From an optimization exercise on the open Yosys and OpenROAD flow, aimed at small area, a short achievable clock period and few clock cycles per item; shortcuts taken in it are not production practice. Where RTL was checked, it was by simulation tests only, not by an equivalence proof against the original. Not every run is shown, and edits may drop behaviour that the tests do not exercise. The RTL of runs 3, 4 and 6 to 11 was laid out without a check of its function.

==> run_1/closeup.png <==
Window x 42 to 92, y 15 to 65 um. Cells in gray, sequential cells in the stronger gray; small squares are vias.
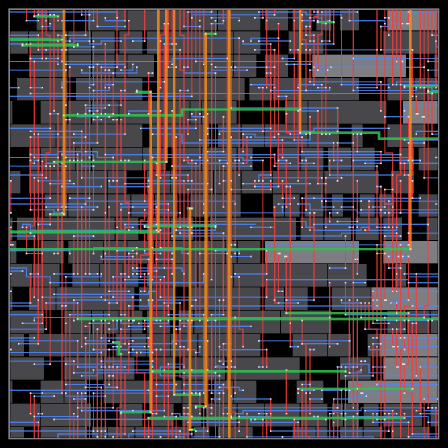
==> run_1/gates.png <==
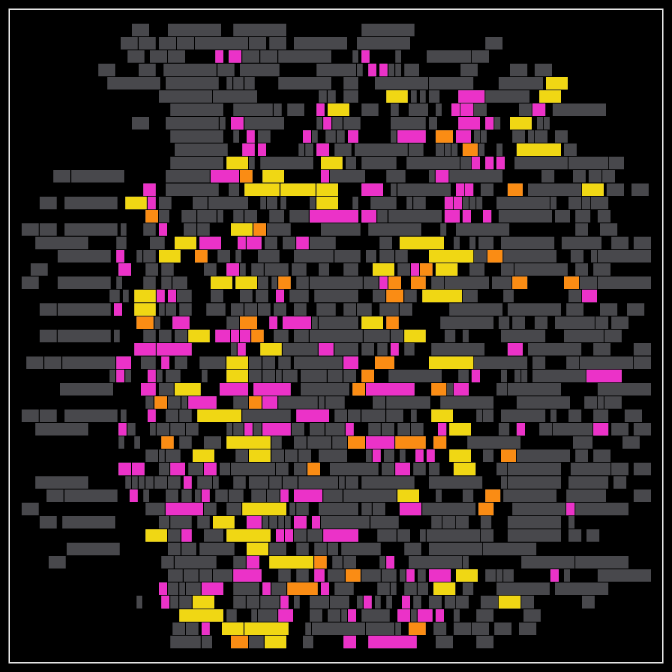
==> run_1/class_map.png <==
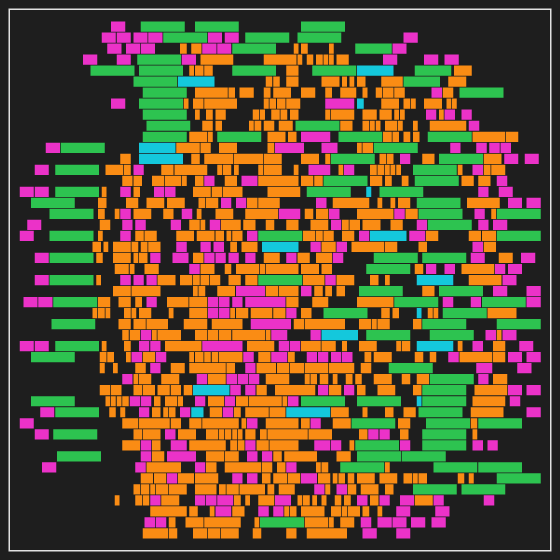
**design/flow/config.mk**
```make
export PLATFORM = sky130hd
export DESIGN_NAME = RSA_decrypt
export DESIGN_NICKNAME = RSA_decrypt
export VERILOG_FILES = /design/flow/design.v
export SDC_FILE = /design/flow/constraint.sdc
export NUM_CORES = 4
export LEC_CHECK = 0
export CAP_MARGIN = 20
export CORE_MARGIN = 2
export CORE_UTILIZATION = 40
export SLEW_MARGIN = 20
```
**design/flow/constraint.sdc**
```tcl
create_clock -name core_clock -period 5.5 [get_ports {clk}]
set_input_delay 1.1000 -clock core_clock [delete_from_list [all_inputs] [get_ports {clk}]]
set_output_delay 1.1000 -clock core_clock [all_outputs]
set_load 0.01 [all_outputs]
```
**design/flow/design.v**
```verilog
module RSA_decrypt #(parameter WIDTH = 8)(
    input                clk,
    input                rst_n,
    input                start,
    input  [2*WIDTH-1:0] c,
    input  [2*WIDTH-1:0] d,
    input  [2*WIDTH-1:0] n,
    output [2*WIDTH-1:0] m_decrypted,
    output reg           finish
);
localparam IDLE = 2'd0;
localparam CHK  = 2'd1;
localparam SQ   = 2'd2;
localparam MUL  = 2'd3;
reg  [1:0]  state;
reg  [15:0] r;       
reg  [15:0] a;       
reg  [15:0] nr;      
reg  [15:0] dr;      
reg  [15:0] acc;     
reg  [3:0]  j;       
reg  [3:0]  e;       
reg         full;    
assign m_decrypted = r;
reg [3:0] nl, dl;
integer i;
always @(*) begin
    nl = 4'd0;
    dl = 4'd0;
    for (i = 0; i < 16; i = i + 1) begin
        if (nr[i]) nl = i;
        if (dr[i]) dl = i;
    end
end
wire        x   = (state == CHK) | ((state == SQ) ? r[j] : a[j]);
wire [17:0] s   = {1'b0, acc, 1'b0} + (x ? {2'b00, r} : 18'd0);
wire [18:0] d1  = {1'b0, s} - {3'b000, nr};
wire [18:0] d2  = {1'b0, s} - {2'b00, nr, 1'b0};
wire [15:0] nxt = !d2[18] ? d2[15:0] : !d1[18] ? d1[15:0] : s[15:0];
wire        last  = (j == 4'd0);
wire [3:0]  jmul  = full ? 4'd15 : nl;
always @(posedge clk or negedge rst_n) begin
    if (!rst_n) begin
        state  <= IDLE;
        finish <= 1'b0;
    end else begin
        finish <= 1'b0;
        case (state)
        IDLE: if (start) state <= CHK;
        CHK: begin
            if (!d1[18]) state <= MUL;                   
            else if (dl == 4'd0) begin state <= IDLE; finish <= 1'b1; end
            else state <= SQ;
        end
        SQ: if (last) begin
            if (dr[e]) state <= MUL;
            else if (e == 4'd0) begin state <= IDLE; finish <= 1'b1; end
        end
        MUL: if (last) begin
            if (e == 4'd0) begin state <= IDLE; finish <= 1'b1; end
            else state <= SQ;
        end
        endcase
    end
end
always @(posedge clk) begin
    case (state)
    IDLE: if (start) begin
        r    <= c;
        a    <= c;
        nr   <= n;
        dr   <= d;
        acc  <= 16'd0;
    end
    CHK: begin
        full <= !d1[18];
        if (!d1[18]) begin
            r <= 16'd1;
            e <= dl;
            j <= 4'd15;
        end else begin
            e <= dl - 4'd1;
            j <= nl;
        end
    end
    SQ: if (last) begin
        r   <= nxt;
        acc <= 16'd0;
        if (dr[e]) j <= jmul;
        else begin
            e <= e - 4'd1;
            j <= nl;
        end
    end else begin
        acc <= nxt;
        j   <= j - 4'd1;
    end
    MUL: if (last) begin
        r   <= nxt;
        acc <= 16'd0;
        e   <= e - 4'd1;
        j   <= nl;
    end else begin
        acc <= nxt;
        j   <= j - 4'd1;
    end
    endcase
end
endmodule
```
**design/flow/run.sh**
```bash
#!/bin/bash
# synth_recipe.tcl (not shown) runs the flow's synth.tcl, then flattens the netlist and writes it again
# the make line also repeats each setting of config.mk as NAME=value (left out here)
make -C /OpenROAD-flow-scripts/flow DESIGN_CONFIG=/design/flow/config.mk WORK_HOME=/design/flow/orfs CLKGATE_MAP_FILE= SYNTH_SCRIPT=/design/flow/synth_recipe.tcl finish
```
==> impl_metrics.toml, run 1 <==
[yosys]
ys_types = 69
yosys_warnings = 1
synthAdderAreaFrac_pct = 11.19
yosysSeqAreaShare_pct = 41.09
synth_edf_count = 89
syn_area_um2 = 6686
synthMuxAreaShare_pct = 7.972
yosysTopAreaCell = "edfxtp_1"
synth_cells = 633
netlist.area_leader.share_pct = 39.97
ys.flop_type = "edfxtp_1"
async_flop_share_pct = 3.261
synth_area_leaders = "edfxtp_1 40%, ha_1 10%, mux4_2 4.0%"
synth-compound-area-share_pct = 17.61
syn_nets = 742
yosys.area_share.simple_pct = 12.97
syn_avg_cell_area_um2 = 10.56
ys_ff_latch = 92
synth_xor_area_share_pct = 5.745

[timing]
fin_crit_ns = 5.991
fin_crit_sh_pct = 108.9
worstMarginPinSlew_ns = 1.170
clock.fmax_mhz = 166.9
setup_ws_ns = -0.4912
rsz0062_at_grt = "yes"
max-slew-margin-rel_pct = 21.45
setup_tns_ns = -25.37
finalSetupViolCount = 60
slew_viol_final = 0

[clock_tree]
cts_resized = 100
clk_latency_ns = 0.36
postCtsSetupBuffers = 16
clk_pin_slew_worst_paths_ns = 0.06
htree_levels = 3
tritoncts = "built"
cts_root_buf = "clkbuf_16"
ctsHoldBuffers = 0

[worst_setup_path]
crit_path_end_kind = "flop"
endpoint = "r[11]"
max_stage_delay_ns = 0.53
cp.depth = 29
slowest_stage = "mux4_2"
critPathBufInv = 9
r2r-start = "state[0]"
critPathTopFamily = "compound AO/OA/AOI/OAI gates"
ff2ff_path_depth = 29
worstSetupPathType = "reg -> reg"
critPathLaunch = "state[0]"
path_max_fanout = 16
r2r_slack_ns = -0.49

[cells_and_area]
register_area_um2 = 2748
nFillCells = 1340
final-clk-cell-share_pct = 3.083
drive_above_1_share_pct = 35.50
layout_common_cells = "139 x buf_4, 89 x edfxtp_1, 67 x clkdlybuf4s50_1"
multi_input_area_um2 = 4491
clkbuf_count = 12
nNonClkInverters = 39
diodes = 0
n_sequential_cell = 92
nets = 966

[grt]
antenna_found_initial = 0
grt_pass1_wl_um = 30560
met3_usage_pct = 3.577
top_usage_layer = "met2"
grt_pass1_vias = 5918
grt_usage_pct = 22.09
overflow = 0
use_met2_pct = 35.54
met1_usage_pct = 30.15
grt_start_max_net_pins = 33

[placement]
dpl_worst_slack_ns = -0.9585
gp_congestion = 0.8834
dpl.hpwl_um = 14710
io_buffer_count = 67

[floorplan]
dieHeight_um = 133.3
die_x_um = 133.3
initial_core_util_pct = 40.61
die_area_um2 = 17770
ios = 68
taps = 220

[outcome]
violatedChecks = "negative setup slack"
status = "failed layout checks"

[routing]
wl_met3_um = 898
drt_pass1_iterations = 5
route.detailed.drc = 0
routed.top_layer = "met4"
drtAntennaViolNets = 0
vias_per_cell = 5.454
vias = 5901
routed_wl_um = 19930
first_iter_violations = 375

[hold_path]
hold_depth = 3
hold_start = "state[0]"
hp-class = "reg -> reg"
min_to = "state[0]"

[job]
cap_violations = 0
Testbench counts for the RTL of run 1, summed over its fixed seeds: cycles 4,065, ops 12.
Notes on closeup.png above:
legend:
  orange:
    layer: M4
  red:
    layer: M2
  green:
    layer: M3
  blue:
    layer: M1
sequential cells in the window: 8
most frequent: buf_4 (40), a21oi_1 (10), nor2_1 (10)
netlist names of flops here include: acc (6), r (2)
cells with their middle in the window: 180

Notes on gates.png above:
legend:
  yellow:
    family: fa/ha/maj cells
    cells: 58
  orange:
    family: non-inverting ao/oa cells
    cells: 38
  magenta:
    family: aoi and oai cells
    cells: 137
Finished Layout Cells: 1082
fraction of area in multi-input gates: 44.61%
commonest non-fill, non-tap cell in the layout: buf_4

Notes on class_map.png above:
legend:
  green:
    class: registers
    cells: 92
  orange:
    class: remaining logic cells
    cells: 525
  magenta:
    class: remaining buffers and delay cells
    cells: 229
  cyan:
    class: clock drivers and dummy loads
    cells: 16
num rows: 47
Layout Utilization: 61.13%
final std cell area, no fill: 10070 um^2
core area: 16470 um^2

==> run_1/ir_map.png <==
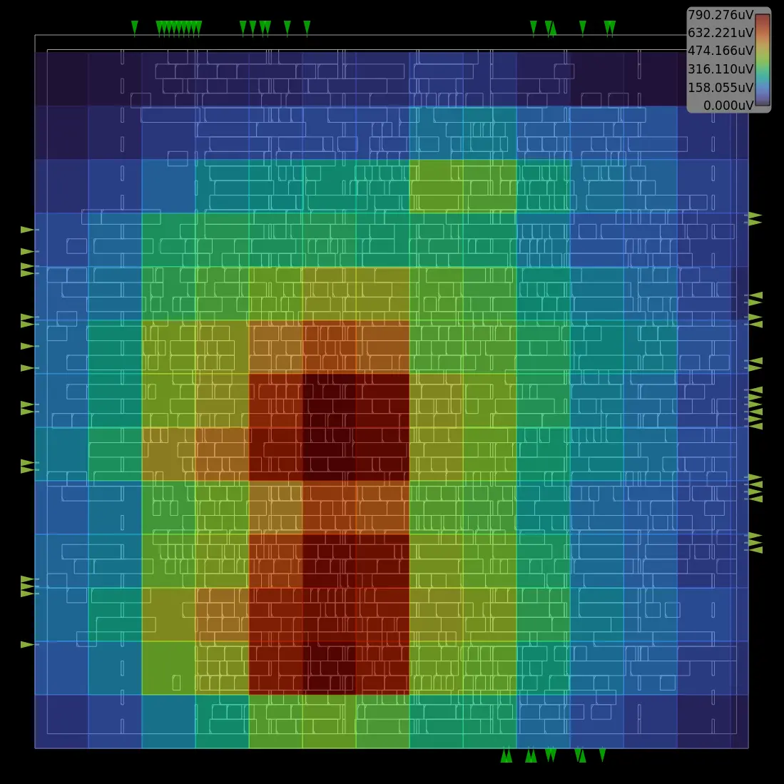

--- run 2 (diff from run 1) ---
==> design/flow/design.v (replaced) <==
module RSA_decrypt #(parameter WIDTH = 8)(
    input                clk,
    input                rst_n,
    input                start,
    input  [2*WIDTH-1:0] c,
    input  [2*WIDTH-1:0] d,
    input  [2*WIDTH-1:0] n,
    output [2*WIDTH-1:0] m_decrypted,
    output reg           finish
);
localparam IDLE  = 3'd0;
localparam NORM  = 3'd1;
localparam STEP  = 3'd2;
localparam CONV  = 3'd3;
localparam FIX   = 3'd4;
localparam SHIFT = 3'd5;
localparam OP_INIT = 2'd0;
localparam OP_SQ   = 2'd1;
localparam OP_MUL  = 2'd2;
localparam OP_FIX  = 2'd3;
reg  [2:0]  state;
reg  [1:0]  op;
reg  [16:0] r;       
reg  [15:0] a;       
reg  [15:0] nn;      
reg  [16:0] dd;      
reg  [3:0]  k;       
reg  [4:0]  j;       
reg         xb;      
reg  [17:0] vs, vc;  
assign m_decrypted = r[15:0];
wire        neg  = j[4];                         
wire [18:0] ax   = {{2{r[16]}}, r} ^ {19{neg}};
wire [18:0] x1   = {vs, xb & neg};
wire [18:0] x2   = {vc, 1'b0};
wire [18:0] x3   = ax & {19{xb}};
wire [18:0] s1   = x1 ^ x2 ^ x3;
wire [18:0] c1   = {(x1[17:0] & x2[17:0]) | (x1[17:0] & x3[17:0]) | (x2[17:0] & x3[17:0]), 1'b0};
wire [5:0]  west = s1[18:13] + c1[18:13];
wire signed [5:0] ws = west;
wire        n14  = nn[14];
wire        qz_e = (ws >= -6'sd4) && (ws < 6'sd0);
wire        qp_e = !ws[5];
wire        q2_e = n14 ? ((ws < -6'sd10) || (ws >= 6'sd8)) : ((ws < -6'sd8) || (ws >= 6'sd6));
wire        fixs = (state == FIX);
wire        qz   = fixs ? !r[16] : qz_e;
wire        qp   = fixs ? 1'b0   : qp_e;
wire        q2   = fixs ? 1'b0   : q2_e;
wire [18:0] mag  = q2 ? {2'b00, nn, 1'b0} : {3'b000, nn};
wire [18:0] mm   = qz ? 19'd0 : (qp ? ~mag : mag);
wire [18:0] c1i  = {c1[18:1], qp & !qz};
wire [18:0] s2   = s1 ^ c1i ^ mm;
wire [18:0] c2   = {(s1[17:0] & c1i[17:0]) | (s1[17:0] & mm[17:0]) | (c1i[17:0] & mm[17:0]), 1'b0};
wire [16:0] vsum = vs[16:0] + vc[16:0];
wire        run   = (state == STEP) || (state == FIX);
wire [3:0]  jend  = (op == OP_SQ) ? k : 4'd0;
wire        last  = (j[3:0] == jend) && !j[4];
wire [4:0]  jn    = j - 5'd1;
wire        xsq   = r[jn];
wire        xmul  = a[jn[3:0]];
wire        dlast = (dd[15:0] == 16'h8000);
always @(posedge clk) begin
    vs <= run ? s2[17:0] : 18'd0;
    vc <= run ? c2[17:0] : 18'd0;
end
always @(posedge clk or negedge rst_n) begin
    if (!rst_n) begin
        state  <= IDLE;
        finish <= 1'b0;
    end else begin
        finish <= 1'b0;
        case (state)
        IDLE:  if (start) state <= NORM;
        NORM:  if ((nn[15] | nn[14]) & (dd[16] | dd[15])) state <= STEP;
        STEP:  if (last) state <= CONV;
        FIX:   state <= CONV;
        CONV:  begin
            if (op == OP_FIX) begin
                if (k == 4'd0) begin state <= IDLE; finish <= 1'b1; end
                else state <= SHIFT;
            end else if (!dd[16] && dlast) state <= FIX;
            else state <= STEP;
        end
        SHIFT: if (k == 4'd1) begin state <= IDLE; finish <= 1'b1; end
        default: state <= IDLE;
        endcase
    end
end
always @(posedge clk) begin
    case (state)
    IDLE: if (start) begin
        r  <= {1'b0, c};
        a  <= c;
        nn <= n;
        dd <= {d, 1'b1};
        k  <= 4'd0;
    end
    NORM: begin
        if (!nn[15]) begin
            nn <= {nn[14:0], 1'b0};
            k  <= k + 4'd1;
        end
        if (!dd[16]) dd <= {dd[15:0], 1'b0};
        if ((nn[15] | nn[14]) & (dd[16] | dd[15])) begin
            dd[16] <= 1'b0;
            op     <= OP_INIT;
            j      <= {1'b0, k + {3'b000, !nn[15]}};
            xb     <= 1'b1;
        end
    end
    STEP: begin
        j  <= jn;
        xb <= (op == OP_SQ) ? xsq : (op == OP_MUL) ? xmul : 1'b0;
    end
    CONV: begin
        if (op != OP_FIX) begin
            r <= vsum;
            if (dd[16]) begin
                dd[16] <= 1'b0;
                op     <= OP_MUL;
                j      <= 5'd15;
                xb     <= a[15];
            end else if (dlast) begin
                op     <= OP_FIX;
                xb     <= 1'b1;
                j      <= 5'd0;
            end else begin
                dd     <= {dd[15:0], 1'b0};
                op     <= OP_SQ;
                j      <= 5'd16;
                xb     <= vsum[16];
            end
        end else begin
            r <= vsum;
        end
    end
    SHIFT: begin
        r <= {1'b0, r[16:1]};
        k <= k - 4'd1;
    end
    default: ;
    endcase
end
endmodule
==> run_2/ir_map.png <==
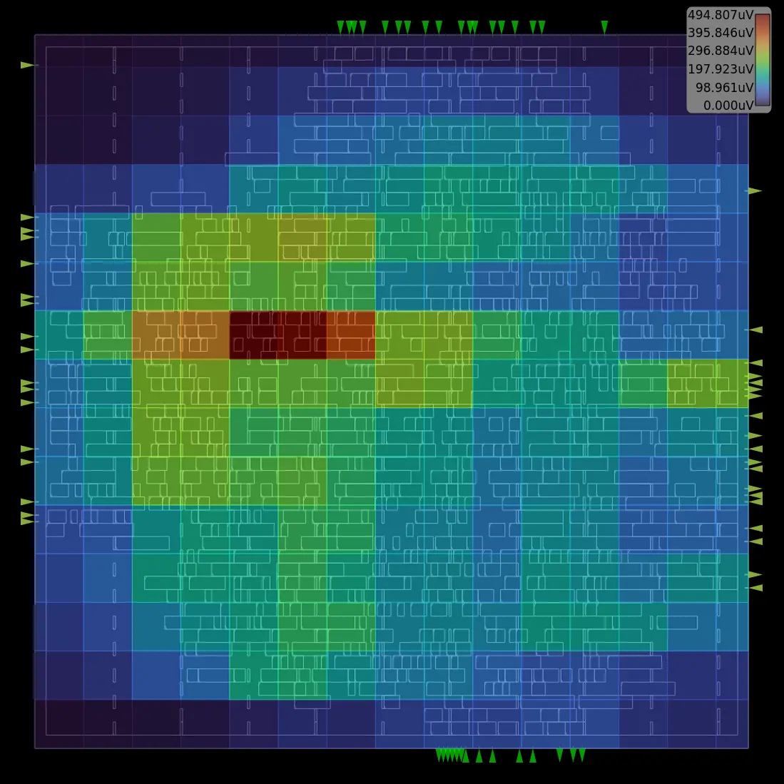

==> run_2/class_map.png <==
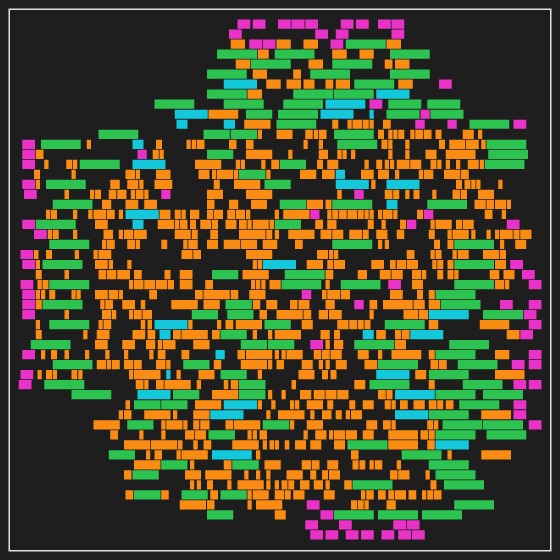
legend:
  orange:
    class: remaining logic cells
    cells: 644
  green:
    class: registers
    cells: 117
  cyan:
    class: clock drivers and dummy loads
    cells: 32
  magenta:
    class: remaining buffers and delay cells
    cells: 78
final std cell area, no fill: 9543 um^2
num rows: 52
sequential share of cell area: 32.94%
core area: 20100 um^2
Layout Utilization: 47.47%

==> run_2/closeup.png <==
Window x 48 to 98, y 19 to 69 um. Cells in gray, sequential cells in the stronger gray; small squares are vias.
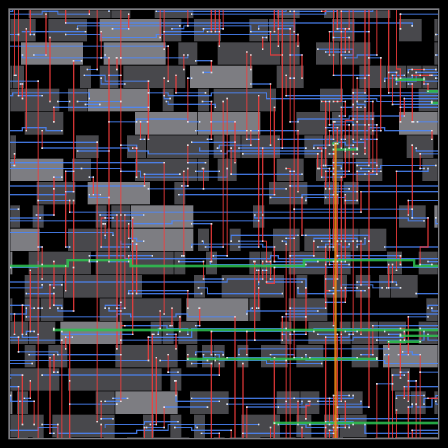
legend:
  orange:
    layer: M4
  red:
    layer: M2
  green:
    layer: M3
  blue:
    layer: M1
netlist names of flops here include: vs (8), vc (6)
most frequent: inv_1 (26), xor2_1 (16), and2_1 (15)
sequential cells in the window: 15
cells with their middle in the window: 151

==> run_2/gates.png <==
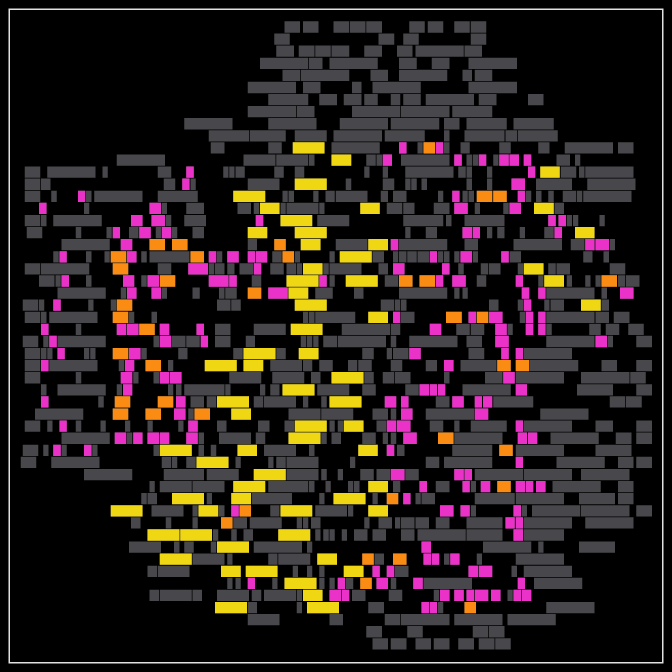
commonest non-fill, non-tap cell in the layout: nand2_1
fraction of area in multi-input gates: 46.32%

==> impl_metrics.toml, run 2 <==
[outcome]
status = "finished clean"

[clock_tree]
cts_resized = 0
htree_levels = 4
cts_root_buf = "clkbuf_16"
ctsHoldBuffers = 0
clk_pin_slew_worst_paths_ns = 0.06

[yosys]
synth_area_leaders = "edfxtp_1 29%, dfxtp_1 8.6%, fa_1 8.6%"
synth_cells = 824
ys.flop_type = "edfxtp_1"
async_flop_share_pct = 3.419
synth-compound-area-share_pct = 17.21
yosysSeqAreaShare_pct = 38.63
synthAdderAreaFrac_pct = 13.07
syn_nets = 939
yosys.area_share.simple_pct = 13.38
synth_xor_area_share_pct = 4.475
synth_edf_count = 78
syn_area_um2 = 8137
ys_types = 71
ys_ff_latch = 117

[grt]
overflow = 0
grt_usage_pct = 19.60
met3_usage_pct = 3.969
top_usage_layer = "met2"
grt_pass1_wl_um = 32730
grt_pass1_vias = 5956
met1_usage_pct = 28.59
antenna_found_initial = 0

[hold_path]
hold_depth = 1
min_to = "dd[10]"
hold_start = "dd[9]"
hp-class = "reg -> reg"

[cells_and_area]
layout_common_cells = "88 x nand2_1, 78 x edfxtp_1, 69 x inv_1"
drive_above_1_share_pct = 8.840
fin_cells = 1141
register_area_um2 = 3143
clkbuf_count = 17
nFillCells = 1905
nets = 973
diodes = 0
multi_input_area_um2 = 4420

[routing]
first_iter_violations = 410
drt_pass1_iterations = 5
routed_wl_um = 20290
wl_met3_um = 1185
vias = 6201
drtAntennaViolNets = 0
vias_per_cell = 5.435
route.detailed.drc = 0

[worst_setup_path]
cp.depth = 14
worstSetupPathType = "reg -> reg"
critPathTopFamily = "simple AND/OR/NAND/NOR gates"
crit_path_end_kind = "flop"
critPathLaunch = "j[4]"
path_max_fanout = 16
r2r-start = "j[4]"
max_stage_delay_ns = 0.61
critPathBufInv = 1
r2r_slack_ns = 0.66

[timing]
setup_tns_ns = 0
clock.fmax_mhz = 206.6
rsz0062_at_grt = "no"
fin_crit_sh_pct = 88.00
slew_viol_final = 0

[job]
cap_violations = 0

[placement]
dpl.hpwl_um = 14790
gp_congestion = 0.8528

[floorplan]
initial_core_util_pct = 40.47
taps = 270
die_x_um = 146.6
dieHeight_um = 146.6
Testbench counts for the RTL of run 2, summed over its fixed seeds: cycles 4,612, ops 12.
==> run_2/port_trees.png <==
Bar = 50 um.
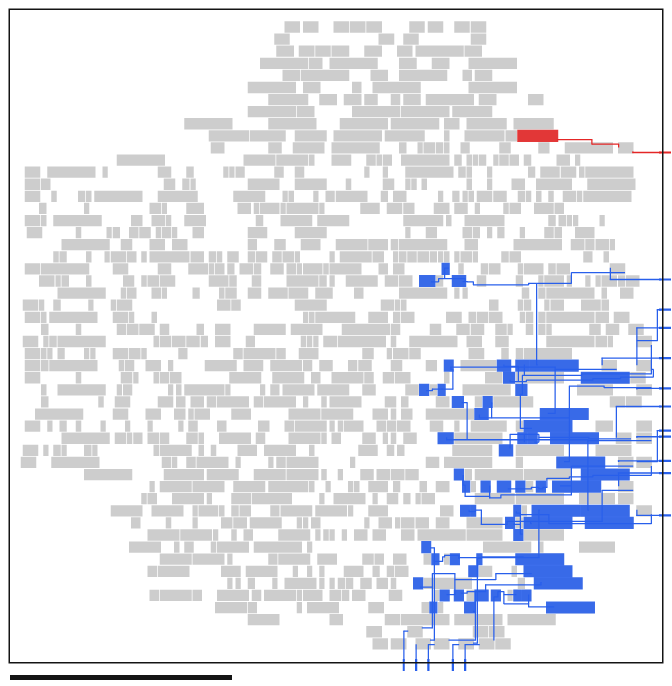

--- run 3 (diff from run 2) ---
--- a/design/flow/design.v
+++ b/design/flow/design.v
@@ -25,15 +25,13 @@
 reg  [15:0] nn;      
 reg  [16:0] dd;      
 reg  [3:0]  k;       
-reg  [4:0]  j;       
+reg  [3:0]  j;       
 reg         xb;      
 reg  [17:0] vs, vc;  
 assign m_decrypted = r[15:0];
-wire        neg  = j[4];                         
-wire [18:0] ax   = {{2{r[16]}}, r} ^ {19{neg}};
-wire [18:0] x1   = {vs, xb & neg};
+wire [18:0] x1   = {vs, 1'b0};
 wire [18:0] x2   = {vc, 1'b0};
-wire [18:0] x3   = ax & {19{xb}};
+wire [18:0] x3   = {{2{r[16]}}, r} & {19{xb}};
 wire [18:0] s1   = x1 ^ x2 ^ x3;
 wire [18:0] c1   = {(x1[17:0] & x2[17:0]) | (x1[17:0] & x3[17:0]) | (x2[17:0] & x3[17:0]), 1'b0};
 wire [5:0]  west = s1[18:13] + c1[18:13];
@@ -54,14 +52,23 @@
 wire [16:0] vsum = vs[16:0] + vc[16:0];
 wire        run   = (state == STEP) || (state == FIX);
 wire [3:0]  jend  = (op == OP_SQ) ? k : 4'd0;
-wire        last  = (j[3:0] == jend) && !j[4];
-wire [4:0]  jn    = j - 5'd1;
+wire        last  = (j == jend);
+wire [3:0]  jn    = j - 4'd1;
 wire        xsq   = r[jn];
-wire        xmul  = a[jn[3:0]];
+wire        xmul  = a[jn];
 wire        dlast = (dd[15:0] == 16'h8000);
+reg  [3:0]  amsb;
+integer i;
+always @(*) begin
+    amsb = 4'd0;
+    for (i = 0; i < 16; i = i + 1)
+        if (a[i]) amsb = i;
+end
+wire        tosq  = (state == CONV) && (op != OP_FIX) && !dd[16] && !dlast;
+wire        sneg  = tosq & vsum[16];
 always @(posedge clk) begin
-    vs <= run ? s2[17:0] : 18'd0;
-    vc <= run ? c2[17:0] : 18'd0;
+    vs <= run ? s2[17:0] : ({18{sneg}} & ~{vsum[16], vsum});
+    vc <= run ? c2[17:0] : {17'd0, sneg};
 end
 always @(posedge clk or negedge rst_n) begin
     if (!rst_n) begin
@@ -104,7 +111,7 @@
         if ((nn[15] | nn[14]) & (dd[16] | dd[15])) begin
             dd[16] <= 1'b0;
             op     <= OP_INIT;
-            j      <= {1'b0, k + {3'b000, !nn[15]}};
+            j      <= k + {3'b000, !nn[15]};
             xb     <= 1'b1;
         end
     end
@@ -118,17 +125,17 @@
             if (dd[16]) begin
                 dd[16] <= 1'b0;
                 op     <= OP_MUL;
-                j      <= 5'd15;
-                xb     <= a[15];
+                j      <= amsb;
+                xb     <= a[amsb];
             end else if (dlast) begin
                 op     <= OP_FIX;
                 xb     <= 1'b1;
-                j      <= 5'd0;
+                j      <= 4'd0;
             end else begin
                 dd     <= {dd[15:0], 1'b0};
                 op     <= OP_SQ;
-                j      <= 5'd16;
-                xb     <= vsum[16];
+                j      <= 4'd15;
+                xb     <= vsum[15];
             end
         end else begin
             r <= vsum;
--- a/design/flow/config.mk
+++ b/design/flow/config.mk
@@ -5,7 +5,9 @@
 export SDC_FILE = /design/flow/constraint.sdc
 export NUM_CORES = 4
 export LEC_CHECK = 0
+export ABC_AREA = 1
 export CAP_MARGIN = 20
 export CORE_MARGIN = 2
 export CORE_UTILIZATION = 40
+export SETUP_SLACK_MARGIN = 1.5
 export SLEW_MARGIN = 20
==> run_3/port_trees.png <==
Bar = 50 um.
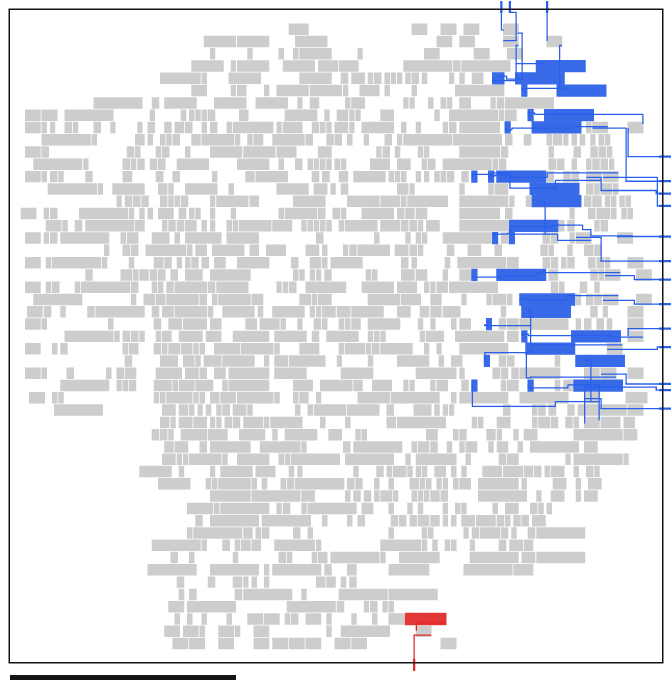
legend:
  red:
    port: finish
    bits: 1
    direction: output
    end_cells: 1
    buffers: 1
    wire: 17.4 um
  blue:
    port: c
    bits: 16
    direction: input
    end_cells: 32
    buffers: 16
    wire: 714 um
I/O pins: 68
IO buf count: 67

==> run_3/class_map.png <==
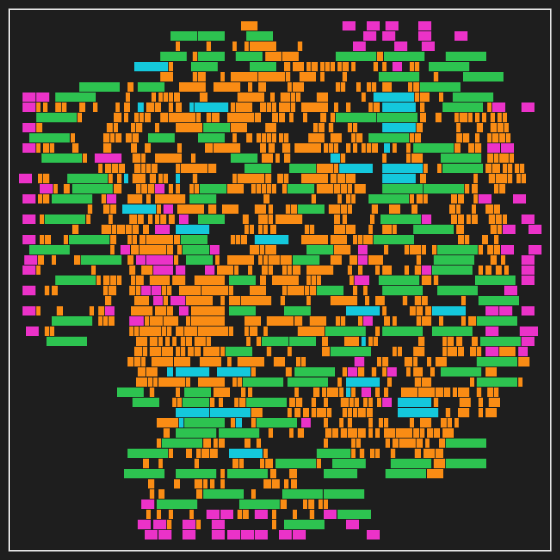
final std cell area, no fill: 9729 um^2
num rows: 51
core area: 19400 um^2

==> impl_metrics.toml, run 3 <==
[outcome]
status = "finished clean"

[grt]
met1_usage_pct = 29.43
grt_usage_pct = 20.76
antenna_found_initial = 0
overflow = 0
top_usage_layer = "met2"
met3_usage_pct = 3.907

[floorplan]
initial_core_util_pct = 40.60
die_x_um = 144.3
taps = 265
dieHeight_um = 144.3

[yosys]
synth_xor_area_share_pct = 3.654
yosysSeqAreaShare_pct = 39.78
ys.flop_type = "edfxtp_1"
async_flop_share_pct = 3.419
synth_edf_count = 77
synth-compound-area-share_pct = 11.31
syn_area_um2 = 7876
ys_types = 46
yosys.area_share.simple_pct = 21.02
synth_cells = 956
synthAdderAreaFrac_pct = 13.50
syn_nets = 1071
ys_ff_latch = 117
synth_area_leaders = "edfxtp_1 29%, nand2_1 10%, dfxtp_1 9.2%"

[worst_setup_path]
crit_path_end_kind = "flop"
critPathBufInv = 3
critPathTopFamily = "adder cells"
cp.depth = 23
path_max_fanout = 6
max_stage_delay_ns = 0.61
r2r-start = "xb"
r2r_slack_ns = 1.48
worstSetupPathType = "reg -> reg"

[routing]
drt_pass1_iterations = 6
route.detailed.drc = 0
vias_per_cell = 5.037
wl_met3_um = 1102
first_iter_violations = 446
vias = 6619

[clock_tree]
cts_root_buf = "clkbuf_16"
cts_resized = 17
clk_latency_ns = 0.43
clk_pin_slew_worst_paths_ns = 0.06
ctsHoldBuffers = 0
htree_levels = 4

[hold_path]
hp-class = "reg -> reg"
hold_depth = 2
hold_start = "dd[11]"
min_to = "dd[12]"

[timing]
clock.fmax_mhz = 248.8
setup_tns_ns = 0
rsz0062_at_grt = "yes"

[job]
cap_violations = 0

[cells_and_area]
layout_common_cells = "211 x nand2_1, 153 x inv_1, 83 x nand3_1"
diodes = 0
register_area_um2 = 3133
multi_input_area_um2 = 4074
final_common_cell = "nand2_1"
n_sequential_cell = 117
final_core_util_pct = 50.15
nets = 1151
nFillCells = 1863
clkbuf_count = 19

[placement]
gp_congestion = 0.8976
dpl.hpwl_um = 15360
==> run_3/gates.png <==
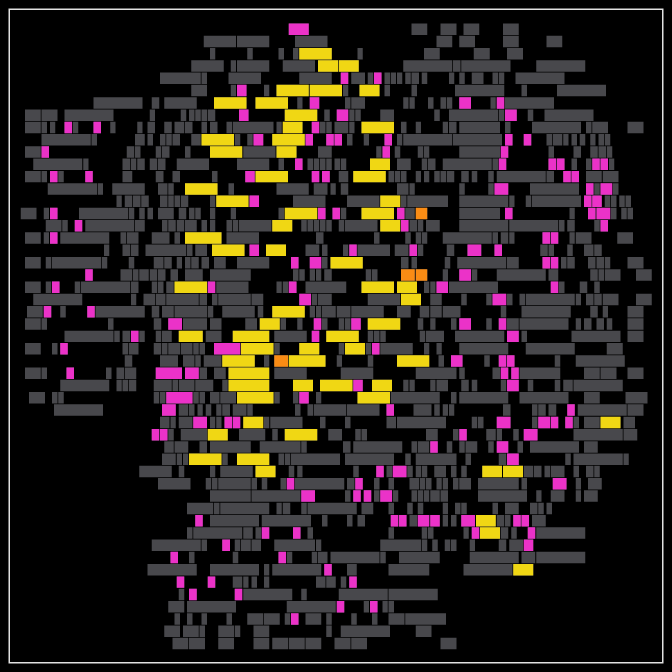
legend:
  yellow:
    family: fa/ha/maj cells
    cells: 64
  orange:
    family: non-inverting ao/oa cells
    cells: 4
  magenta:
    family: aoi and oai cells
    cells: 149
    where: all over the die
Finished Layout Cells: 1314
fraction of area in multi-input gates: 41.87%

==> run_3/ir_map.png <==
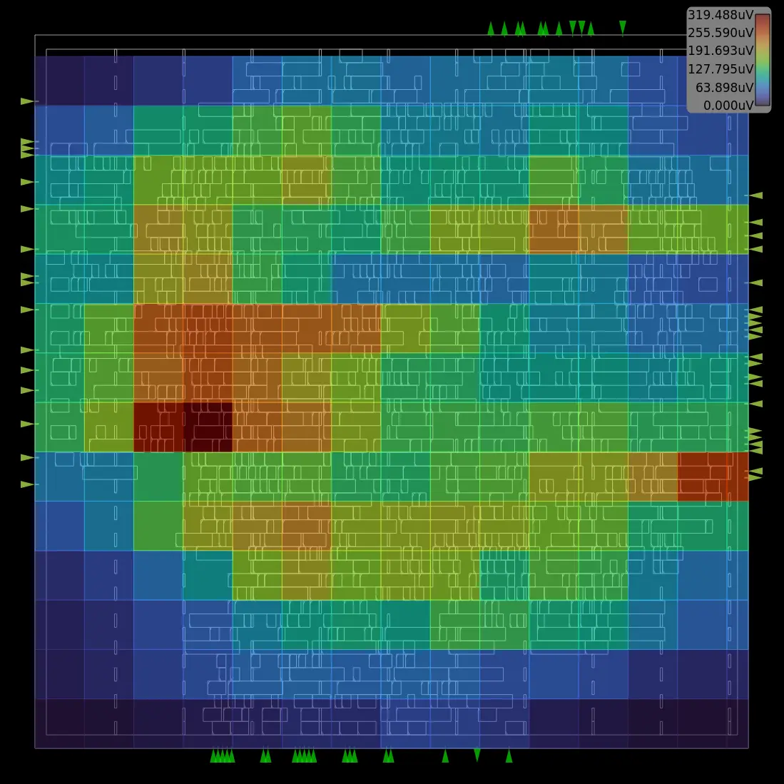

==> run_3/closeup.png <==
Window x 47 to 97, y 18 to 68 um. Cells in gray, sequential cells in the stronger gray; small squares are vias.
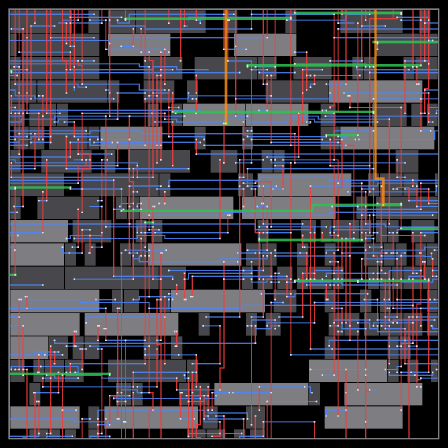

--- run 4 (diff from run 3) ---
--- a/design/flow/config.mk
+++ b/design/flow/config.mk
@@ -9,5 +9,4 @@
 export CAP_MARGIN = 20
 export CORE_MARGIN = 2
 export CORE_UTILIZATION = 40
-export SETUP_SLACK_MARGIN = 1.5
 export SLEW_MARGIN = 20
==> run_4/closeup.png <==
Window x 47 to 97, y 18 to 68 um. Cells in gray, sequential cells in the stronger gray; small squares are vias.
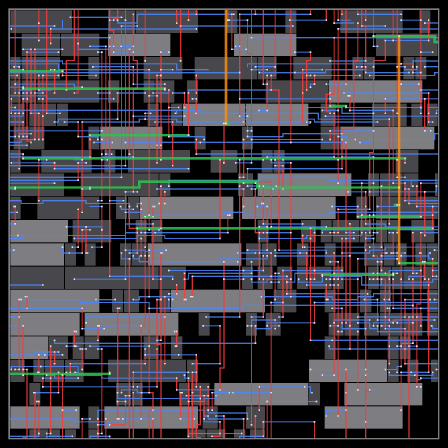
legend:
  blue:
    layer: M1
  orange:
    layer: M4
  green:
    layer: M3
  red:
    layer: M2
netlist names of flops here include: dd (8), vc (4), state (3)
cells with their middle in the window: 168
sequential cells in the window: 23
most frequent: inv_1 (33), nand2_1 (22), nor2_1 (16)

==> run_4/class_map.png <==
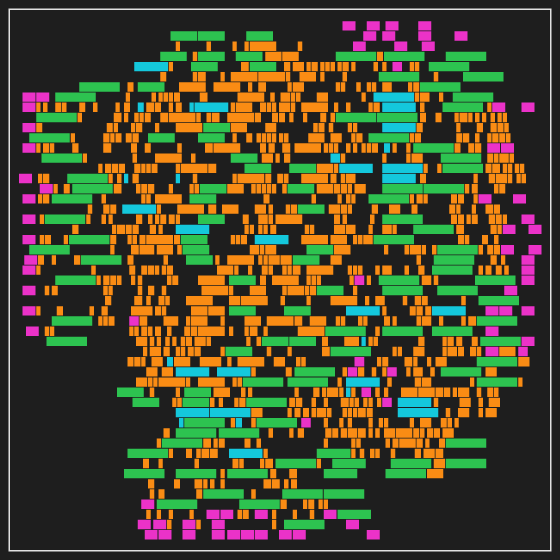
final std cell area, no fill: 9308 um^2
sequential share of cell area: 33.66%
Layout Utilization: 47.98%

==> impl_metrics.toml, run 4 <==
[worst_setup_path]
critPathTopFamily = "simple AND/OR/NAND/NOR gates"
critPathBufInv = 2
r2r-start = "xb"
r2r_slack_ns = 1.04
path_max_fanout = 18
worstSetupPathType = "reg -> reg"
endpoint = "vs[15]"
cp.depth = 21

[grt]
top_usage_layer = "met2"
met1_usage_pct = 29.12
met3_usage_pct = 3.907
antenna_found_initial = 0
grt_usage_pct = 20.32
overflow = 0

[floorplan]
die_x_um = 144.3
fp.coreArea_um2 = 19400
rows = 51
ios = 68
initial_core_util_pct = 40.60
dieHeight_um = 144.3
taps = 265

[yosys]
syn_area_um2 = 7876
synth_top_family_by_area = "simple AND/OR/NAND/NOR gates"
synth_edf_count = 77
synth_xor_area_share_pct = 3.654
syn_nets = 1071
yosysSeqAreaShare_pct = 39.78
yosys.area_share.simple_pct = 21.02
synth_area_leaders = "edfxtp_1 29%, nand2_1 10%, dfxtp_1 9.2%"
synth-compound-area-share_pct = 11.31
ys_types = 46
ys.flop_type = "edfxtp_1"
synth_cells = 956
async_flop_share_pct = 3.419
synthAdderAreaFrac_pct = 13.50
ys_ff_latch = 117
synthMuxAreaShare_pct = 0

[cells_and_area]
final_common_cell = "nand2_1"
layout_common_cells = "216 x nand2_1, 157 x inv_1, 88 x nand3_1"
register_area_um2 = 3133
n_sequential_cell = 117
clkbuf_count = 19
multi_input_area_um2 = 3897
nFillCells = 1914
multi_input_area_share_pct = 41.87
diodes = 0
fin_cells = 1287
nets = 1124

[routing]
vias_per_cell = 4.988
route.detailed.drc = 0
drt_pass1_iterations = 5
first_iter_violations = 425
routed.top_layer = "met4"
wl_met3_um = 1148
vias = 6419

[hold_path]
hp-class = "reg -> reg"
hold_start = "dd[11]"
min_to = "dd[12]"

[timing]
clock.fmax_mhz = 224.0
fin_crit_ns = 4.464
rsz0062_at_grt = "no"
slew_viol_final = 0
finalSetupViolCount = 0
setup_ws_ns = 1.037
setup_tns_ns = 0

[clock_tree]
cts.path.max_buffers = 2
clk_pin_slew_worst_paths_ns = 0.06
cts_resized = 0
ctsHoldBuffers = 0
clk_latency_ns = 0.43
cts_root_buf = "clkbuf_16"
htree_levels = 4

[placement]
dpl_worst_slack_ns = 1.082
io_buffer_count = 67
gp_congestion = 0.8976
dpl.hpwl_um = 15360

[outcome]
status = "finished clean"

[job]
cap_violations = 0
==> run_4/port_trees.png <==
Bar = 50 um.
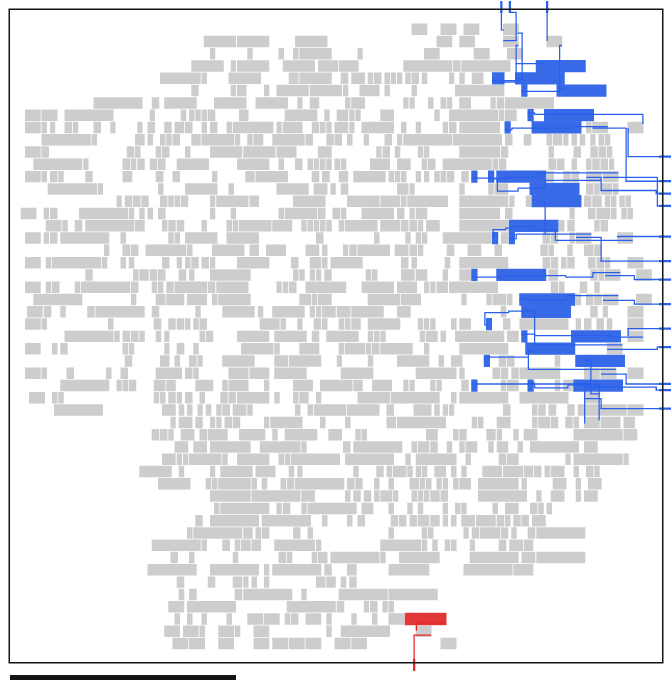
legend:
  red:
    port: finish
    bits: 1
    direction: output
    end_cells: 1
    buffers: 1
    wire: 17.4 um
  blue:
    port: c
    bits: 16
    direction: input
    end_cells: 32
    buffers: 16
    wire: 705 um

==> run_4/ir_map.png <==
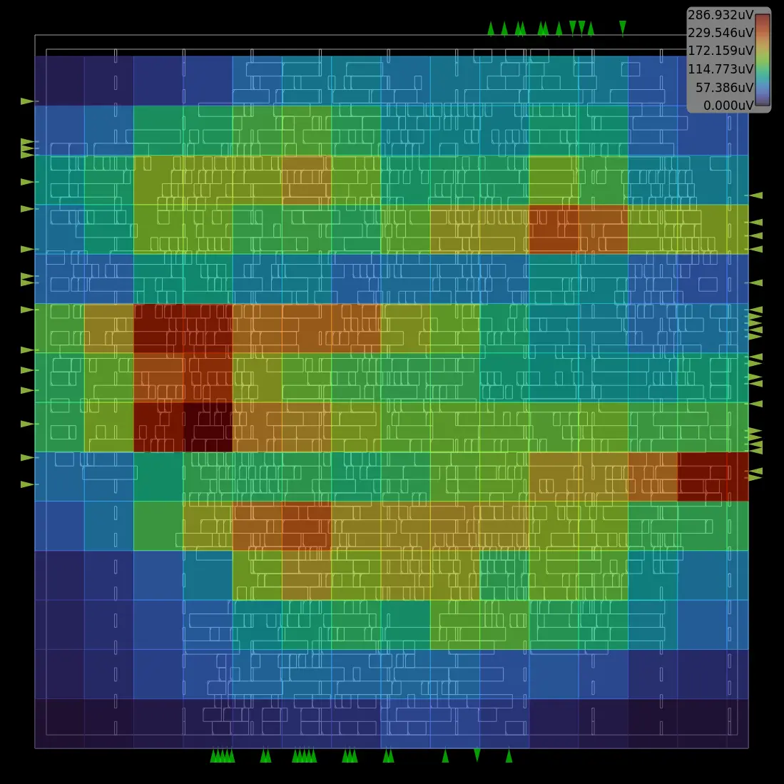

==> run_4/gates.png <==
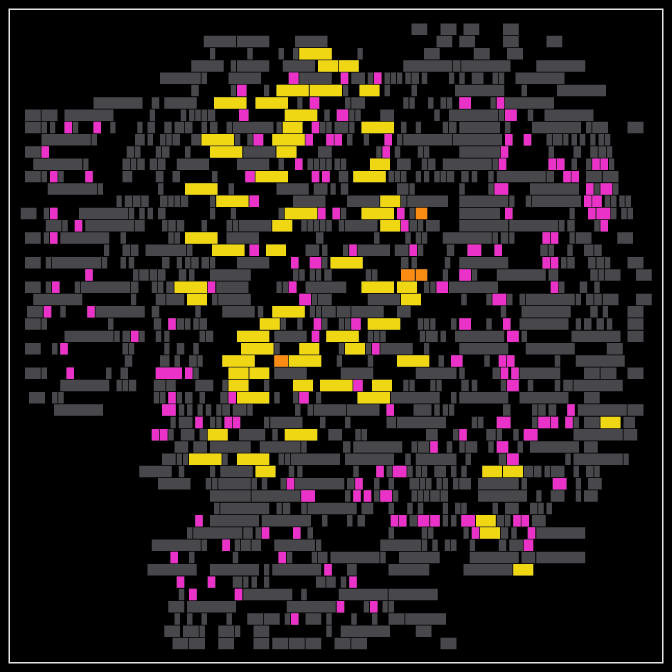

--- run 5 (diff from run 4) ---
--- a/design/flow/design.v
+++ b/design/flow/design.v
@@ -34,12 +34,12 @@
 wire [18:0] x3   = {{2{r[16]}}, r} & {19{xb}};
 wire [18:0] s1   = x1 ^ x2 ^ x3;
 wire [18:0] c1   = {(x1[17:0] & x2[17:0]) | (x1[17:0] & x3[17:0]) | (x2[17:0] & x3[17:0]), 1'b0};
-wire [5:0]  west = s1[18:13] + c1[18:13];
-wire signed [5:0] ws = west;
+wire [4:0]  west = s1[18:14] + c1[18:14];
+wire signed [4:0] ws = west;
 wire        n14  = nn[14];
-wire        qz_e = (ws >= -6'sd4) && (ws < 6'sd0);
-wire        qp_e = !ws[5];
-wire        q2_e = n14 ? ((ws < -6'sd10) || (ws >= 6'sd8)) : ((ws < -6'sd8) || (ws >= 6'sd6));
+wire        qz_e = (west[4:1] == 4'b1111);           
+wire        qp_e = !west[4];                         
+wire        q2_e = n14 ? ((ws < -5'sd5) || (ws >= 5'sd4)) : ((ws < -5'sd4) || (ws >= 5'sd3));
 wire        fixs = (state == FIX);
 wire        qz   = fixs ? !r[16] : qz_e;
 wire        qp   = fixs ? 1'b0   : qp_e;
--- a/design/flow/config.mk
+++ b/design/flow/config.mk
@@ -9,4 +9,6 @@
 export CAP_MARGIN = 20
 export CORE_MARGIN = 2
 export CORE_UTILIZATION = 40
+export CTS_BUF_LIST = sky130_fd_sc_hd__clkbuf_4 sky130_fd_sc_hd__clkbuf_8
+export SETUP_SLACK_MARGIN = 1.5
 export SLEW_MARGIN = 20
==> run_5/gates.png <==
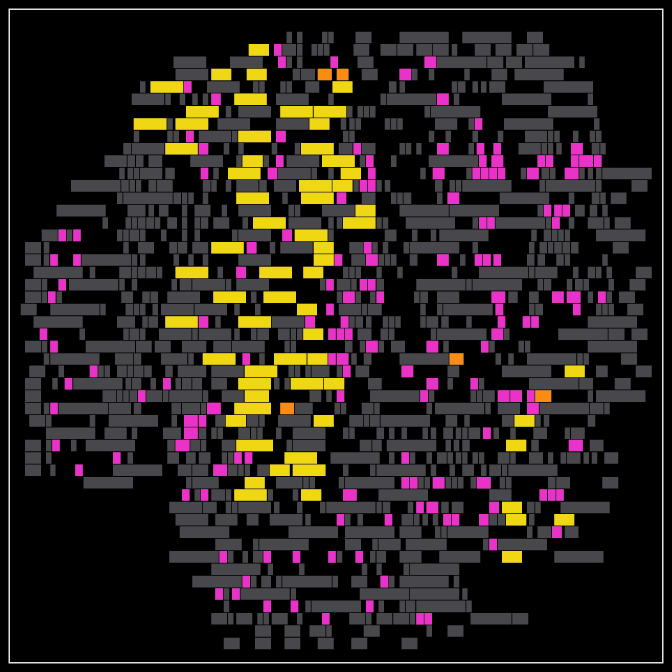
legend:
  yellow:
    family: fa/ha/maj cells
    cells: 64
  magenta:
    family: aoi and oai cells
    cells: 156
  orange:
    family: non-inverting ao/oa cells
    cells: 5
Finished Layout Cells: 1281
fraction of area in multi-input gates: 42.21%

==> run_5/port_trees.png <==
Bar = 50 um.
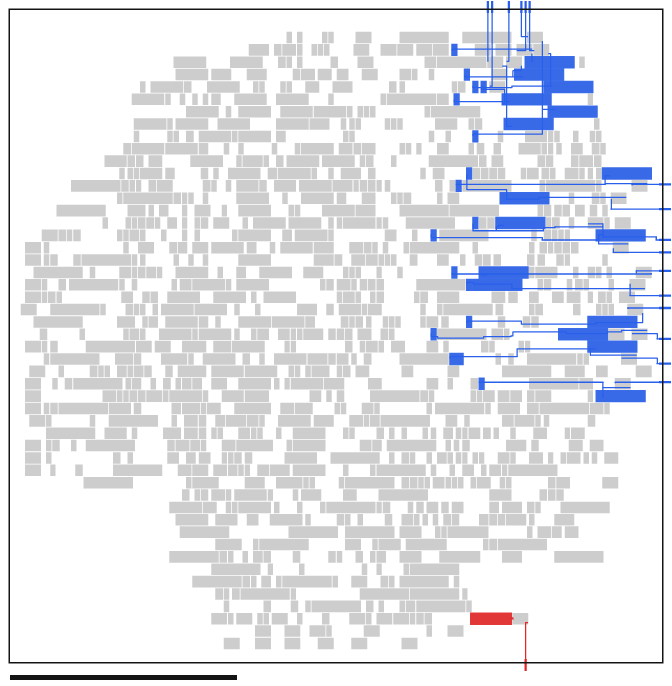
legend:
  red:
    port: finish
    bits: 1
    direction: output
    end_cells: 1
    buffers: 1
    wire: 9.60 um
  blue:
    port: c
    bits: 16
    direction: input
    end_cells: 32
    buffers: 16
    wire: 733 um

==> run_5/closeup.png <==
Window x 47 to 97, y 18 to 68 um. Cells in gray, sequential cells in the stronger gray; small squares are vias.
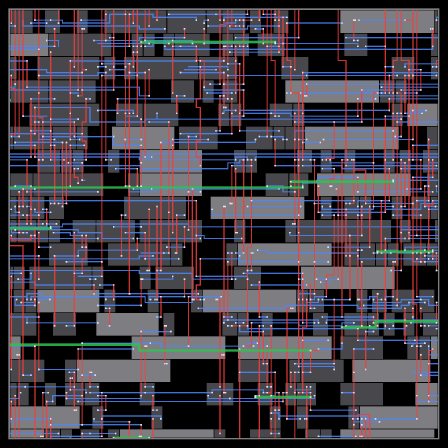

==> run_5/ir_map.png <==
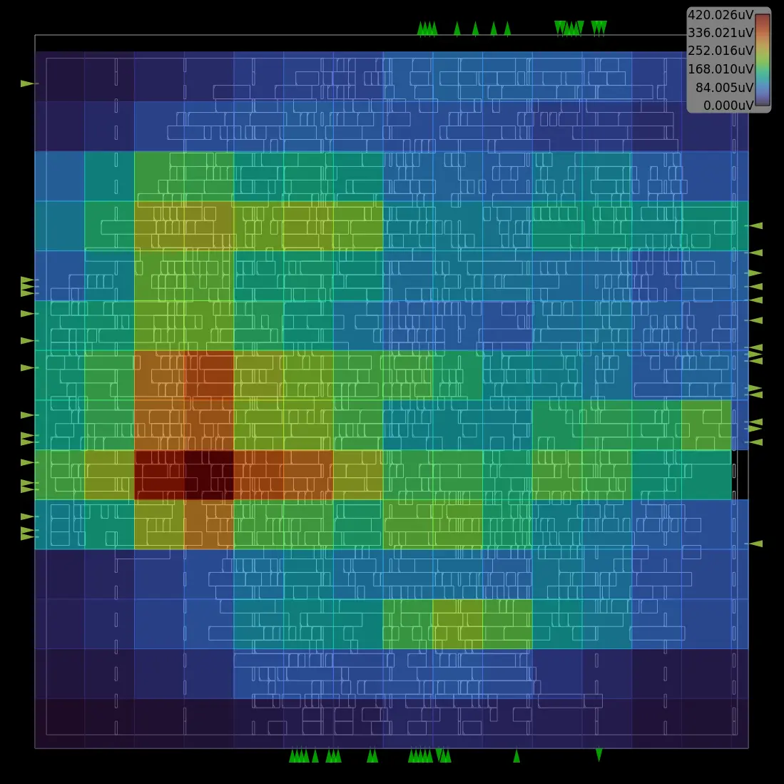

==> impl_metrics.toml, run 5 <==
[worst_setup_path]
r2r-start = "xb"
slowest_stage = "fa_1"
cp.required_ns = 5.85
r2r_slack_ns = 1.46
cp.depth = 21
path_max_fanout = 4
worstSetupPathType = "reg -> reg"
critPathBufInv = 3
endpoint = "vs[15]"

[floorplan]
ios = 68
rows = 50
fp.coreArea_um2 = 18890
taps = 260
die_x_um = 143.4
initial_core_util_pct = 41.15

[cells_and_area]
final_core_util_pct = 49.79
register_area_um2 = 3133
n_sequential_cell = 117
nets = 1123
diodes = 0
nFillCells = 1831
stdcell_area_um2 = 9407
layout_common_cells = "202 x nand2_1, 143 x inv_1, 77 x edfxtp_1"
clkbuf_count = 19
multi_input_area_um2 = 3970
sh_seq_area_pct = 33.31

[yosys]
synth_cells = 936
synth_xor_area_share_pct = 3.702
syn_nets = 1051
syn_area_um2 = 7774
synth_area_leaders = "edfxtp_1 30%, nand2_1 10%, dfxtp_1 9.3%"
ys.flop_type = "edfxtp_1"
synth_top_family_by_area = "simple AND/OR/NAND/NOR gates"
synth_edf_count = 77
ys_ff_latch = 117
synth-compound-area-share_pct = 11.93
ys_types = 50
yosysSeqAreaShare_pct = 40.30
yosys.area_share.simple_pct = 19.72
synthAdderAreaFrac_pct = 13.68

[timing]
fin_crit_ns = 4.039
finalSetupViolCount = 0
setup_tns_ns = 0

[clock_tree]
ctsHoldBuffers = 0
clk_latency_ns = 0.46
htree_levels = 4
cts_resized = 12
cts.path.max_buffers = 2
cts_root_buf = "clkbuf_8"

[placement]
gp_congestion = 0.9136
dpl.hpwl_um = 14810
io_buffer_count = 67

[routing]
vias = 6314
drt_pass1_iterations = 5
routed.top_layer = "met4"
wl_met3_um = 975
drtAntennaViolNets = 0
vias_per_cell = 4.929
route.detailed.drc = 0

[hold_path]
min_to = "dd[11]"
hp-class = "reg -> reg"
hold_start = "dd[10]"

[job]
cap_violations = 0

[grt]
met1_usage_pct = 28.77
overflow = 0
met3_usage_pct = 3.699
antenna_found_initial = 0
grt_usage_pct = 19.82
top_usage_layer = "met2"

[outcome]
status = "finished clean"
Testbench counts for the RTL of run 5, summed over its fixed seeds: cycles 4,286, ops 12.
==> run_5/class_map.png <==
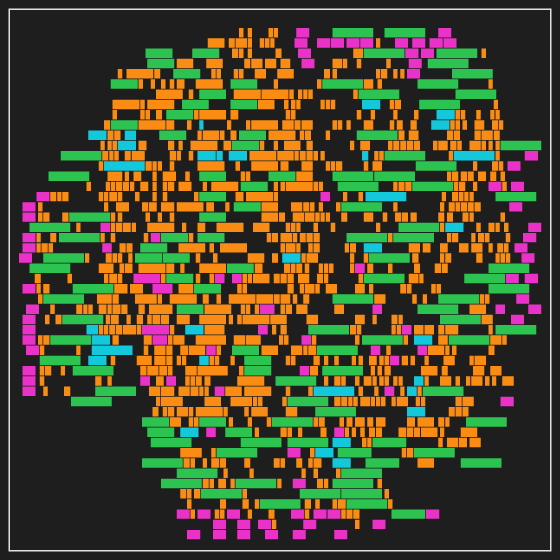

--- run 6 (diff from run 5) ---
--- a/design/flow/design.v
+++ b/design/flow/design.v
@@ -41,14 +41,19 @@
 wire        qp_e = !west[4];                         
 wire        q2_e = n14 ? ((ws < -5'sd5) || (ws >= 5'sd4)) : ((ws < -5'sd4) || (ws >= 5'sd3));
 wire        fixs = (state == FIX);
-wire        qz   = fixs ? !r[16] : qz_e;
-wire        qp   = fixs ? 1'b0   : qp_e;
-wire        q2   = fixs ? 1'b0   : q2_e;
-wire [18:0] mag  = q2 ? {2'b00, nn, 1'b0} : {3'b000, nn};
-wire [18:0] mm   = qz ? 19'd0 : (qp ? ~mag : mag);
-wire [18:0] c1i  = {c1[18:1], qp & !qz};
-wire [18:0] s2   = s1 ^ c1i ^ mm;
-wire [18:0] c2   = {(s1[17:0] & c1i[17:0]) | (s1[17:0] & mm[17:0]) | (c1i[17:0] & mm[17:0]), 1'b0};
+wire        addn  = fixs ? r[16] : (!qz_e && !qp_e && !q2_e);    
+wire        add2n = !fixs && !qp_e && q2_e;                      
+wire        subn  = !fixs && qp_e && !q2_e;                      
+wire        sub2n = !fixs && qp_e && q2_e;                       
+wire [18:0] n1   = {3'b000, nn};
+wire [18:0] n2   = {2'b00, nn, 1'b0};
+wire [18:0] mm   = ({19{addn}} & n1) | ({19{add2n}} & n2) | ({19{subn}} & ~n1) | ({19{sub2n}} & ~n2);
+wire [18:0] c1i  = {c1[18:1], subn | sub2n};
+wire [18:0] p2   = s1 ^ c1i;
+wire [18:0] g2   = s1 & c1i;
+wire [18:0] o2   = s1 | c1i;
+wire [18:0] s2   = p2 ^ mm;
+wire [18:0] c2   = {(mm[17:0] & o2[17:0]) | g2[17:0], 1'b0};
 wire [16:0] vsum = vs[16:0] + vc[16:0];
 wire        run   = (state == STEP) || (state == FIX);
 wire [3:0]  jend  = (op == OP_SQ) ? k : 4'd0;
==> design/flow/flow/run.sh (new file) <==
#!/bin/bash
set -e
export BUFFER_PORTS_ARGS="-buffer_cell sky130_fd_sc_hd__buf_1"
bash standard.sh > standard.log 2>&1
==> design/flow/standard.sh (new file) <==
#!/bin/bash
# synth_recipe.tcl (not shown) runs the flow's synth.tcl, then flattens the netlist and writes it again
# the make line also repeats each setting of config.mk as NAME=value (left out here)
make -C /OpenROAD-flow-scripts/flow DESIGN_CONFIG=/design/flow/config.mk WORK_HOME=/design/flow/orfs CLKGATE_MAP_FILE= SYNTH_SCRIPT=/design/flow/synth_recipe.tcl "${@:-finish}"
removed: design/flow/run.sh
==> run_6/class_map.png <==
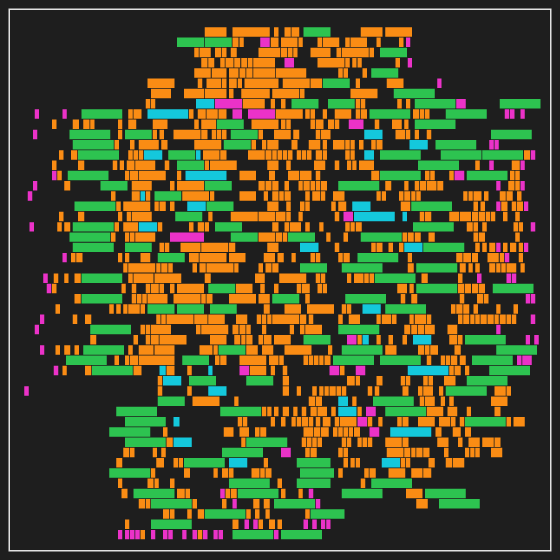
legend:
  green:
    class: registers
    cells: 117
  cyan:
    class: clock drivers and dummy loads
    cells: 31
  orange:
    class: remaining logic cells
    cells: 765
  magenta:
    class: remaining buffers and delay cells
    cells: 86
Layout Utilization: 47.61%
final std cell area, no fill: 8965 um^2
sequential share of cell area: 34.95%
core area: 18830 um^2
num rows: 50

==> run_6/closeup.png <==
Window x 47 to 97, y 18 to 68 um. Cells in gray, sequential cells in the stronger gray; small squares are vias.
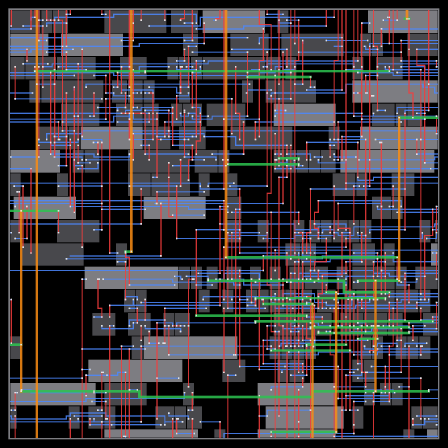
legend:
  blue:
    layer: M1
  red:
    layer: M2
  green:
    layer: M3
  orange:
    layer: M4
sequential cells in the window: 18
cells with their middle in the window: 172
netlist names of flops here include: vc (4), vs (4), dd (3)
most frequent: nand2_1 (37), inv_1 (26), nor2_1 (20)

==> run_6/gates.png <==
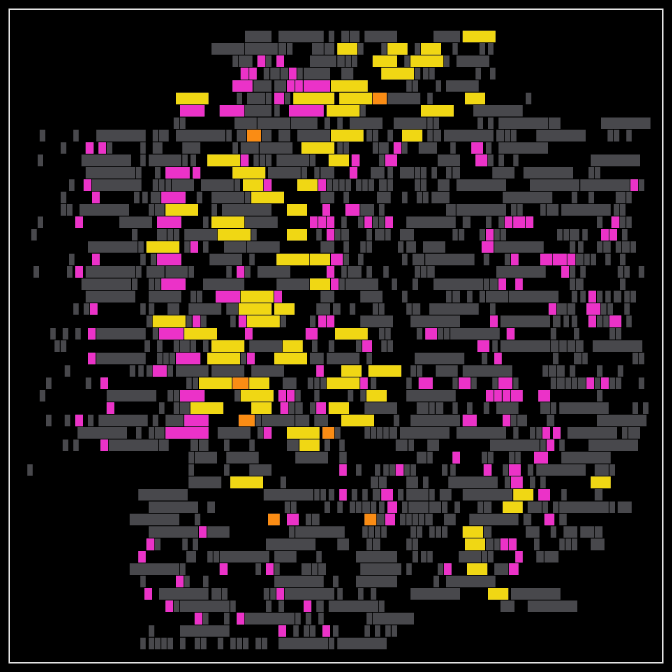
legend:
  orange:
    family: non-inverting ao/oa cells
    cells: 7
  yellow:
    family: fa/ha/maj cells
    cells: 64
  magenta:
    family: aoi and oai cells
    cells: 152
    where: all over the die
fraction of area in multi-input gates: 45.25%
Finished Layout Cells: 1259

==> run_6/port_trees.png <==
Bar = 50 um.
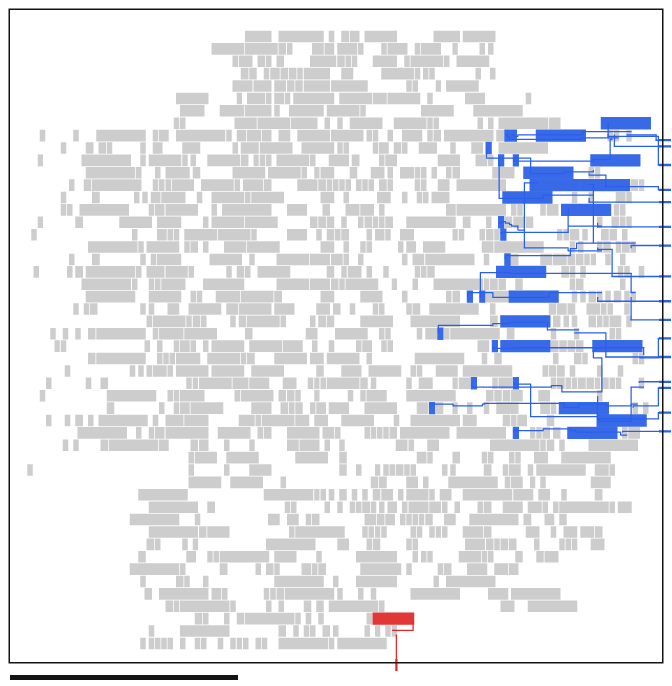
legend:
  red:
    port: finish
    bits: 1
    direction: output
    end_cells: 1
    buffers: 1
    wire: 11.9 um
  blue:
    port: c
    bits: 16
    direction: input
    end_cells: 32
    buffers: 16
    wire: 789 um

==> impl_metrics.toml, run 6 <==
[cells_and_area]
diodes = 0
buffer_area_share_pct = 4.913
n_sequential_cell = 117
nNonClkInverters = 152
register_area_um2 = 3133
largestRegisters = "vc: 18 flops, vs: 18 flops"
multi_input_gates = 613
syn_to_final_growth_pct = 15.70
layout_common_cells = "213 x nand2_1, 146 x inv_1, 77 x edfxtp_1"
drive_above_1_share_pct = 10.21
nets = 1102
signal_buffers = 86
clkbuf_count = 18
biggestCellCategory = "multi-input gates"
final-clk-cell-share_pct = 4.787
multi_input_area_um2 = 4056
nFillCells = 1797
final_common_cell = "nand2_1"

[worst_setup_path]
r2r_slack_ns = 1.39
cp.arrival_ns = 4.45
worstSetupPathType = "reg -> reg"
worstPathCellList = "nand2_2, fa_1, inv_2, ha_4, fa_2, nand2_2, nand2_2, a21oi_4, xor2_2, o21ai_1, nand2_1, nand2_2, nand2_4, inv_4, nor3_4, buf_12, nand2_2, o2111ai_2, fa_1, a32o_1"
r2r-start = "xb"
path_max_fanout = 8
cp.required_ns = 5.84
crit_path_end_kind = "flop"
slowest_stage = "fa_1"
critPathLaunchType = "flop"
r2r_end = "vs[3]"
endpoint = "vs[3]"
ff2ff_path_depth = 20
cp.depth = 20
max_stage_delay_ns = 0.52
critPathLaunch = "xb"
critPathTopFamily = "adder cells"
critPathBufInv = 3
crit_top_cell = "nand2_2"

[floorplan]
die_x_um = 143.2
taps = 260
ios = 68
dieHeight_um = 143.2
initial_core_util_pct = 41.15
die_area_um2 = 20500

[yosys]
yosysTopAreaCell = "edfxtp_1"
ys_ff_latch = 117
netlist.area_leader.share_pct = 29.84
synthAdderAreaFrac_pct = 13.73
synth_edf_count = 77
ys.flop_type = "edfxtp_1"
syn_avg_cell_area_um2 = 8.404
synth_top_family_by_area = "simple AND/OR/NAND/NOR gates"
netlist_top_cells_count = "231 x nand2_1, 149 x inv_1, 77 x edfxtp_1"
synth-compound-area-share_pct = 12.64
synthMuxAreaShare_pct = 0
synth_cells = 922
yosysSeqAreaShare_pct = 40.43
synth_area_leaders = "edfxtp_1 30%, nand2_1 11%, dfxtp_1 9.3%"
yosysMostFrequentCell = "nand2_1"
syn_nets = 1037
yosys_warnings = 1
yosys.area_share.simple_pct = 18.99
synth_xor_area_share_pct = 3.811
ys_types = 46
syn_area_um2 = 7749
async_flop_share_pct = 3.419

[routing]
wl_per_cell_um = 16.19
drt_pass1_iterations = 5
wl_met3_um = 1388
route.detailed.drc = 0
first_iter_violations = 484
routed_wl_um = 20390
routed.top_layer = "met4"
met2_length_um = 8869
vias = 6364
wirelength_met1_um = 9768
vias_per_cell = 5.055
drtAntennaViolNets = 0

[timing]
hold_slack_ns = 0.4675
max-slew-margin-rel_pct = 45.12
fin_crit_sh_pct = 74.76
fin_crit_ns = 4.112
setup_ws_ns = 1.388
finalClockSkew_ns = 0.008794
slew_viol_final = 0
finalSetupViolCount = 0
clock.fmax_mhz = 243.2
rsz0062_at_grt = "yes"
hold_viol_final = 0
setup_tns_ns = 0
worstMarginPinSlew_ns = 0.8181

[grt]
overflow = 0
met1_usage_pct = 30.53
met3_usage_pct = 4.527
top_usage_layer = "met2"
use_met2_pct = 30.75
grt_start_max_net_pins = 36
antenna_found_initial = 0
grt_pass1_wl_um = 32310
grt_usage_pct = 20.76
grt_pass1_vias = 6079

[placement]
dpl.hpwl_um = 15440
io_buffer_count = 67
placed_area_um2 = 8182
dp_cells = 1218
dpl_worst_slack_ns = 0.8067
gp_congestion = 0.9100

[clock_tree]
htree_levels = 4
cts_resized = 6
clkSinkCount = 117
ctsHoldBuffers = 0
tritoncts = "built"
clk_latency_ns = 0.45
cts_made_buffers = 17
postCtsSetupBuffers = 5
cts.path.max_buffers = 2
cts_root_buf = "clkbuf_8"
clk_pin_slew_worst_paths_ns = 0.07

[outcome]
status = "finished clean"

[hold_path]
hp-class = "in -> async"

[job]
cap_violations = 0
==> run_6/ir_map.png <==
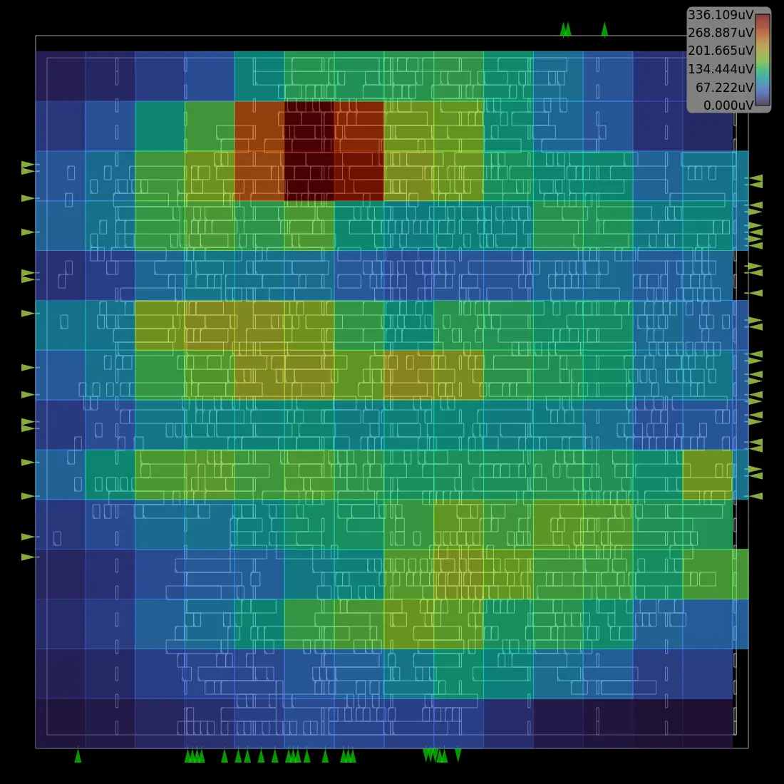

--- run 7 (diff from run 6) ---
--- a/design/flow/design.v
+++ b/design/flow/design.v
@@ -34,7 +34,15 @@
 wire [18:0] x3   = {{2{r[16]}}, r} & {19{xb}};
 wire [18:0] s1   = x1 ^ x2 ^ x3;
 wire [18:0] c1   = {(x1[17:0] & x2[17:0]) | (x1[17:0] & x3[17:0]) | (x2[17:0] & x3[17:0]), 1'b0};
-wire [4:0]  west = s1[18:14] + c1[18:14];
+wire [4:0]  eg   = s1[18:14] & c1[18:14];
+wire [4:0]  ep   = s1[18:14] ^ c1[18:14];
+wire [4:0]  ecy;                                     
+assign ecy[0] = 1'b0;
+assign ecy[1] = eg[0];
+assign ecy[2] = eg[1] | (ep[1] & eg[0]);
+assign ecy[3] = eg[2] | (ep[2] & eg[1]) | (ep[2] & ep[1] & eg[0]);
+assign ecy[4] = eg[3] | (ep[3] & eg[2]) | (ep[3] & ep[2] & eg[1]) | (ep[3] & ep[2] & ep[1] & eg[0]);
+wire [4:0]  west = ep ^ ecy;
 wire signed [4:0] ws = west;
 wire        n14  = nn[14];
 wire        qz_e = (west[4:1] == 4'b1111);           
--- a/design/flow/config.mk
+++ b/design/flow/config.mk
@@ -10,5 +10,5 @@
 export CORE_MARGIN = 2
 export CORE_UTILIZATION = 40
 export CTS_BUF_LIST = sky130_fd_sc_hd__clkbuf_4 sky130_fd_sc_hd__clkbuf_8
-export SETUP_SLACK_MARGIN = 1.5
+export SETUP_SLACK_MARGIN = 0.8
 export SLEW_MARGIN = 20
==> run_7/ir_map.png <==
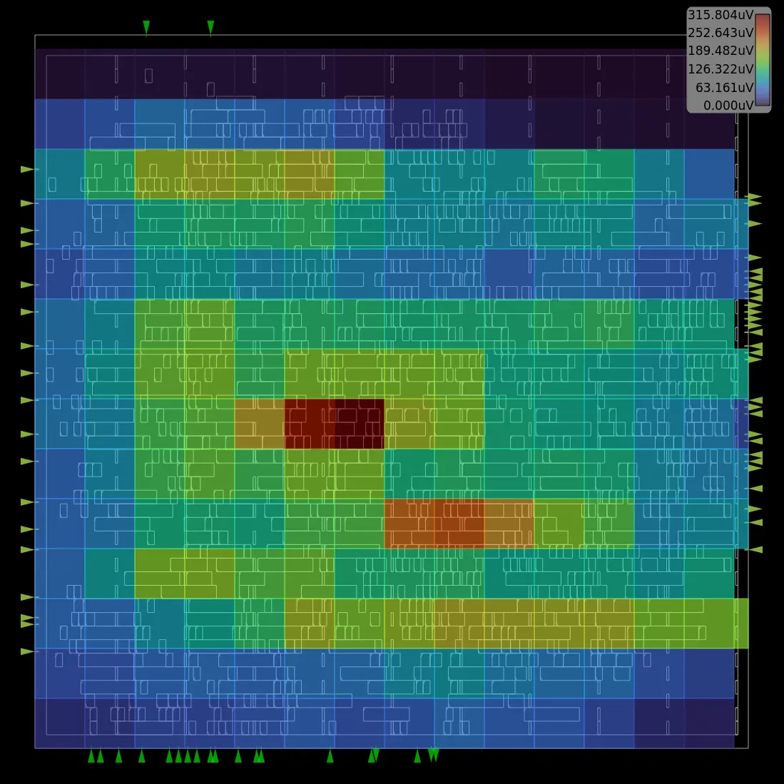

==> run_7/gates.png <==
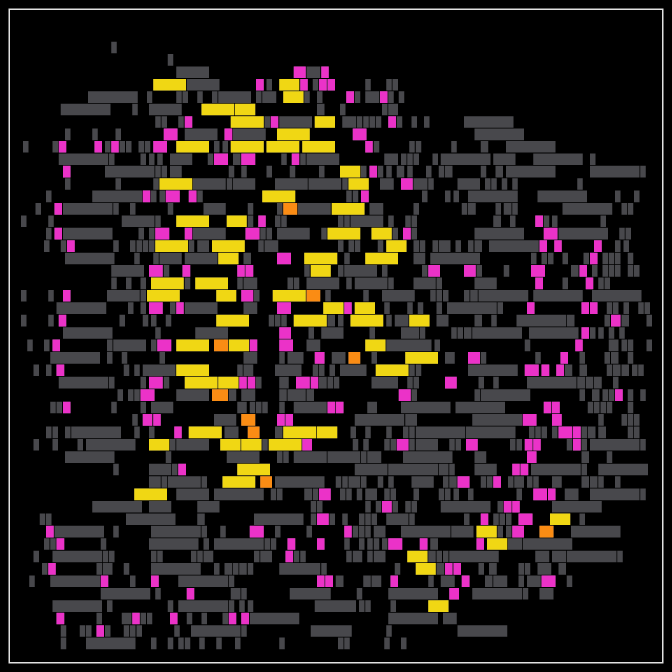
legend:
  magenta:
    family: aoi and oai cells
    cells: 152
    where: all over the die
  orange:
    family: non-inverting ao/oa cells
    cells: 9
  yellow:
    family: fa/ha/maj cells
    cells: 63
Finished Layout Cells: 1237
fraction of area in multi-input gates: 44.42%

==> impl_metrics.toml, run 7 <==
[outcome]
status = "finished clean"

[yosys]
ys.flop_type = "edfxtp_1"
synthMuxAreaShare_pct = 0
yosys.area_share.simple_pct = 18.85
synth_top_family_by_area = "simple AND/OR/NAND/NOR gates"
yosysSeqAreaShare_pct = 40.63
yosys_warnings = 1
netlist_top_cells_count = "239 x nand2_1, 141 x inv_1, 77 x edfxtp_1"
netlist.area_leader.share_pct = 29.99
synthAdderAreaFrac_pct = 13.63
ys_ff_latch = 117
synth_cells = 912
synth_edf_count = 77
yosysTopAreaCell = "edfxtp_1"
syn_avg_cell_area_um2 = 8.455
synth_area_leaders = "edfxtp_1 30%, nand2_1 12%, dfxtp_1 9.3%"
ys_types = 54
synth_xor_area_share_pct = 3.959
yosysMostFrequentCell = "nand2_1"
syn_nets = 1026
synth-compound-area-share_pct = 12.79
syn_area_um2 = 7711
async_flop_share_pct = 3.419

[placement]
io_buffer_count = 67
dpl_worst_slack_ns = 1.081
dpl.hpwl_um = 15870
placed_area_um2 = 8088
gp_congestion = 0.8881
dp_cells = 1202

[floorplan]
die_area_um2 = 20400
rows = 50
ios = 68
initial_core_util_pct = 40.95
fp.coreArea_um2 = 18830
taps = 260
die_x_um = 142.8
dieHeight_um = 142.8

[routing]
route.detailed.drc = 0
wl_per_cell_um = 16.29
met2_length_um = 8651
routed_wl_um = 20150
vias = 6256
routed.top_layer = "met4"
drt_pass1_iterations = 4
wirelength_met1_um = 9982
drtAntennaViolNets = 0
first_iter_violations = 478
wl_met3_um = 1194
vias_per_cell = 5.057

[worst_setup_path]
path_max_fanout = 16
slowest_stage = "edfxtp_1"
endpoint = "vs[13]"
critPathLaunch = "xb"
worstPathCellList = "nand2_4, fa_1, inv_1, ha_1, a21oi_1, nand2_1, a21o_1, xor2_2, inv_2, nand2_1, o21ai_1, o21ai_2, nand2_4, nor3_4, nand2_1, o2111ai_1, fa_1, a22o_1"
critPathLaunchType = "flop"
worstSetupPathType = "reg -> reg"
r2r_slack_ns = 1.28
cp.arrival_ns = 4.55
critPathBufInv = 2
crit_top_cell = "nand2_1"
r2r-start = "xb"
max_stage_delay_ns = 0.56
cp.depth = 18
crit_path_end_kind = "flop"
critPathTopFamily = "adder cells"
cp.required_ns = 5.83
ff2ff_path_depth = 18
r2r_end = "vs[13]"

[hold_path]
hp-class = "in -> async"

[grt]
antenna_found_initial = 0
grt_pass1_wl_um = 32380
grt_usage_pct = 20.85
grt_pass1_vias = 6050
use_met2_pct = 30.95
met3_usage_pct = 3.890
top_usage_layer = "met1"
grt_start_max_net_pins = 32
met1_usage_pct = 31.11
overflow = 0

[timing]
max-slew-margin-rel_pct = 38.13
setup_ws_ns = 1.280
hold_viol_final = 0
slew_viol_final = 0
worstMarginPinSlew_ns = 0.9209
finalSetupViolCount = 0
setup_tns_ns = 0
fin_crit_ns = 4.220
finalClockSkew_ns = 0.01211
rsz0062_at_grt = "no"
fin_crit_sh_pct = 76.73
hold_slack_ns = 0.4786
clock.fmax_mhz = 236.9

[job]
cap_violations = 0

[cells_and_area]
buffer_area_share_pct = 3.643
final-clk-cell-share_pct = 5.135
largestRegisters = "vc: 18 flops, vs: 18 flops"
register_area_um2 = 3133
syn_to_final_growth_pct = 10.90
drive_above_1_share_pct = 5.732
biggestCellCategory = "multi-input gates"
nets = 1078
multi_input_gates = 608
n_sequential_cell = 117
layout_common_cells = "239 x nand2_1, 141 x inv_1, 77 x edfxtp_1"
signal_buffers = 75
diodes = 0
multi_input_area_um2 = 3799
clkbuf_count = 22
nFillCells = 1885
nNonClkInverters = 145
final_common_cell = "nand2_1"

[clock_tree]
cts.path.max_buffers = 2
cts_root_buf = "clkbuf_8"
postCtsSetupBuffers = 0
cts_resized = 0
cts_made_buffers = 17
clk_pin_slew_worst_paths_ns = 0.07
clkSinkCount = 117
tritoncts = "built"
htree_levels = 4
clk_latency_ns = 0.45
ctsHoldBuffers = 0
==> run_7/closeup.png <==
Window x 46 to 96, y 18 to 68 um. Cells in gray, sequential cells in the stronger gray; small squares are vias.
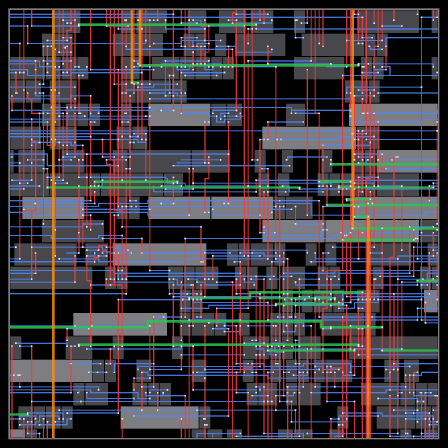

==> run_7/class_map.png <==
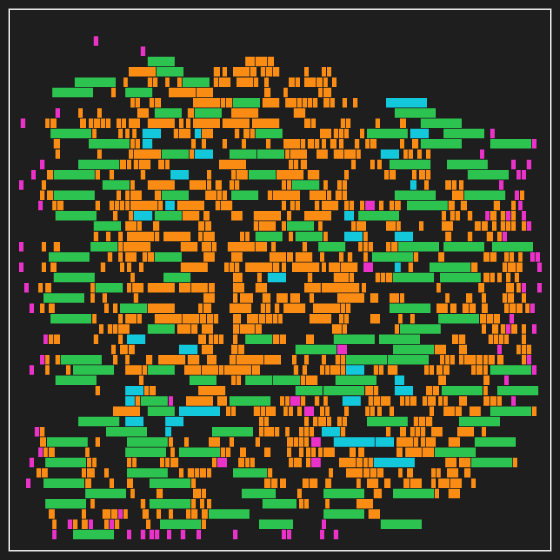
legend:
  magenta:
    class: remaining buffers and delay cells
    cells: 75
  orange:
    class: remaining logic cells
    cells: 753
  green:
    class: registers
    cells: 117
  cyan:
    class: clock drivers and dummy loads
    cells: 32
Layout Utilization: 45.42%
sequential share of cell area: 36.63%
final std cell area, no fill: 8552 um^2

==> run_7/port_trees.png <==
Bar = 50 um.
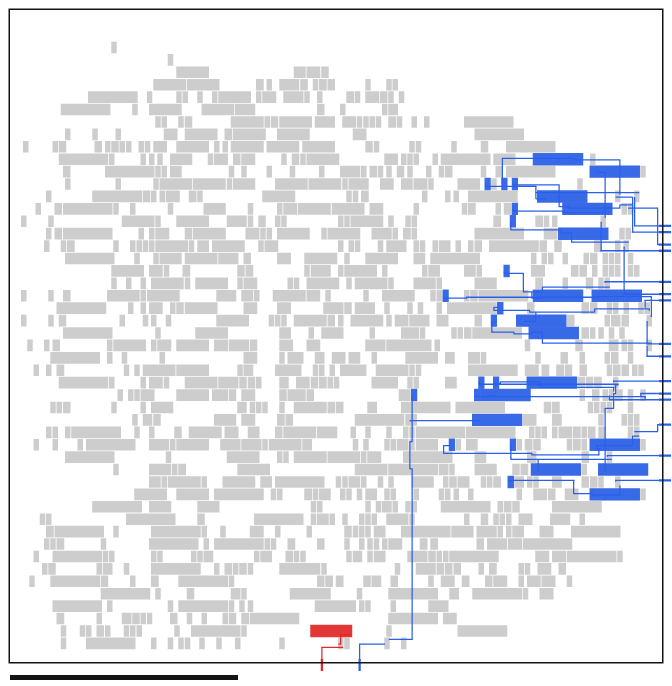

--- run 8 (diff from run 7) ---
--- a/design/flow/config.mk
+++ b/design/flow/config.mk
@@ -10,5 +10,5 @@
 export CORE_MARGIN = 2
 export CORE_UTILIZATION = 40
 export CTS_BUF_LIST = sky130_fd_sc_hd__clkbuf_4 sky130_fd_sc_hd__clkbuf_8
-export SETUP_SLACK_MARGIN = 0.8
+export SETUP_SLACK_MARGIN = 1.5
 export SLEW_MARGIN = 20
==> run_8/port_trees.png <==
Bar = 50 um.
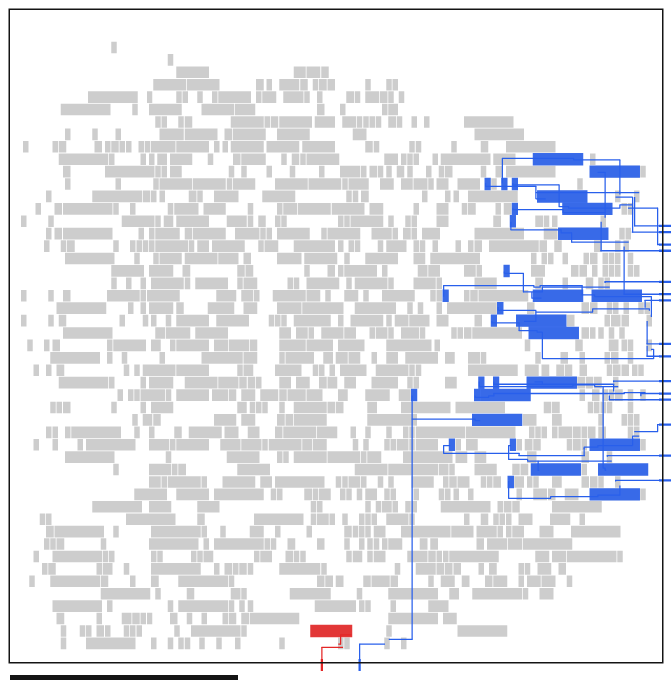
legend:
  blue:
    port: c
    bits: 16
    direction: input
    end_cells: 32
    buffers: 16
    wire: 822 um
  red:
    port: finish
    bits: 1
    direction: output
    end_cells: 1
    buffers: 1
    wire: 12.3 um

==> run_8/closeup.png <==
Window x 46 to 96, y 18 to 68 um. Cells in gray, sequential cells in the stronger gray; small squares are vias.
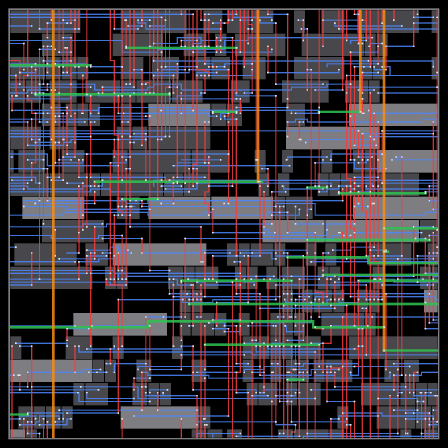
legend:
  red:
    layer: M2
  orange:
    layer: M4
  green:
    layer: M3
  blue:
    layer: M1
cells with their middle in the window: 184
sequential cells in the window: 14
most frequent: inv_1 (31), nand2_1 (31), nor2_1 (21)
netlist names of flops here include: r (3), vc (3), dd (2)

==> impl_metrics.toml, run 8 <==
[outcome]
status = "finished clean"

[worst_setup_path]
cp.depth = 20
critPathLaunch = "xb"
critPathBufInv = 3
endpoint = "vs[5]"
slowest_stage = "edfxtp_1"
critPathLaunchType = "flop"
worstSetupPathType = "reg -> reg"

[routing]
routed_wl_um = 20940
route.detailed.drc = 0
wl_per_cell_um = 16.75
wl_met3_um = 1200
first_iter_violations = 547
drtAntennaViolNets = 0
routed.top_layer = "met4"
vias_per_cell = 5.107

[timing]
finalSetupViolCount = 0
fin_crit_ns = 3.943
hold_viol_final = 0
hold_slack_ns = 0.4771
worstMarginPinSlew_ns = 0.8909
slew_viol_final = 0

[yosys]
yosysTopAreaCell = "edfxtp_1"
synthMuxAreaShare_pct = 0
synth_cells = 912
yosys_warnings = 1
syn_nets = 1026
yosys.area_share.simple_pct = 18.85
yosysSeqAreaShare_pct = 40.63
synth_top_family_by_area = "simple AND/OR/NAND/NOR gates"
syn_area_um2 = 7711
ys_ff_latch = 117
ys_types = 54
synth_edf_count = 77

[cells_and_area]
syn_to_final_growth_pct = 15.32
n_sequential_cell = 117
biggestCellCategory = "multi-input gates"
final-clk-cell-share_pct = 4.939
largestRegisters = "vc: 18 flops, vs: 18 flops"
buffer_area_share_pct = 4.897
diodes = 0

[clock_tree]
cts_resized = 4
postCtsSetupBuffers = 4
cts_made_buffers = 17
clkSinkCount = 117

[grt]
antenna_found_initial = 0
overflow = 0
met1_usage_pct = 31.15
top_usage_layer = "met2"

[placement]
gp_congestion = 0.8881
io_buffer_count = 67
dpl_worst_slack_ns = 1.081
placed_area_um2 = 8088

[floorplan]
fp.coreArea_um2 = 18830
taps = 260

[hold_path]
hp-class = "in -> async"
==> run_8/class_map.png <==
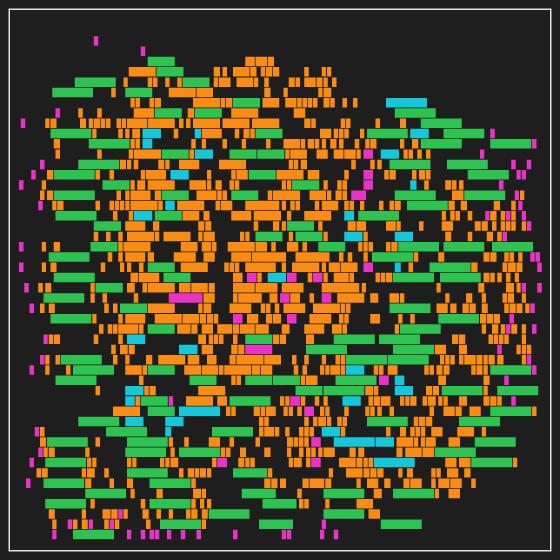
legend:
  magenta:
    class: remaining buffers and delay cells
    cells: 87
  cyan:
    class: clock drivers and dummy loads
    cells: 32
  green:
    class: registers
    cells: 117
  orange:
    class: remaining logic cells
    cells: 754
final std cell area, no fill: 8892 um^2
sequential share of cell area: 35.23%
Layout Utilization: 47.22%

==> run_8/gates.png <==
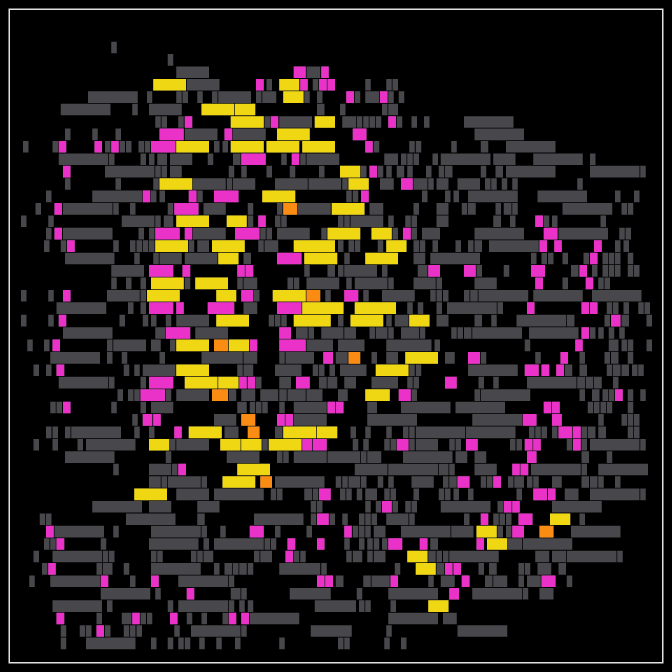
legend:
  yellow:
    family: fa/ha/maj cells
    cells: 63
  magenta:
    family: aoi and oai cells
    cells: 153
    where: all over the die
  orange:
    family: non-inverting ao/oa cells
    cells: 9
fraction of area in multi-input gates: 45.12%
Finished Layout Cells: 1250

==> run_8/ir_map.png <==
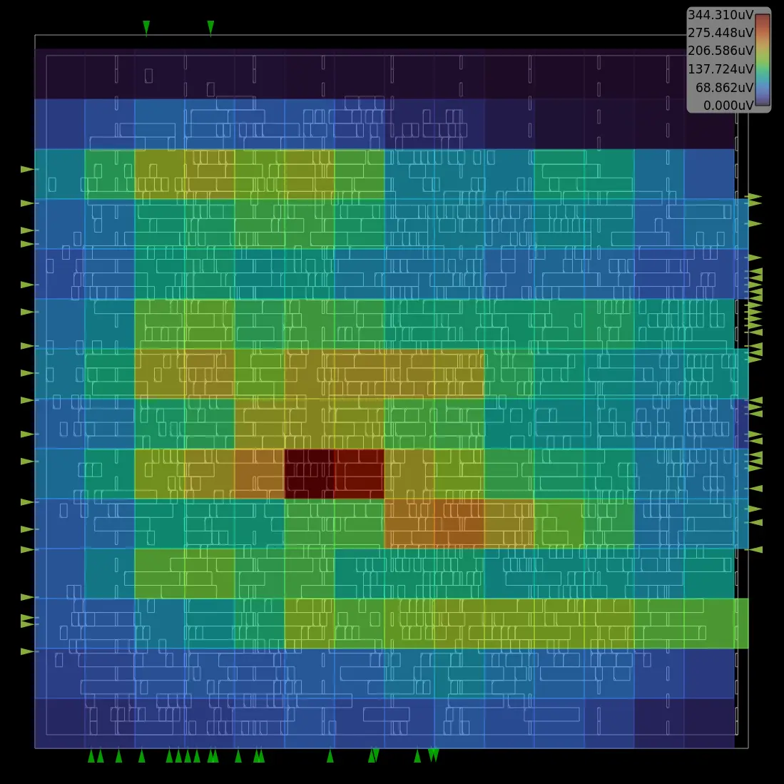

==> run 9: a larger rewrite; changed files in full <==
==> design/flow/design.v <==
module RSA_decrypt #(parameter WIDTH = 8)(
    input                clk,
    input                rst_n,
    input                start,
    input  [2*WIDTH-1:0] c,
    input  [2*WIDTH-1:0] d,
    input  [2*WIDTH-1:0] n,
    output [2*WIDTH-1:0] m_decrypted,
    output reg           finish
);
localparam IDLE  = 3'd0;
localparam NORM  = 3'd1;
localparam STEP  = 3'd2;
localparam CONV  = 3'd3;
localparam SHIFT = 3'd4;
localparam OP_INIT = 2'd0;
localparam OP_SQ   = 2'd1;
localparam OP_MUL  = 2'd2;
localparam OP_FIX  = 2'd3;
reg  [2:0]  state;
reg  [1:0]  op;
reg  [16:0] r;       
reg  [15:0] a;       
reg  [15:0] nn;      
reg  [16:0] dd;      
reg  [3:0]  k;       
reg  [3:0]  j;       
reg         xb;      
reg         lst;     
reg  [18:0] ws, wc;  
reg         pend;    
assign m_decrypted = r[15:0];
wire [4:0]  eg   = ws[18:14] & wc[18:14];
wire [4:0]  ep   = ws[18:14] ^ wc[18:14];
wire [4:0]  ecy;
assign ecy[0] = 1'b0;
assign ecy[1] = eg[0];
assign ecy[2] = eg[1] | (ep[1] & eg[0]);
assign ecy[3] = eg[2] | (ep[2] & eg[1]) | (ep[2] & ep[1] & eg[0]);
assign ecy[4] = eg[3] | (ep[3] & eg[2]) | (ep[3] & ep[2] & eg[1]) | (ep[3] & ep[2] & ep[1] & eg[0]);
wire [4:0]  west = ep ^ ecy;
wire signed [4:0] ws5 = west;
wire        n14  = nn[14];
wire        qz_e = (west[4:1] == 4'b1111);           
wire        qp_e = !west[4];                         
wire        q2_e = n14 ? ((ws5 < -5'sd5) || (ws5 >= 5'sd4)) : ((ws5 < -5'sd4) || (ws5 >= 5'sd3));
wire        fixs = (op == OP_FIX);                   
wire        addn  = fixs ? r[16] : (!qz_e && !qp_e && !q2_e);    
wire        add2n = !fixs && !qp_e && q2_e;                      
wire        subn  = !fixs && qp_e && !q2_e;                      
wire        sub2n = !fixs && qp_e && q2_e;                       
wire [18:0] x1   = {ws[17:0], 1'b0};
wire [18:0] x2   = {wc[17:0], 1'b0};
wire [18:0] x3   = {{2{r[16]}}, r} & {19{xb}};
wire [18:0] s1   = x1 ^ x2 ^ x3;
wire [18:0] c1   = {(x1[17:0] & x2[17:0]) | (x1[17:0] & x3[17:0]) | (x2[17:0] & x3[17:0]), 1'b0};
wire [18:0] n2   = {2'b00, nn, 1'b0};
wire [18:0] n4   = {1'b0, nn, 2'b00};
wire [18:0] mm   = ({19{addn}} & n2) | ({19{add2n}} & n4) | ({19{subn}} & ~n2) | ({19{sub2n}} & ~n4);
wire [18:0] c1i  = {c1[18:2], pend, subn | sub2n};    
wire [18:0] p2   = s1 ^ c1i;
wire [18:0] g2   = s1 & c1i;
wire [18:0] o2   = s1 | c1i;
wire [18:0] s2   = p2 ^ mm;
wire [18:0] c2   = {(mm[17:0] & o2[17:0]) | g2[17:0], 1'b0};
wire [16:0] vsum = ws[17:1] + wc[17:1];
wire [3:0]  jend  = (op == OP_SQ) ? k : 4'd0;
wire [3:0]  jn    = j - 4'd1;
wire        xnext = (op == OP_SQ) ? r[jn] : (op == OP_MUL) ? a[jn] : 1'b0;
wire        dlast = (dd[15:0] == 16'h8000);
reg  [3:0]  amsb;
integer i;
always @(*) begin
    amsb = 4'd0;
    for (i = 0; i < 16; i = i + 1)
        if (a[i]) amsb = i;
end
wire        go_mul = (op != OP_FIX) && dd[16];
wire        go_fix = (op != OP_FIX) && !dd[16] && dlast;
wire        go_sq  = (op != OP_FIX) && !dd[16] && !dlast;
wire        cv     = (state == CONV) && (op != OP_FIX);
wire        ldneg  = cv && go_sq && vsum[16];
wire        ldx1   = cv && (go_sq ? vsum[15] : go_mul ? a[amsb] : 1'b1);
wire [18:0] rx     = {{2{vsum[16]}}, vsum};
always @(posedge clk) begin
    if (state == STEP) begin
        ws   <= s2;
        wc   <= c2;
        pend <= 1'b0;
    end else begin
        ws   <= rx & {19{ldx1}};
        wc   <= {~rx[17:0], 1'b1} & {19{ldneg}};
        pend <= ldneg;
    end
end
always @(posedge clk or negedge rst_n) begin
    if (!rst_n) begin
        state  <= IDLE;
        finish <= 1'b0;
    end else begin
        finish <= 1'b0;
        case (state)
        IDLE:  if (start) state <= NORM;
        NORM:  if ((nn[15] | nn[14]) & (dd[16] | dd[15])) state <= STEP;
        STEP:  if (lst) state <= CONV;
        CONV:  begin
            if (op == OP_FIX) begin
                if (k == 4'd0) begin state <= IDLE; finish <= 1'b1; end
                else state <= SHIFT;
            end else state <= STEP;
        end
        SHIFT: if (k == 4'd1) begin state <= IDLE; finish <= 1'b1; end
        default: state <= IDLE;
        endcase
    end
end
always @(posedge clk) begin
    case (state)
    IDLE: begin                  
        r  <= {1'b0, c};
        a  <= c;
        nn <= n;
        dd <= {d, 1'b1};
        k  <= 4'd0;
    end
    NORM: begin
        if (!nn[15]) begin
            nn <= {nn[14:0], 1'b0};
            k  <= k + 4'd1;
        end
        if (!dd[16]) dd <= {dd[15:0], 1'b0};
        if ((nn[15] | nn[14]) & (dd[16] | dd[15])) begin
            dd[16] <= 1'b0;
            op     <= OP_INIT;
            j      <= k + {3'b000, !nn[15]};
            xb     <= 1'b1;
            lst    <= 1'b0;
        end
    end
    STEP: begin
        if (j == jend) begin
            lst <= 1'b1;
            xb  <= 1'b0;
        end else begin
            j   <= jn;
            xb  <= xnext;
        end
    end
    CONV: begin
        r <= vsum;
        if (go_mul) begin
            dd[16] <= 1'b0;
            op     <= OP_MUL;
            j      <= amsb - 4'd1;
            xb     <= (amsb != 4'd0) & a[amsb - 4'd1];
            lst    <= (amsb == 4'd0);
        end else if (go_fix) begin
            op     <= OP_FIX;
            xb     <= 1'b0;
            lst    <= 1'b1;
        end else if (go_sq) begin
            dd     <= {dd[15:0], 1'b0};
            op     <= OP_SQ;
            j      <= 4'd14;
            xb     <= vsum[14];
            lst    <= 1'b0;
        end
    end
    SHIFT: begin
        r <= {1'b0, r[16:1]};
        k <= k - 4'd1;
    end
    default: ;
    endcase
end
endmodule
==> design/flow/config.mk <==
export PLATFORM = sky130hd
export DESIGN_NAME = RSA_decrypt
export DESIGN_NICKNAME = RSA_decrypt
export VERILOG_FILES = /design/flow/design.v
export SDC_FILE = /design/flow/constraint.sdc
export NUM_CORES = 4
export LEC_CHECK = 0
export ABC_AREA = 1
export CAP_MARGIN = 20
export CORE_MARGIN = 2
export CORE_UTILIZATION = 40
export CTS_BUF_LIST = sky130_fd_sc_hd__clkbuf_4 sky130_fd_sc_hd__clkbuf_8
export SETUP_SLACK_MARGIN = 1.8
export SLEW_MARGIN = 20
==> run_9/ir_map.png <==
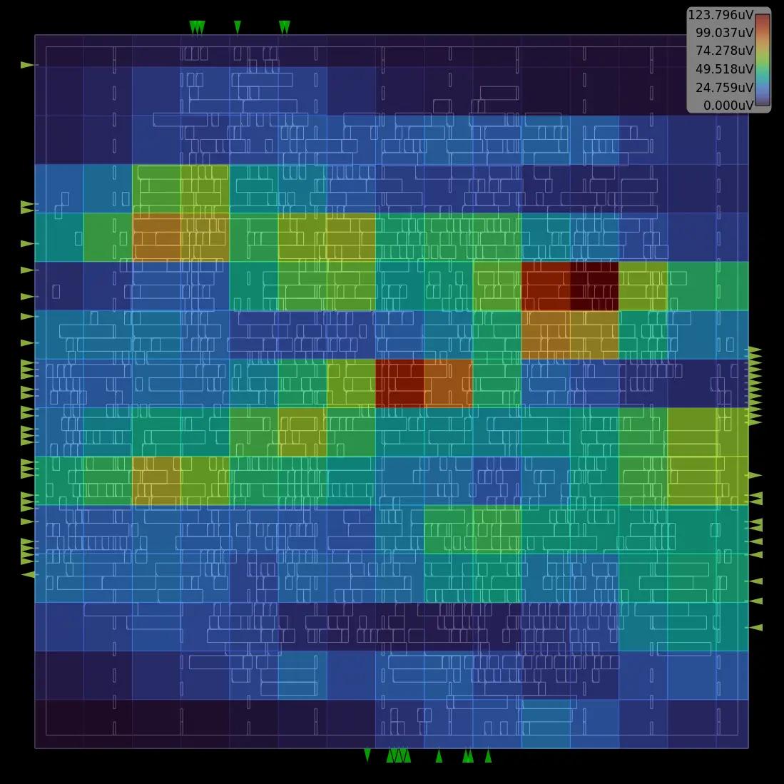

==> run_9/class_map.png <==
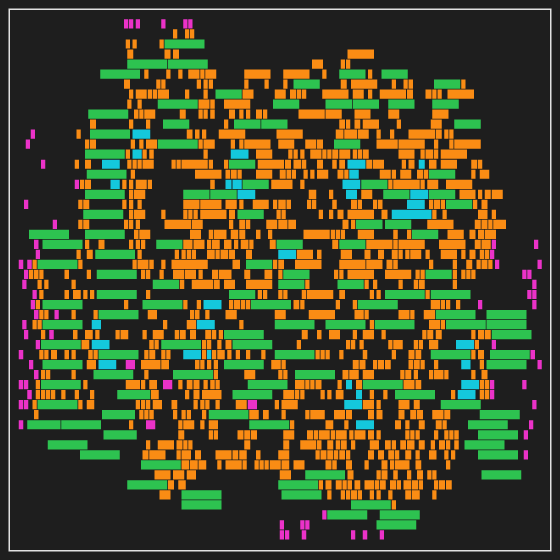
legend:
  orange:
    class: remaining logic cells
    cells: 807
  cyan:
    class: clock drivers and dummy loads
    cells: 32
  green:
    class: registers
    cells: 120
  magenta:
    class: remaining buffers and delay cells
    cells: 71
core area: 20100 um^2
sequential share of cell area: 36.07%
Layout Utilization: 44.17%
final std cell area, no fill: 8880 um^2
num rows: 52

==> run_9/gates.png <==
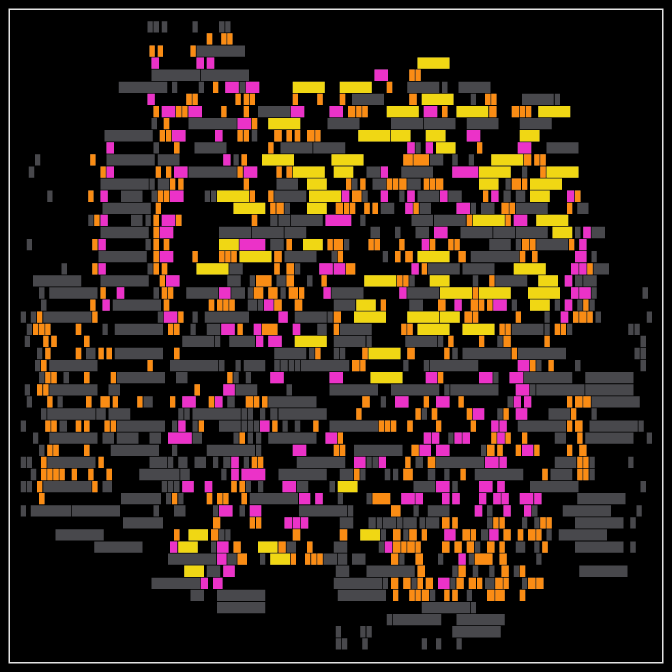
Finished Layout Cells: 1300
fraction of area in multi-input gates: 47.41%

==> run_9/port_trees.png <==
Bar = 50 um.
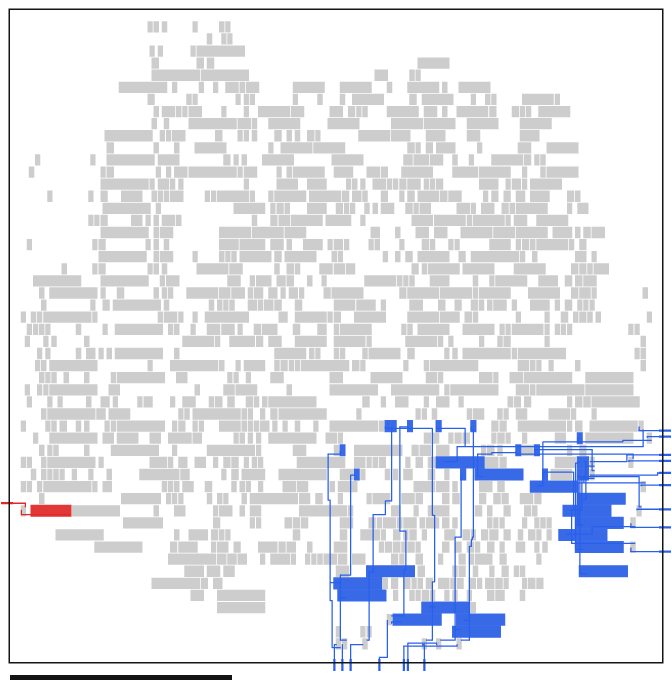
legend:
  blue:
    port: c
    bits: 16
    direction: input
    end_cells: 32
    buffers: 16
    wire: 818 um
  red:
    port: finish
    bits: 1
    direction: output
    end_cells: 1
    buffers: 1
    wire: 15.9 um

==> impl_metrics.toml, run 9 <==
[placement]
dpl_worst_slack_ns = 1.073
io_buffer_count = 67
placed_area_um2 = 8478
gp_congestion = 0.8794

[timing]
worstMarginPinSlew_ns = 1.042
hold_viol_final = 0
fin_crit_ns = 3.357
slew_viol_final = 0
finalClockSkew_ns = 0.01471
hold_slack_ns = 0.4780
finalSetupViolCount = 0

[grt]
met1_usage_pct = 29.92
top_usage_layer = "met2"
grt_start_max_net_pins = 38
overflow = 0
antenna_found_initial = 0
grt_usage_pct = 20.80

[yosys]
synth_edf_count = 78
synthMuxAreaShare_pct = 0
synth_top_family_by_area = "simple AND/OR/NAND/NOR gates"
yosysTopAreaCell = "edfxtp_1"
syn_nets = 1083
yosys_warnings = 1
yosysSeqAreaShare_pct = 39.38
yosys.area_share.simple_pct = 23.14
synth_cells = 972
ys_ff_latch = 120
syn_area_um2 = 8133
ys_types = 49

[routing]
routed.top_layer = "met4"
drtAntennaViolNets = 0
route.detailed.drc = 0
wl_met3_um = 1218
vias_per_cell = 5.205
routed_wl_um = 21670
wl_per_cell_um = 16.67

[cells_and_area]
buffer_area_share_pct = 3.170
syn_to_final_growth_pct = 9.185
final-clk-cell-share_pct = 4.157
biggestCellCategory = "multi-input gates"
diodes = 0
largestRegisters = "wc: 19 flops, ws: 19 flops"

[worst_setup_path]
worstSetupPathType = "reg -> reg"
endpoint = "ws[8]"
critPathLaunch = "ws[16]"
critPathBufInv = 0
critPathLaunchType = "flop"
slowest_stage = "fa_1"
worstPathCellList = "ha_1, a21oi_4, nand2_2, a21oi_4, xnor2_4, nor2_2, nand4_1, nand3_2, nor2_2, nand2_1, o2111ai_1, fa_1, nand2_1, nand2_1"
cp.depth = 14

[floorplan]
taps = 270

[hold_path]
hp-class = "in -> async"

[clock_tree]
clk_pin_slew_worst_paths_ns = 0.07
cts_resized = 4
postCtsSetupBuffers = 0
clkSinkCount = 120
cts_made_buffers = 17

[outcome]
status = "finished clean"
==> run_9/closeup.png <==
Window x 48 to 98, y 19 to 69 um. Cells in gray, sequential cells in the stronger gray; small squares are vias.
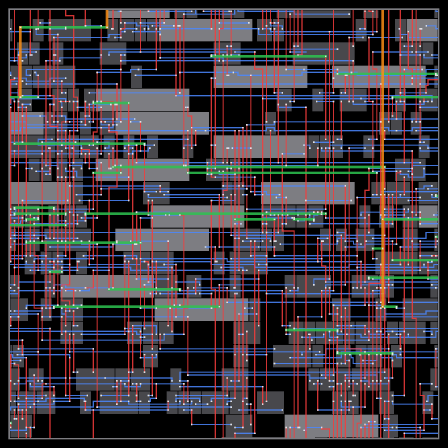

--- run 10 (diff from run 9) ---
--- a/design/flow/config.mk
+++ b/design/flow/config.mk
@@ -10,5 +10,5 @@
 export CORE_MARGIN = 2
 export CORE_UTILIZATION = 40
 export CTS_BUF_LIST = sky130_fd_sc_hd__clkbuf_4 sky130_fd_sc_hd__clkbuf_8
-export SETUP_SLACK_MARGIN = 1.8
+export SETUP_SLACK_MARGIN = 2.2
 export SLEW_MARGIN = 20
==> run_10/closeup.png <==
Window x 48 to 98, y 19 to 69 um. Cells in gray, sequential cells in the stronger gray; small squares are vias.
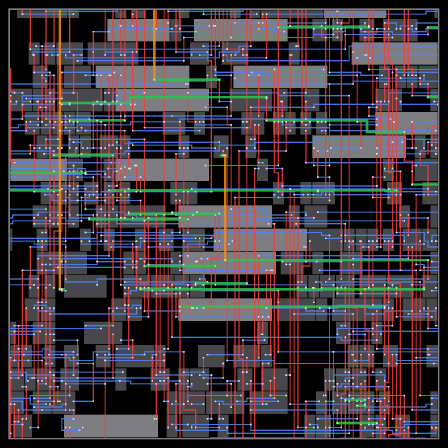
legend:
  red:
    layer: M2
  orange:
    layer: M4
  green:
    layer: M3
  blue:
    layer: M1
cells with their middle in the window: 193
most frequent: nand2_1 (39), inv_1 (30), nand3_1 (19)
netlist names of flops here include: r (5), j (4), op (2)
sequential cells in the window: 15

==> run_10/port_trees.png <==
Bar = 50 um.
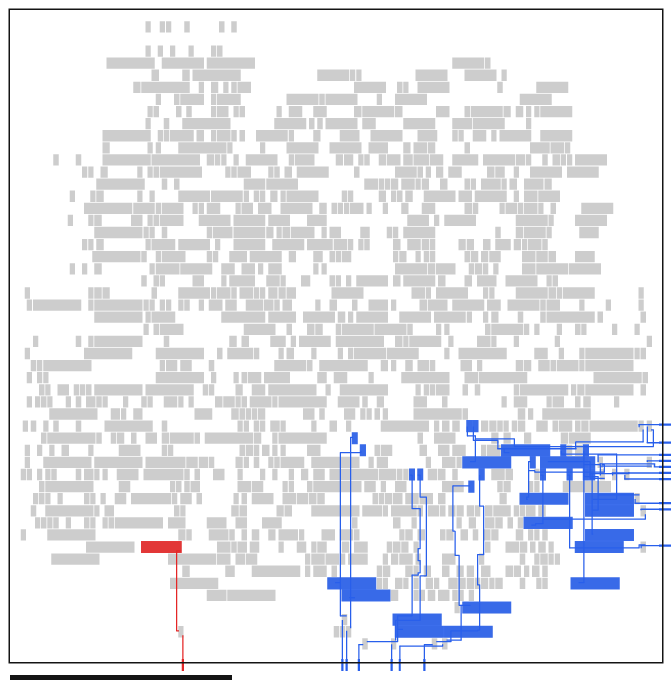
legend:
  red:
    port: finish
    bits: 1
    direction: output
    end_cells: 1
    buffers: 1
    wire: 25.0 um
  blue:
    port: c
    bits: 16
    direction: input
    end_cells: 32
    buffers: 16
    wire: 750 um

==> run_10/gates.png <==
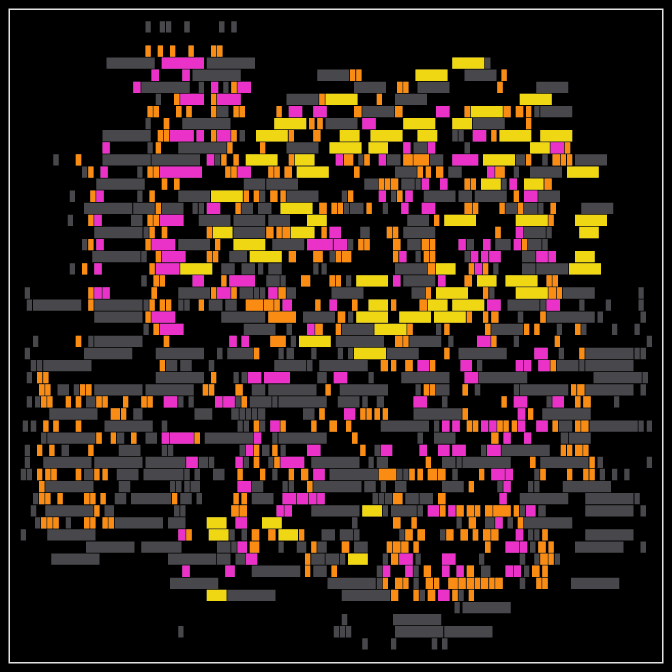
Finished Layout Cells: 1312
fraction of area in multi-input gates: 47.62%

==> run_10/class_map.png <==
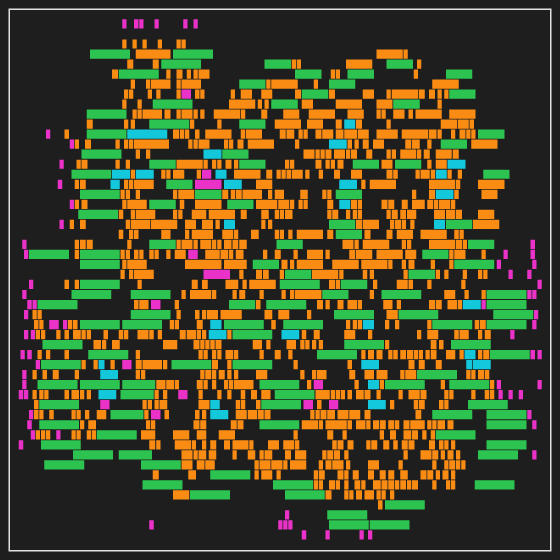
legend:
  orange:
    class: remaining logic cells
    cells: 809
  magenta:
    class: remaining buffers and delay cells
    cells: 81
  green:
    class: registers
    cells: 120
  cyan:
    class: clock drivers and dummy loads
    cells: 32
sequential share of cell area: 35.06%
Layout Utilization: 45.44%
final std cell area, no fill: 9136 um^2

==> impl_metrics.toml, run 10 <==
[grt]
grt_start_max_net_pins = 37
grt_pass1_vias = 6444
use_met2_pct = 32.63
antenna_found_initial = 0
overflow = 0
top_usage_layer = "met2"
met1_usage_pct = 31.01
grt_usage_pct = 21.31

[timing]
finalSetupViolCount = 0
setup_ws_ns = 2.376
hold_viol_final = 0
fin_crit_sh_pct = 56.80
worstMarginPinSlew_ns = 1.095
max-slew-margin-rel_pct = 26.98
slew_viol_final = 0
hold_slack_ns = 0.4600
finalClockSkew_ns = 0.01416
setup_tns_ns = 0
fin_crit_ns = 3.124

[cells_and_area]
n_sequential_cell = 120
multi_input_gates = 682
largestRegisters = "wc: 19 flops, ws: 19 flops"
nets = 1140
diodes = 0
final_common_cell = "nand2_1"
layout_common_cells = "292 x nand2_1, 117 x inv_1, 78 x edfxtp_1"
register_area_um2 = 3203
syn_to_final_growth_pct = 12.34
buffer_area_share_pct = 4.177
biggestCellCategory = "multi-input gates"
clkbuf_count = 17
signal_buffers = 81
nNonClkInverters = 127
nFillCells = 1980
final-clk-cell-share_pct = 4.122

[routing]
wl_met3_um = 1466
routed_wl_um = 22350
routed.top_layer = "met4"
drt_pass1_iterations = 5
drtAntennaViolNets = 0
route.detailed.drc = 0
wirelength_met1_um = 10550
wl_per_cell_um = 17.04
met2_length_um = 10090
vias_per_cell = 5.202
vias = 6825

[clock_tree]
ctsHoldBuffers = 0
cts_made_buffers = 17
clkSinkCount = 120
cts.path.max_buffers = 2
cts_resized = 7
postCtsSetupBuffers = 4
clk_pin_slew_worst_paths_ns = 0.09
cts_root_buf = "clkbuf_8"

[worst_setup_path]
endpoint = "ws[1]"
path_max_fanout = 8
critPathTopFamily = "simple AND/OR/NAND/NOR gates"
worstPathCellList = "ha_2, a21oi_4, nand2_2, a21oi_4, xnor2_4, nor2_2, nand4_1, nand3_4, nand3_2, o21ai_4, a21oi_1, fa_1, or2_2, nand2_1"
ff2ff_path_depth = 14
max_stage_delay_ns = 0.44
cp.arrival_ns = 3.52
critPathBufInv = 0
r2r_end = "ws[1]"
critPathLaunchType = "flop"
slowest_stage = "fa_1"
critPathLaunch = "ws[16]"
r2r_slack_ns = 2.38
crit_top_cell = "a21oi_4"
worstSetupPathType = "reg -> reg"
cp.depth = 14

[yosys]
synth_top_family_by_area = "simple AND/OR/NAND/NOR gates"
synth_area_leaders = "edfxtp_1 29%, nand2_1 13%, dfxtp_1 9.4%"
synthMuxAreaShare_pct = 0
async_flop_share_pct = 3.333
yosysSeqAreaShare_pct = 39.38
syn_avg_cell_area_um2 = 8.367
syn_nets = 1083
synth_cells = 972
synth_edf_count = 78
yosysTopAreaCell = "edfxtp_1"
synth-compound-area-share_pct = 12.66
yosys.area_share.simple_pct = 23.14
yosysMostFrequentCell = "nand2_1"
ys_ff_latch = 120
syn_area_um2 = 8133
yosys_warnings = 1
synth_xor_area_share_pct = 3.138
ys_types = 49

[placement]
gp_congestion = 0.9057
placed_area_um2 = 8478
io_buffer_count = 67
dp_cells = 1266
dpl_worst_slack_ns = 1.073
dpl.hpwl_um = 16370

[floorplan]
taps = 270
initial_core_util_pct = 40.45
rows = 52
die_x_um = 146.6
ios = 68
fp.coreArea_um2 = 20100

[hold_path]
hp-class = "in -> async"

[outcome]
status = "finished clean"

[job]
cap_violations = 0
==> run_10/ir_map.png <==
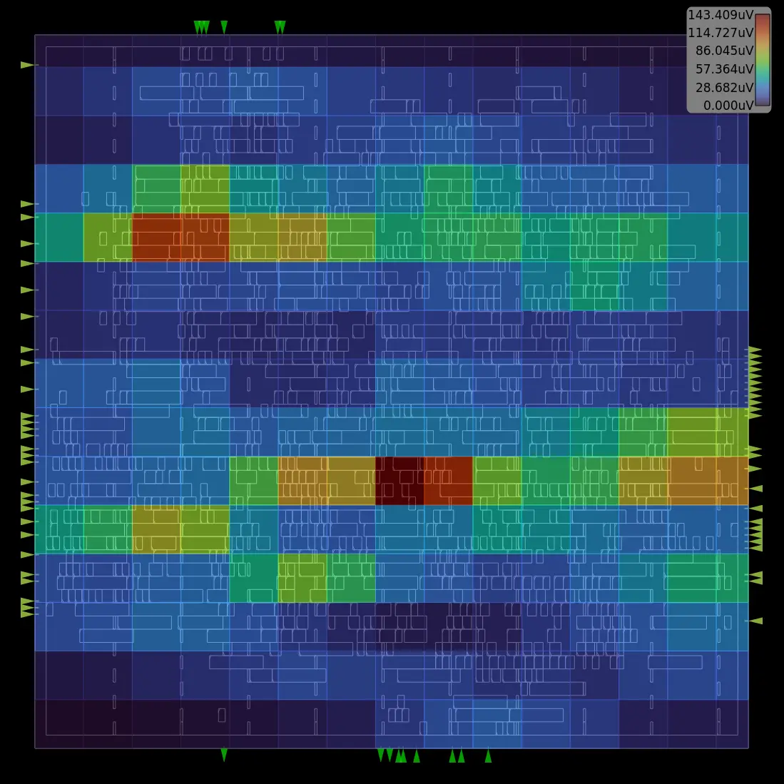

--- run 11 (diff from run 10) ---
--- a/design/flow/config.mk
+++ b/design/flow/config.mk
@@ -5,7 +5,7 @@
 export SDC_FILE = /design/flow/constraint.sdc
 export NUM_CORES = 4
 export LEC_CHECK = 0
-export ABC_AREA = 1
+export ABC_AREA = 0
 export CAP_MARGIN = 20
 export CORE_MARGIN = 2
 export CORE_UTILIZATION = 40
==> run_11/ir_map.png <==
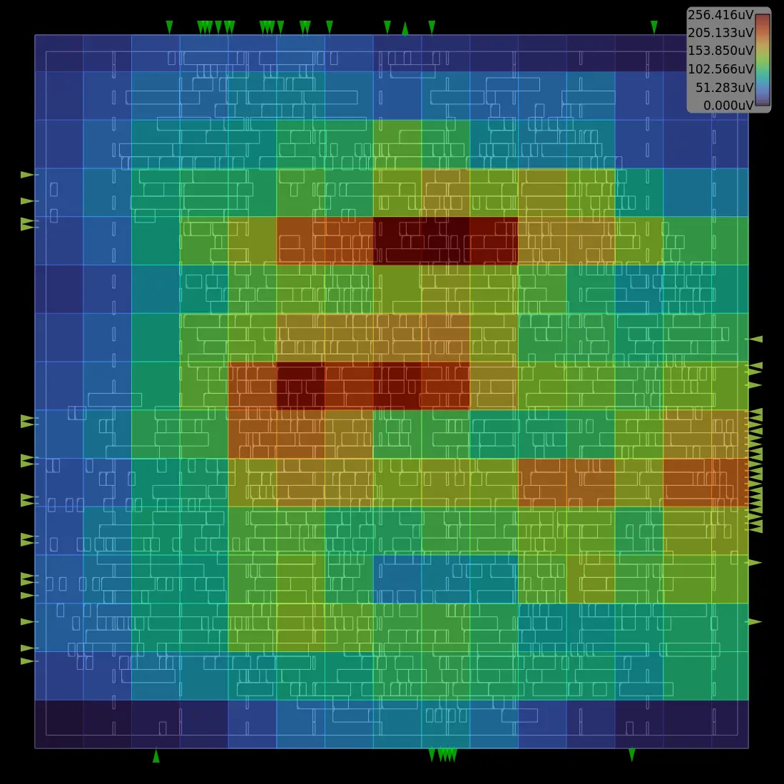

==> run_11/class_map.png <==
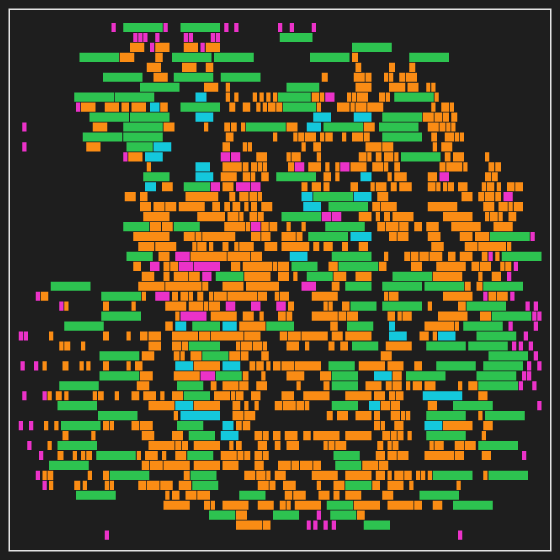
legend:
  magenta:
    class: remaining buffers and delay cells
    cells: 92
  green:
    class: registers
    cells: 120
  cyan:
    class: clock drivers and dummy loads
    cells: 32
  orange:
    class: remaining logic cells
    cells: 617
final std cell area, no fill: 9370 um^2
sequential share of cell area: 34.26%
core area: 20230 um^2

==> impl_metrics.toml, run 11 <==
[clock_tree]
ctsHoldBuffers = 0
clk_pin_slew_worst_paths_ns = 0.08
postCtsSetupBuffers = 7
cts_resized = 7
cts_root_buf = "clkbuf_8"
cts_made_buffers = 17
cts.path.max_buffers = 2
clk_latency_ns = 0.45
clkSinkCount = 120
htree_levels = 4
tritoncts = "built"

[cells_and_area]
final_common_cell = "nand2_1"
multi_input_gates = 601
final-clk-cell-share_pct = 4.460
buffer_area_share_pct = 5.194
fin_cells = 1131
layout_common_cells = "98 x nand2_1, 78 x edfxtp_1, 67 x buf_1"
syn_to_final_growth_pct = 13.62
nFillCells = 1905
drive_above_1_share_pct = 14.29
final_core_util_pct = 46.31
clkbuf_count = 17
largestRegisters = "wc: 19 flops, ws: 19 flops"
nNonClkInverters = 16
multi_input_area_share_pct = 51.84
multi_input_area_um2 = 4857
signal_buffers = 92
register_area_um2 = 3211
nets = 959
biggestCellCategory = "multi-input gates"
n_sequential_cell = 120
diodes = 0

[grt]
grt_start_max_net_pins = 35
overflow = 0
met1_usage_pct = 31.67
top_usage_layer = "met1"
use_met2_pct = 30.14
grt_usage_pct = 20.64
grt_pass1_wl_um = 35300
grt_pass1_vias = 6235
met3_usage_pct = 3.395
antenna_found_initial = 0

[routing]
route.detailed.drc = 0
routed.top_layer = "met4"
wirelength_met1_um = 10540
wl_per_cell_um = 19.61
vias_per_cell = 5.744
first_iter_violations = 476
routed_wl_um = 22180
vias = 6496
met2_length_um = 9837
drtAntennaViolNets = 0
wl_met3_um = 1460
drt_pass1_iterations = 5

[yosys]
synth_xor_area_share_pct = 3.156
synthMuxAreaShare_pct = 7.586
syn_avg_cell_area_um2 = 10.35
syn_nets = 908
synth_edf_count = 78
yosysMostFrequentCell = "nand2_1"
ys_ff_latch = 120
syn_area_um2 = 8247
yosys_warnings = 1
ys.flop_type = "edfxtp_1"
synthAdderAreaFrac_pct = 12.38
ys_types = 77
yosysTopAreaCell = "edfxtp_1"
synth_top_family_by_area = "compound AO/OA/AOI/OAI gates"
yosysSeqAreaShare_pct = 38.84
synth_area_leaders = "edfxtp_1 28%, dfxtp_1 9.2%, fa_1 8.7%"
synth_cells = 797
netlist.area_leader.share_pct = 28.40
async_flop_share_pct = 3.333
synth-compound-area-share_pct = 18.30
netlist_top_cells_count = "98 x nand2_1, 78 x edfxtp_1, 46 x nor2_1"
yosys.area_share.simple_pct = 15.02

[worst_setup_path]
crit_path_end_kind = "flop"
r2r_end = "ws[16]"
ff2ff_path_depth = 12
critPathLaunchType = "flop"
worstSetupPathType = "reg -> reg"
cp.depth = 12
endpoint = "ws[16]"
critPathLaunch = "ws[14]"
cp.arrival_ns = 3.62
cp.required_ns = 5.84
path_max_fanout = 8
critPathBufInv = 1
critPathTopFamily = "compound AO/OA/AOI/OAI gates"
max_stage_delay_ns = 0.48
worstPathCellList = "ha_4, fa_2, nor2_4, o21ba_4, o31ai_4, o211ai_1, nand2_4, nor3_4, buf_6, a221o_1, fa_1, a22o_1"
r2r-start = "ws[14]"
r2r_slack_ns = 2.22
slowest_stage = "fa_2"

[timing]
setup_tns_ns = 0
finalSetupViolCount = 0
fin_crit_ns = 3.283
slew_viol_final = 0
rsz0062_at_grt = "yes"
hold_slack_ns = 0.4754
hold_viol_final = 0
setup_ws_ns = 2.217
finalClockSkew_ns = 0.01470
worstMarginPinSlew_ns = 0.8863
max-slew-margin-rel_pct = 40.92
fin_crit_sh_pct = 59.69
clock.fmax_mhz = 304.6

[placement]
placed_area_um2 = 8607
gp_congestion = 0.8467
dpl.hpwl_um = 15920
dpl_worst_slack_ns = 1.518
io_buffer_count = 67
dp_cells = 1083

[floorplan]
die_area_um2 = 21780
die_x_um = 147.6
rows = 52
taps = 270
initial_core_util_pct = 40.76
ios = 68
dieHeight_um = 147.6

[job]
cap_violations = 0

[hold_path]
hp-class = "in -> async"

[outcome]
status = "finished clean"
==> run_11/closeup.png <==
Window x 49 to 99, y 19 to 69 um. Cells in gray, sequential cells in the stronger gray; small squares are vias.
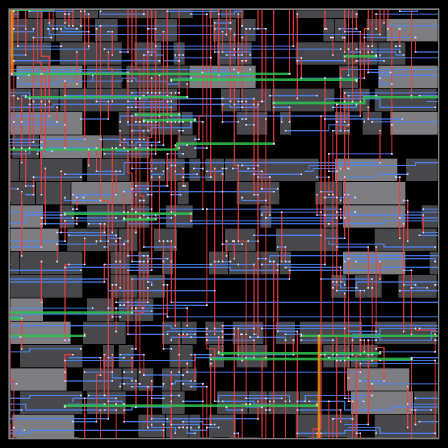
legend:
  orange:
    layer: M4
  green:
    layer: M3
  blue:
    layer: M1
  red:
    layer: M2
netlist names of flops here include: ws (11), wc (9)
most frequent: fa_1 (17), dfxtp_1 (17), and2_1 (14)
sequential cells in the window: 20
cells with their middle in the window: 142

==> run_11/port_trees.png <==
Bar = 50 um.
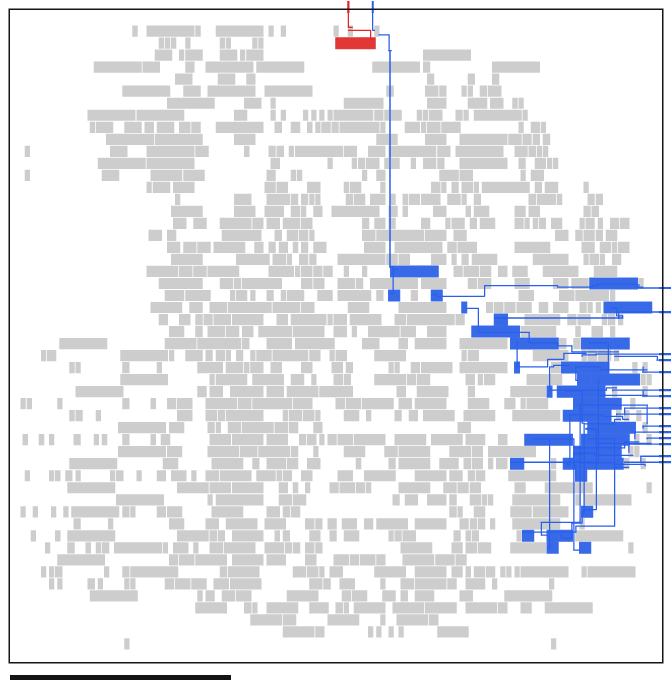
legend:
  red:
    port: finish
    bits: 1
    direction: output
    end_cells: 1
    buffers: 1
    wire: 12.5 um
  blue:
    port: c
    bits: 16
    direction: input
    end_cells: 32
    buffers: 16
    wire: 797 um

==> separate check: timing with driven ports <==
In the flow no input, the clock included, has a driving cell. The finished layouts below were timed again as built, in two steps. Step 1 sets driving cells, clkbuf_16 on the clock port and buf_2 on the other inputs (assumed; they add their load-dependent delay and slew). Step 2 moves the port delays by t, midway between the first and last clock arrival at a register: inputs arrive t later, outputs are due t later. That takes back most of the time a late clock gives input paths. Three values: no drivers, after step 1, after step 2; two values: the first two.
run	shift t [ns]	slack for setup (ns)	worst hold slack (ns)	clock arrival spread, ns	pins driven straight from the clock port
run 1	0.396	-0.491 / -0.491 / -0.491	0.644 / 0.644 / 0.644	0.012 / 0.011	1
run 2	0.468	0.660 / 0.660 / 0.660	0.581 / 0.581 / 0.581	0.015 / 0.015	1
run 3	0.462	1.481 / 1.481 / 1.481	0.610 / 0.610 / 0.610	0.013 / 0.012	1
run 4	0.459	1.036 / 1.036 / 1.036	0.610 / 0.610 / 0.610	0.013 / 0.013	1
run 5	0.496	1.461 / 1.461 / 1.461	0.617 / 0.617 / 0.617	0.009 / 0.009	1
run 6	0.483	1.388 / 1.388 / 1.388	0.467 / 0.449 / 0.557	0.009 / 0.009	1
run 7	0.479	1.280 / 1.280 / 1.280	0.479 / 0.461 / 0.562	0.015 / 0.014	1
run 8	0.483	1.557 / 1.557 / 1.557	0.477 / 0.459 / 0.562	0.017 / 0.017	1
run 9	0.487	2.143 / 2.143 / 2.143	0.478 / 0.460 / 0.565	0.018 / 0.018	1
run 10	0.499	2.376 / 2.376 / 2.376	0.460 / 0.438 / 0.561	0.015 / 0.014	1
run 11	0.482	2.217 / 2.217 / 2.217	0.475 / 0.456 / 0.571	0.014 / 0.015	1
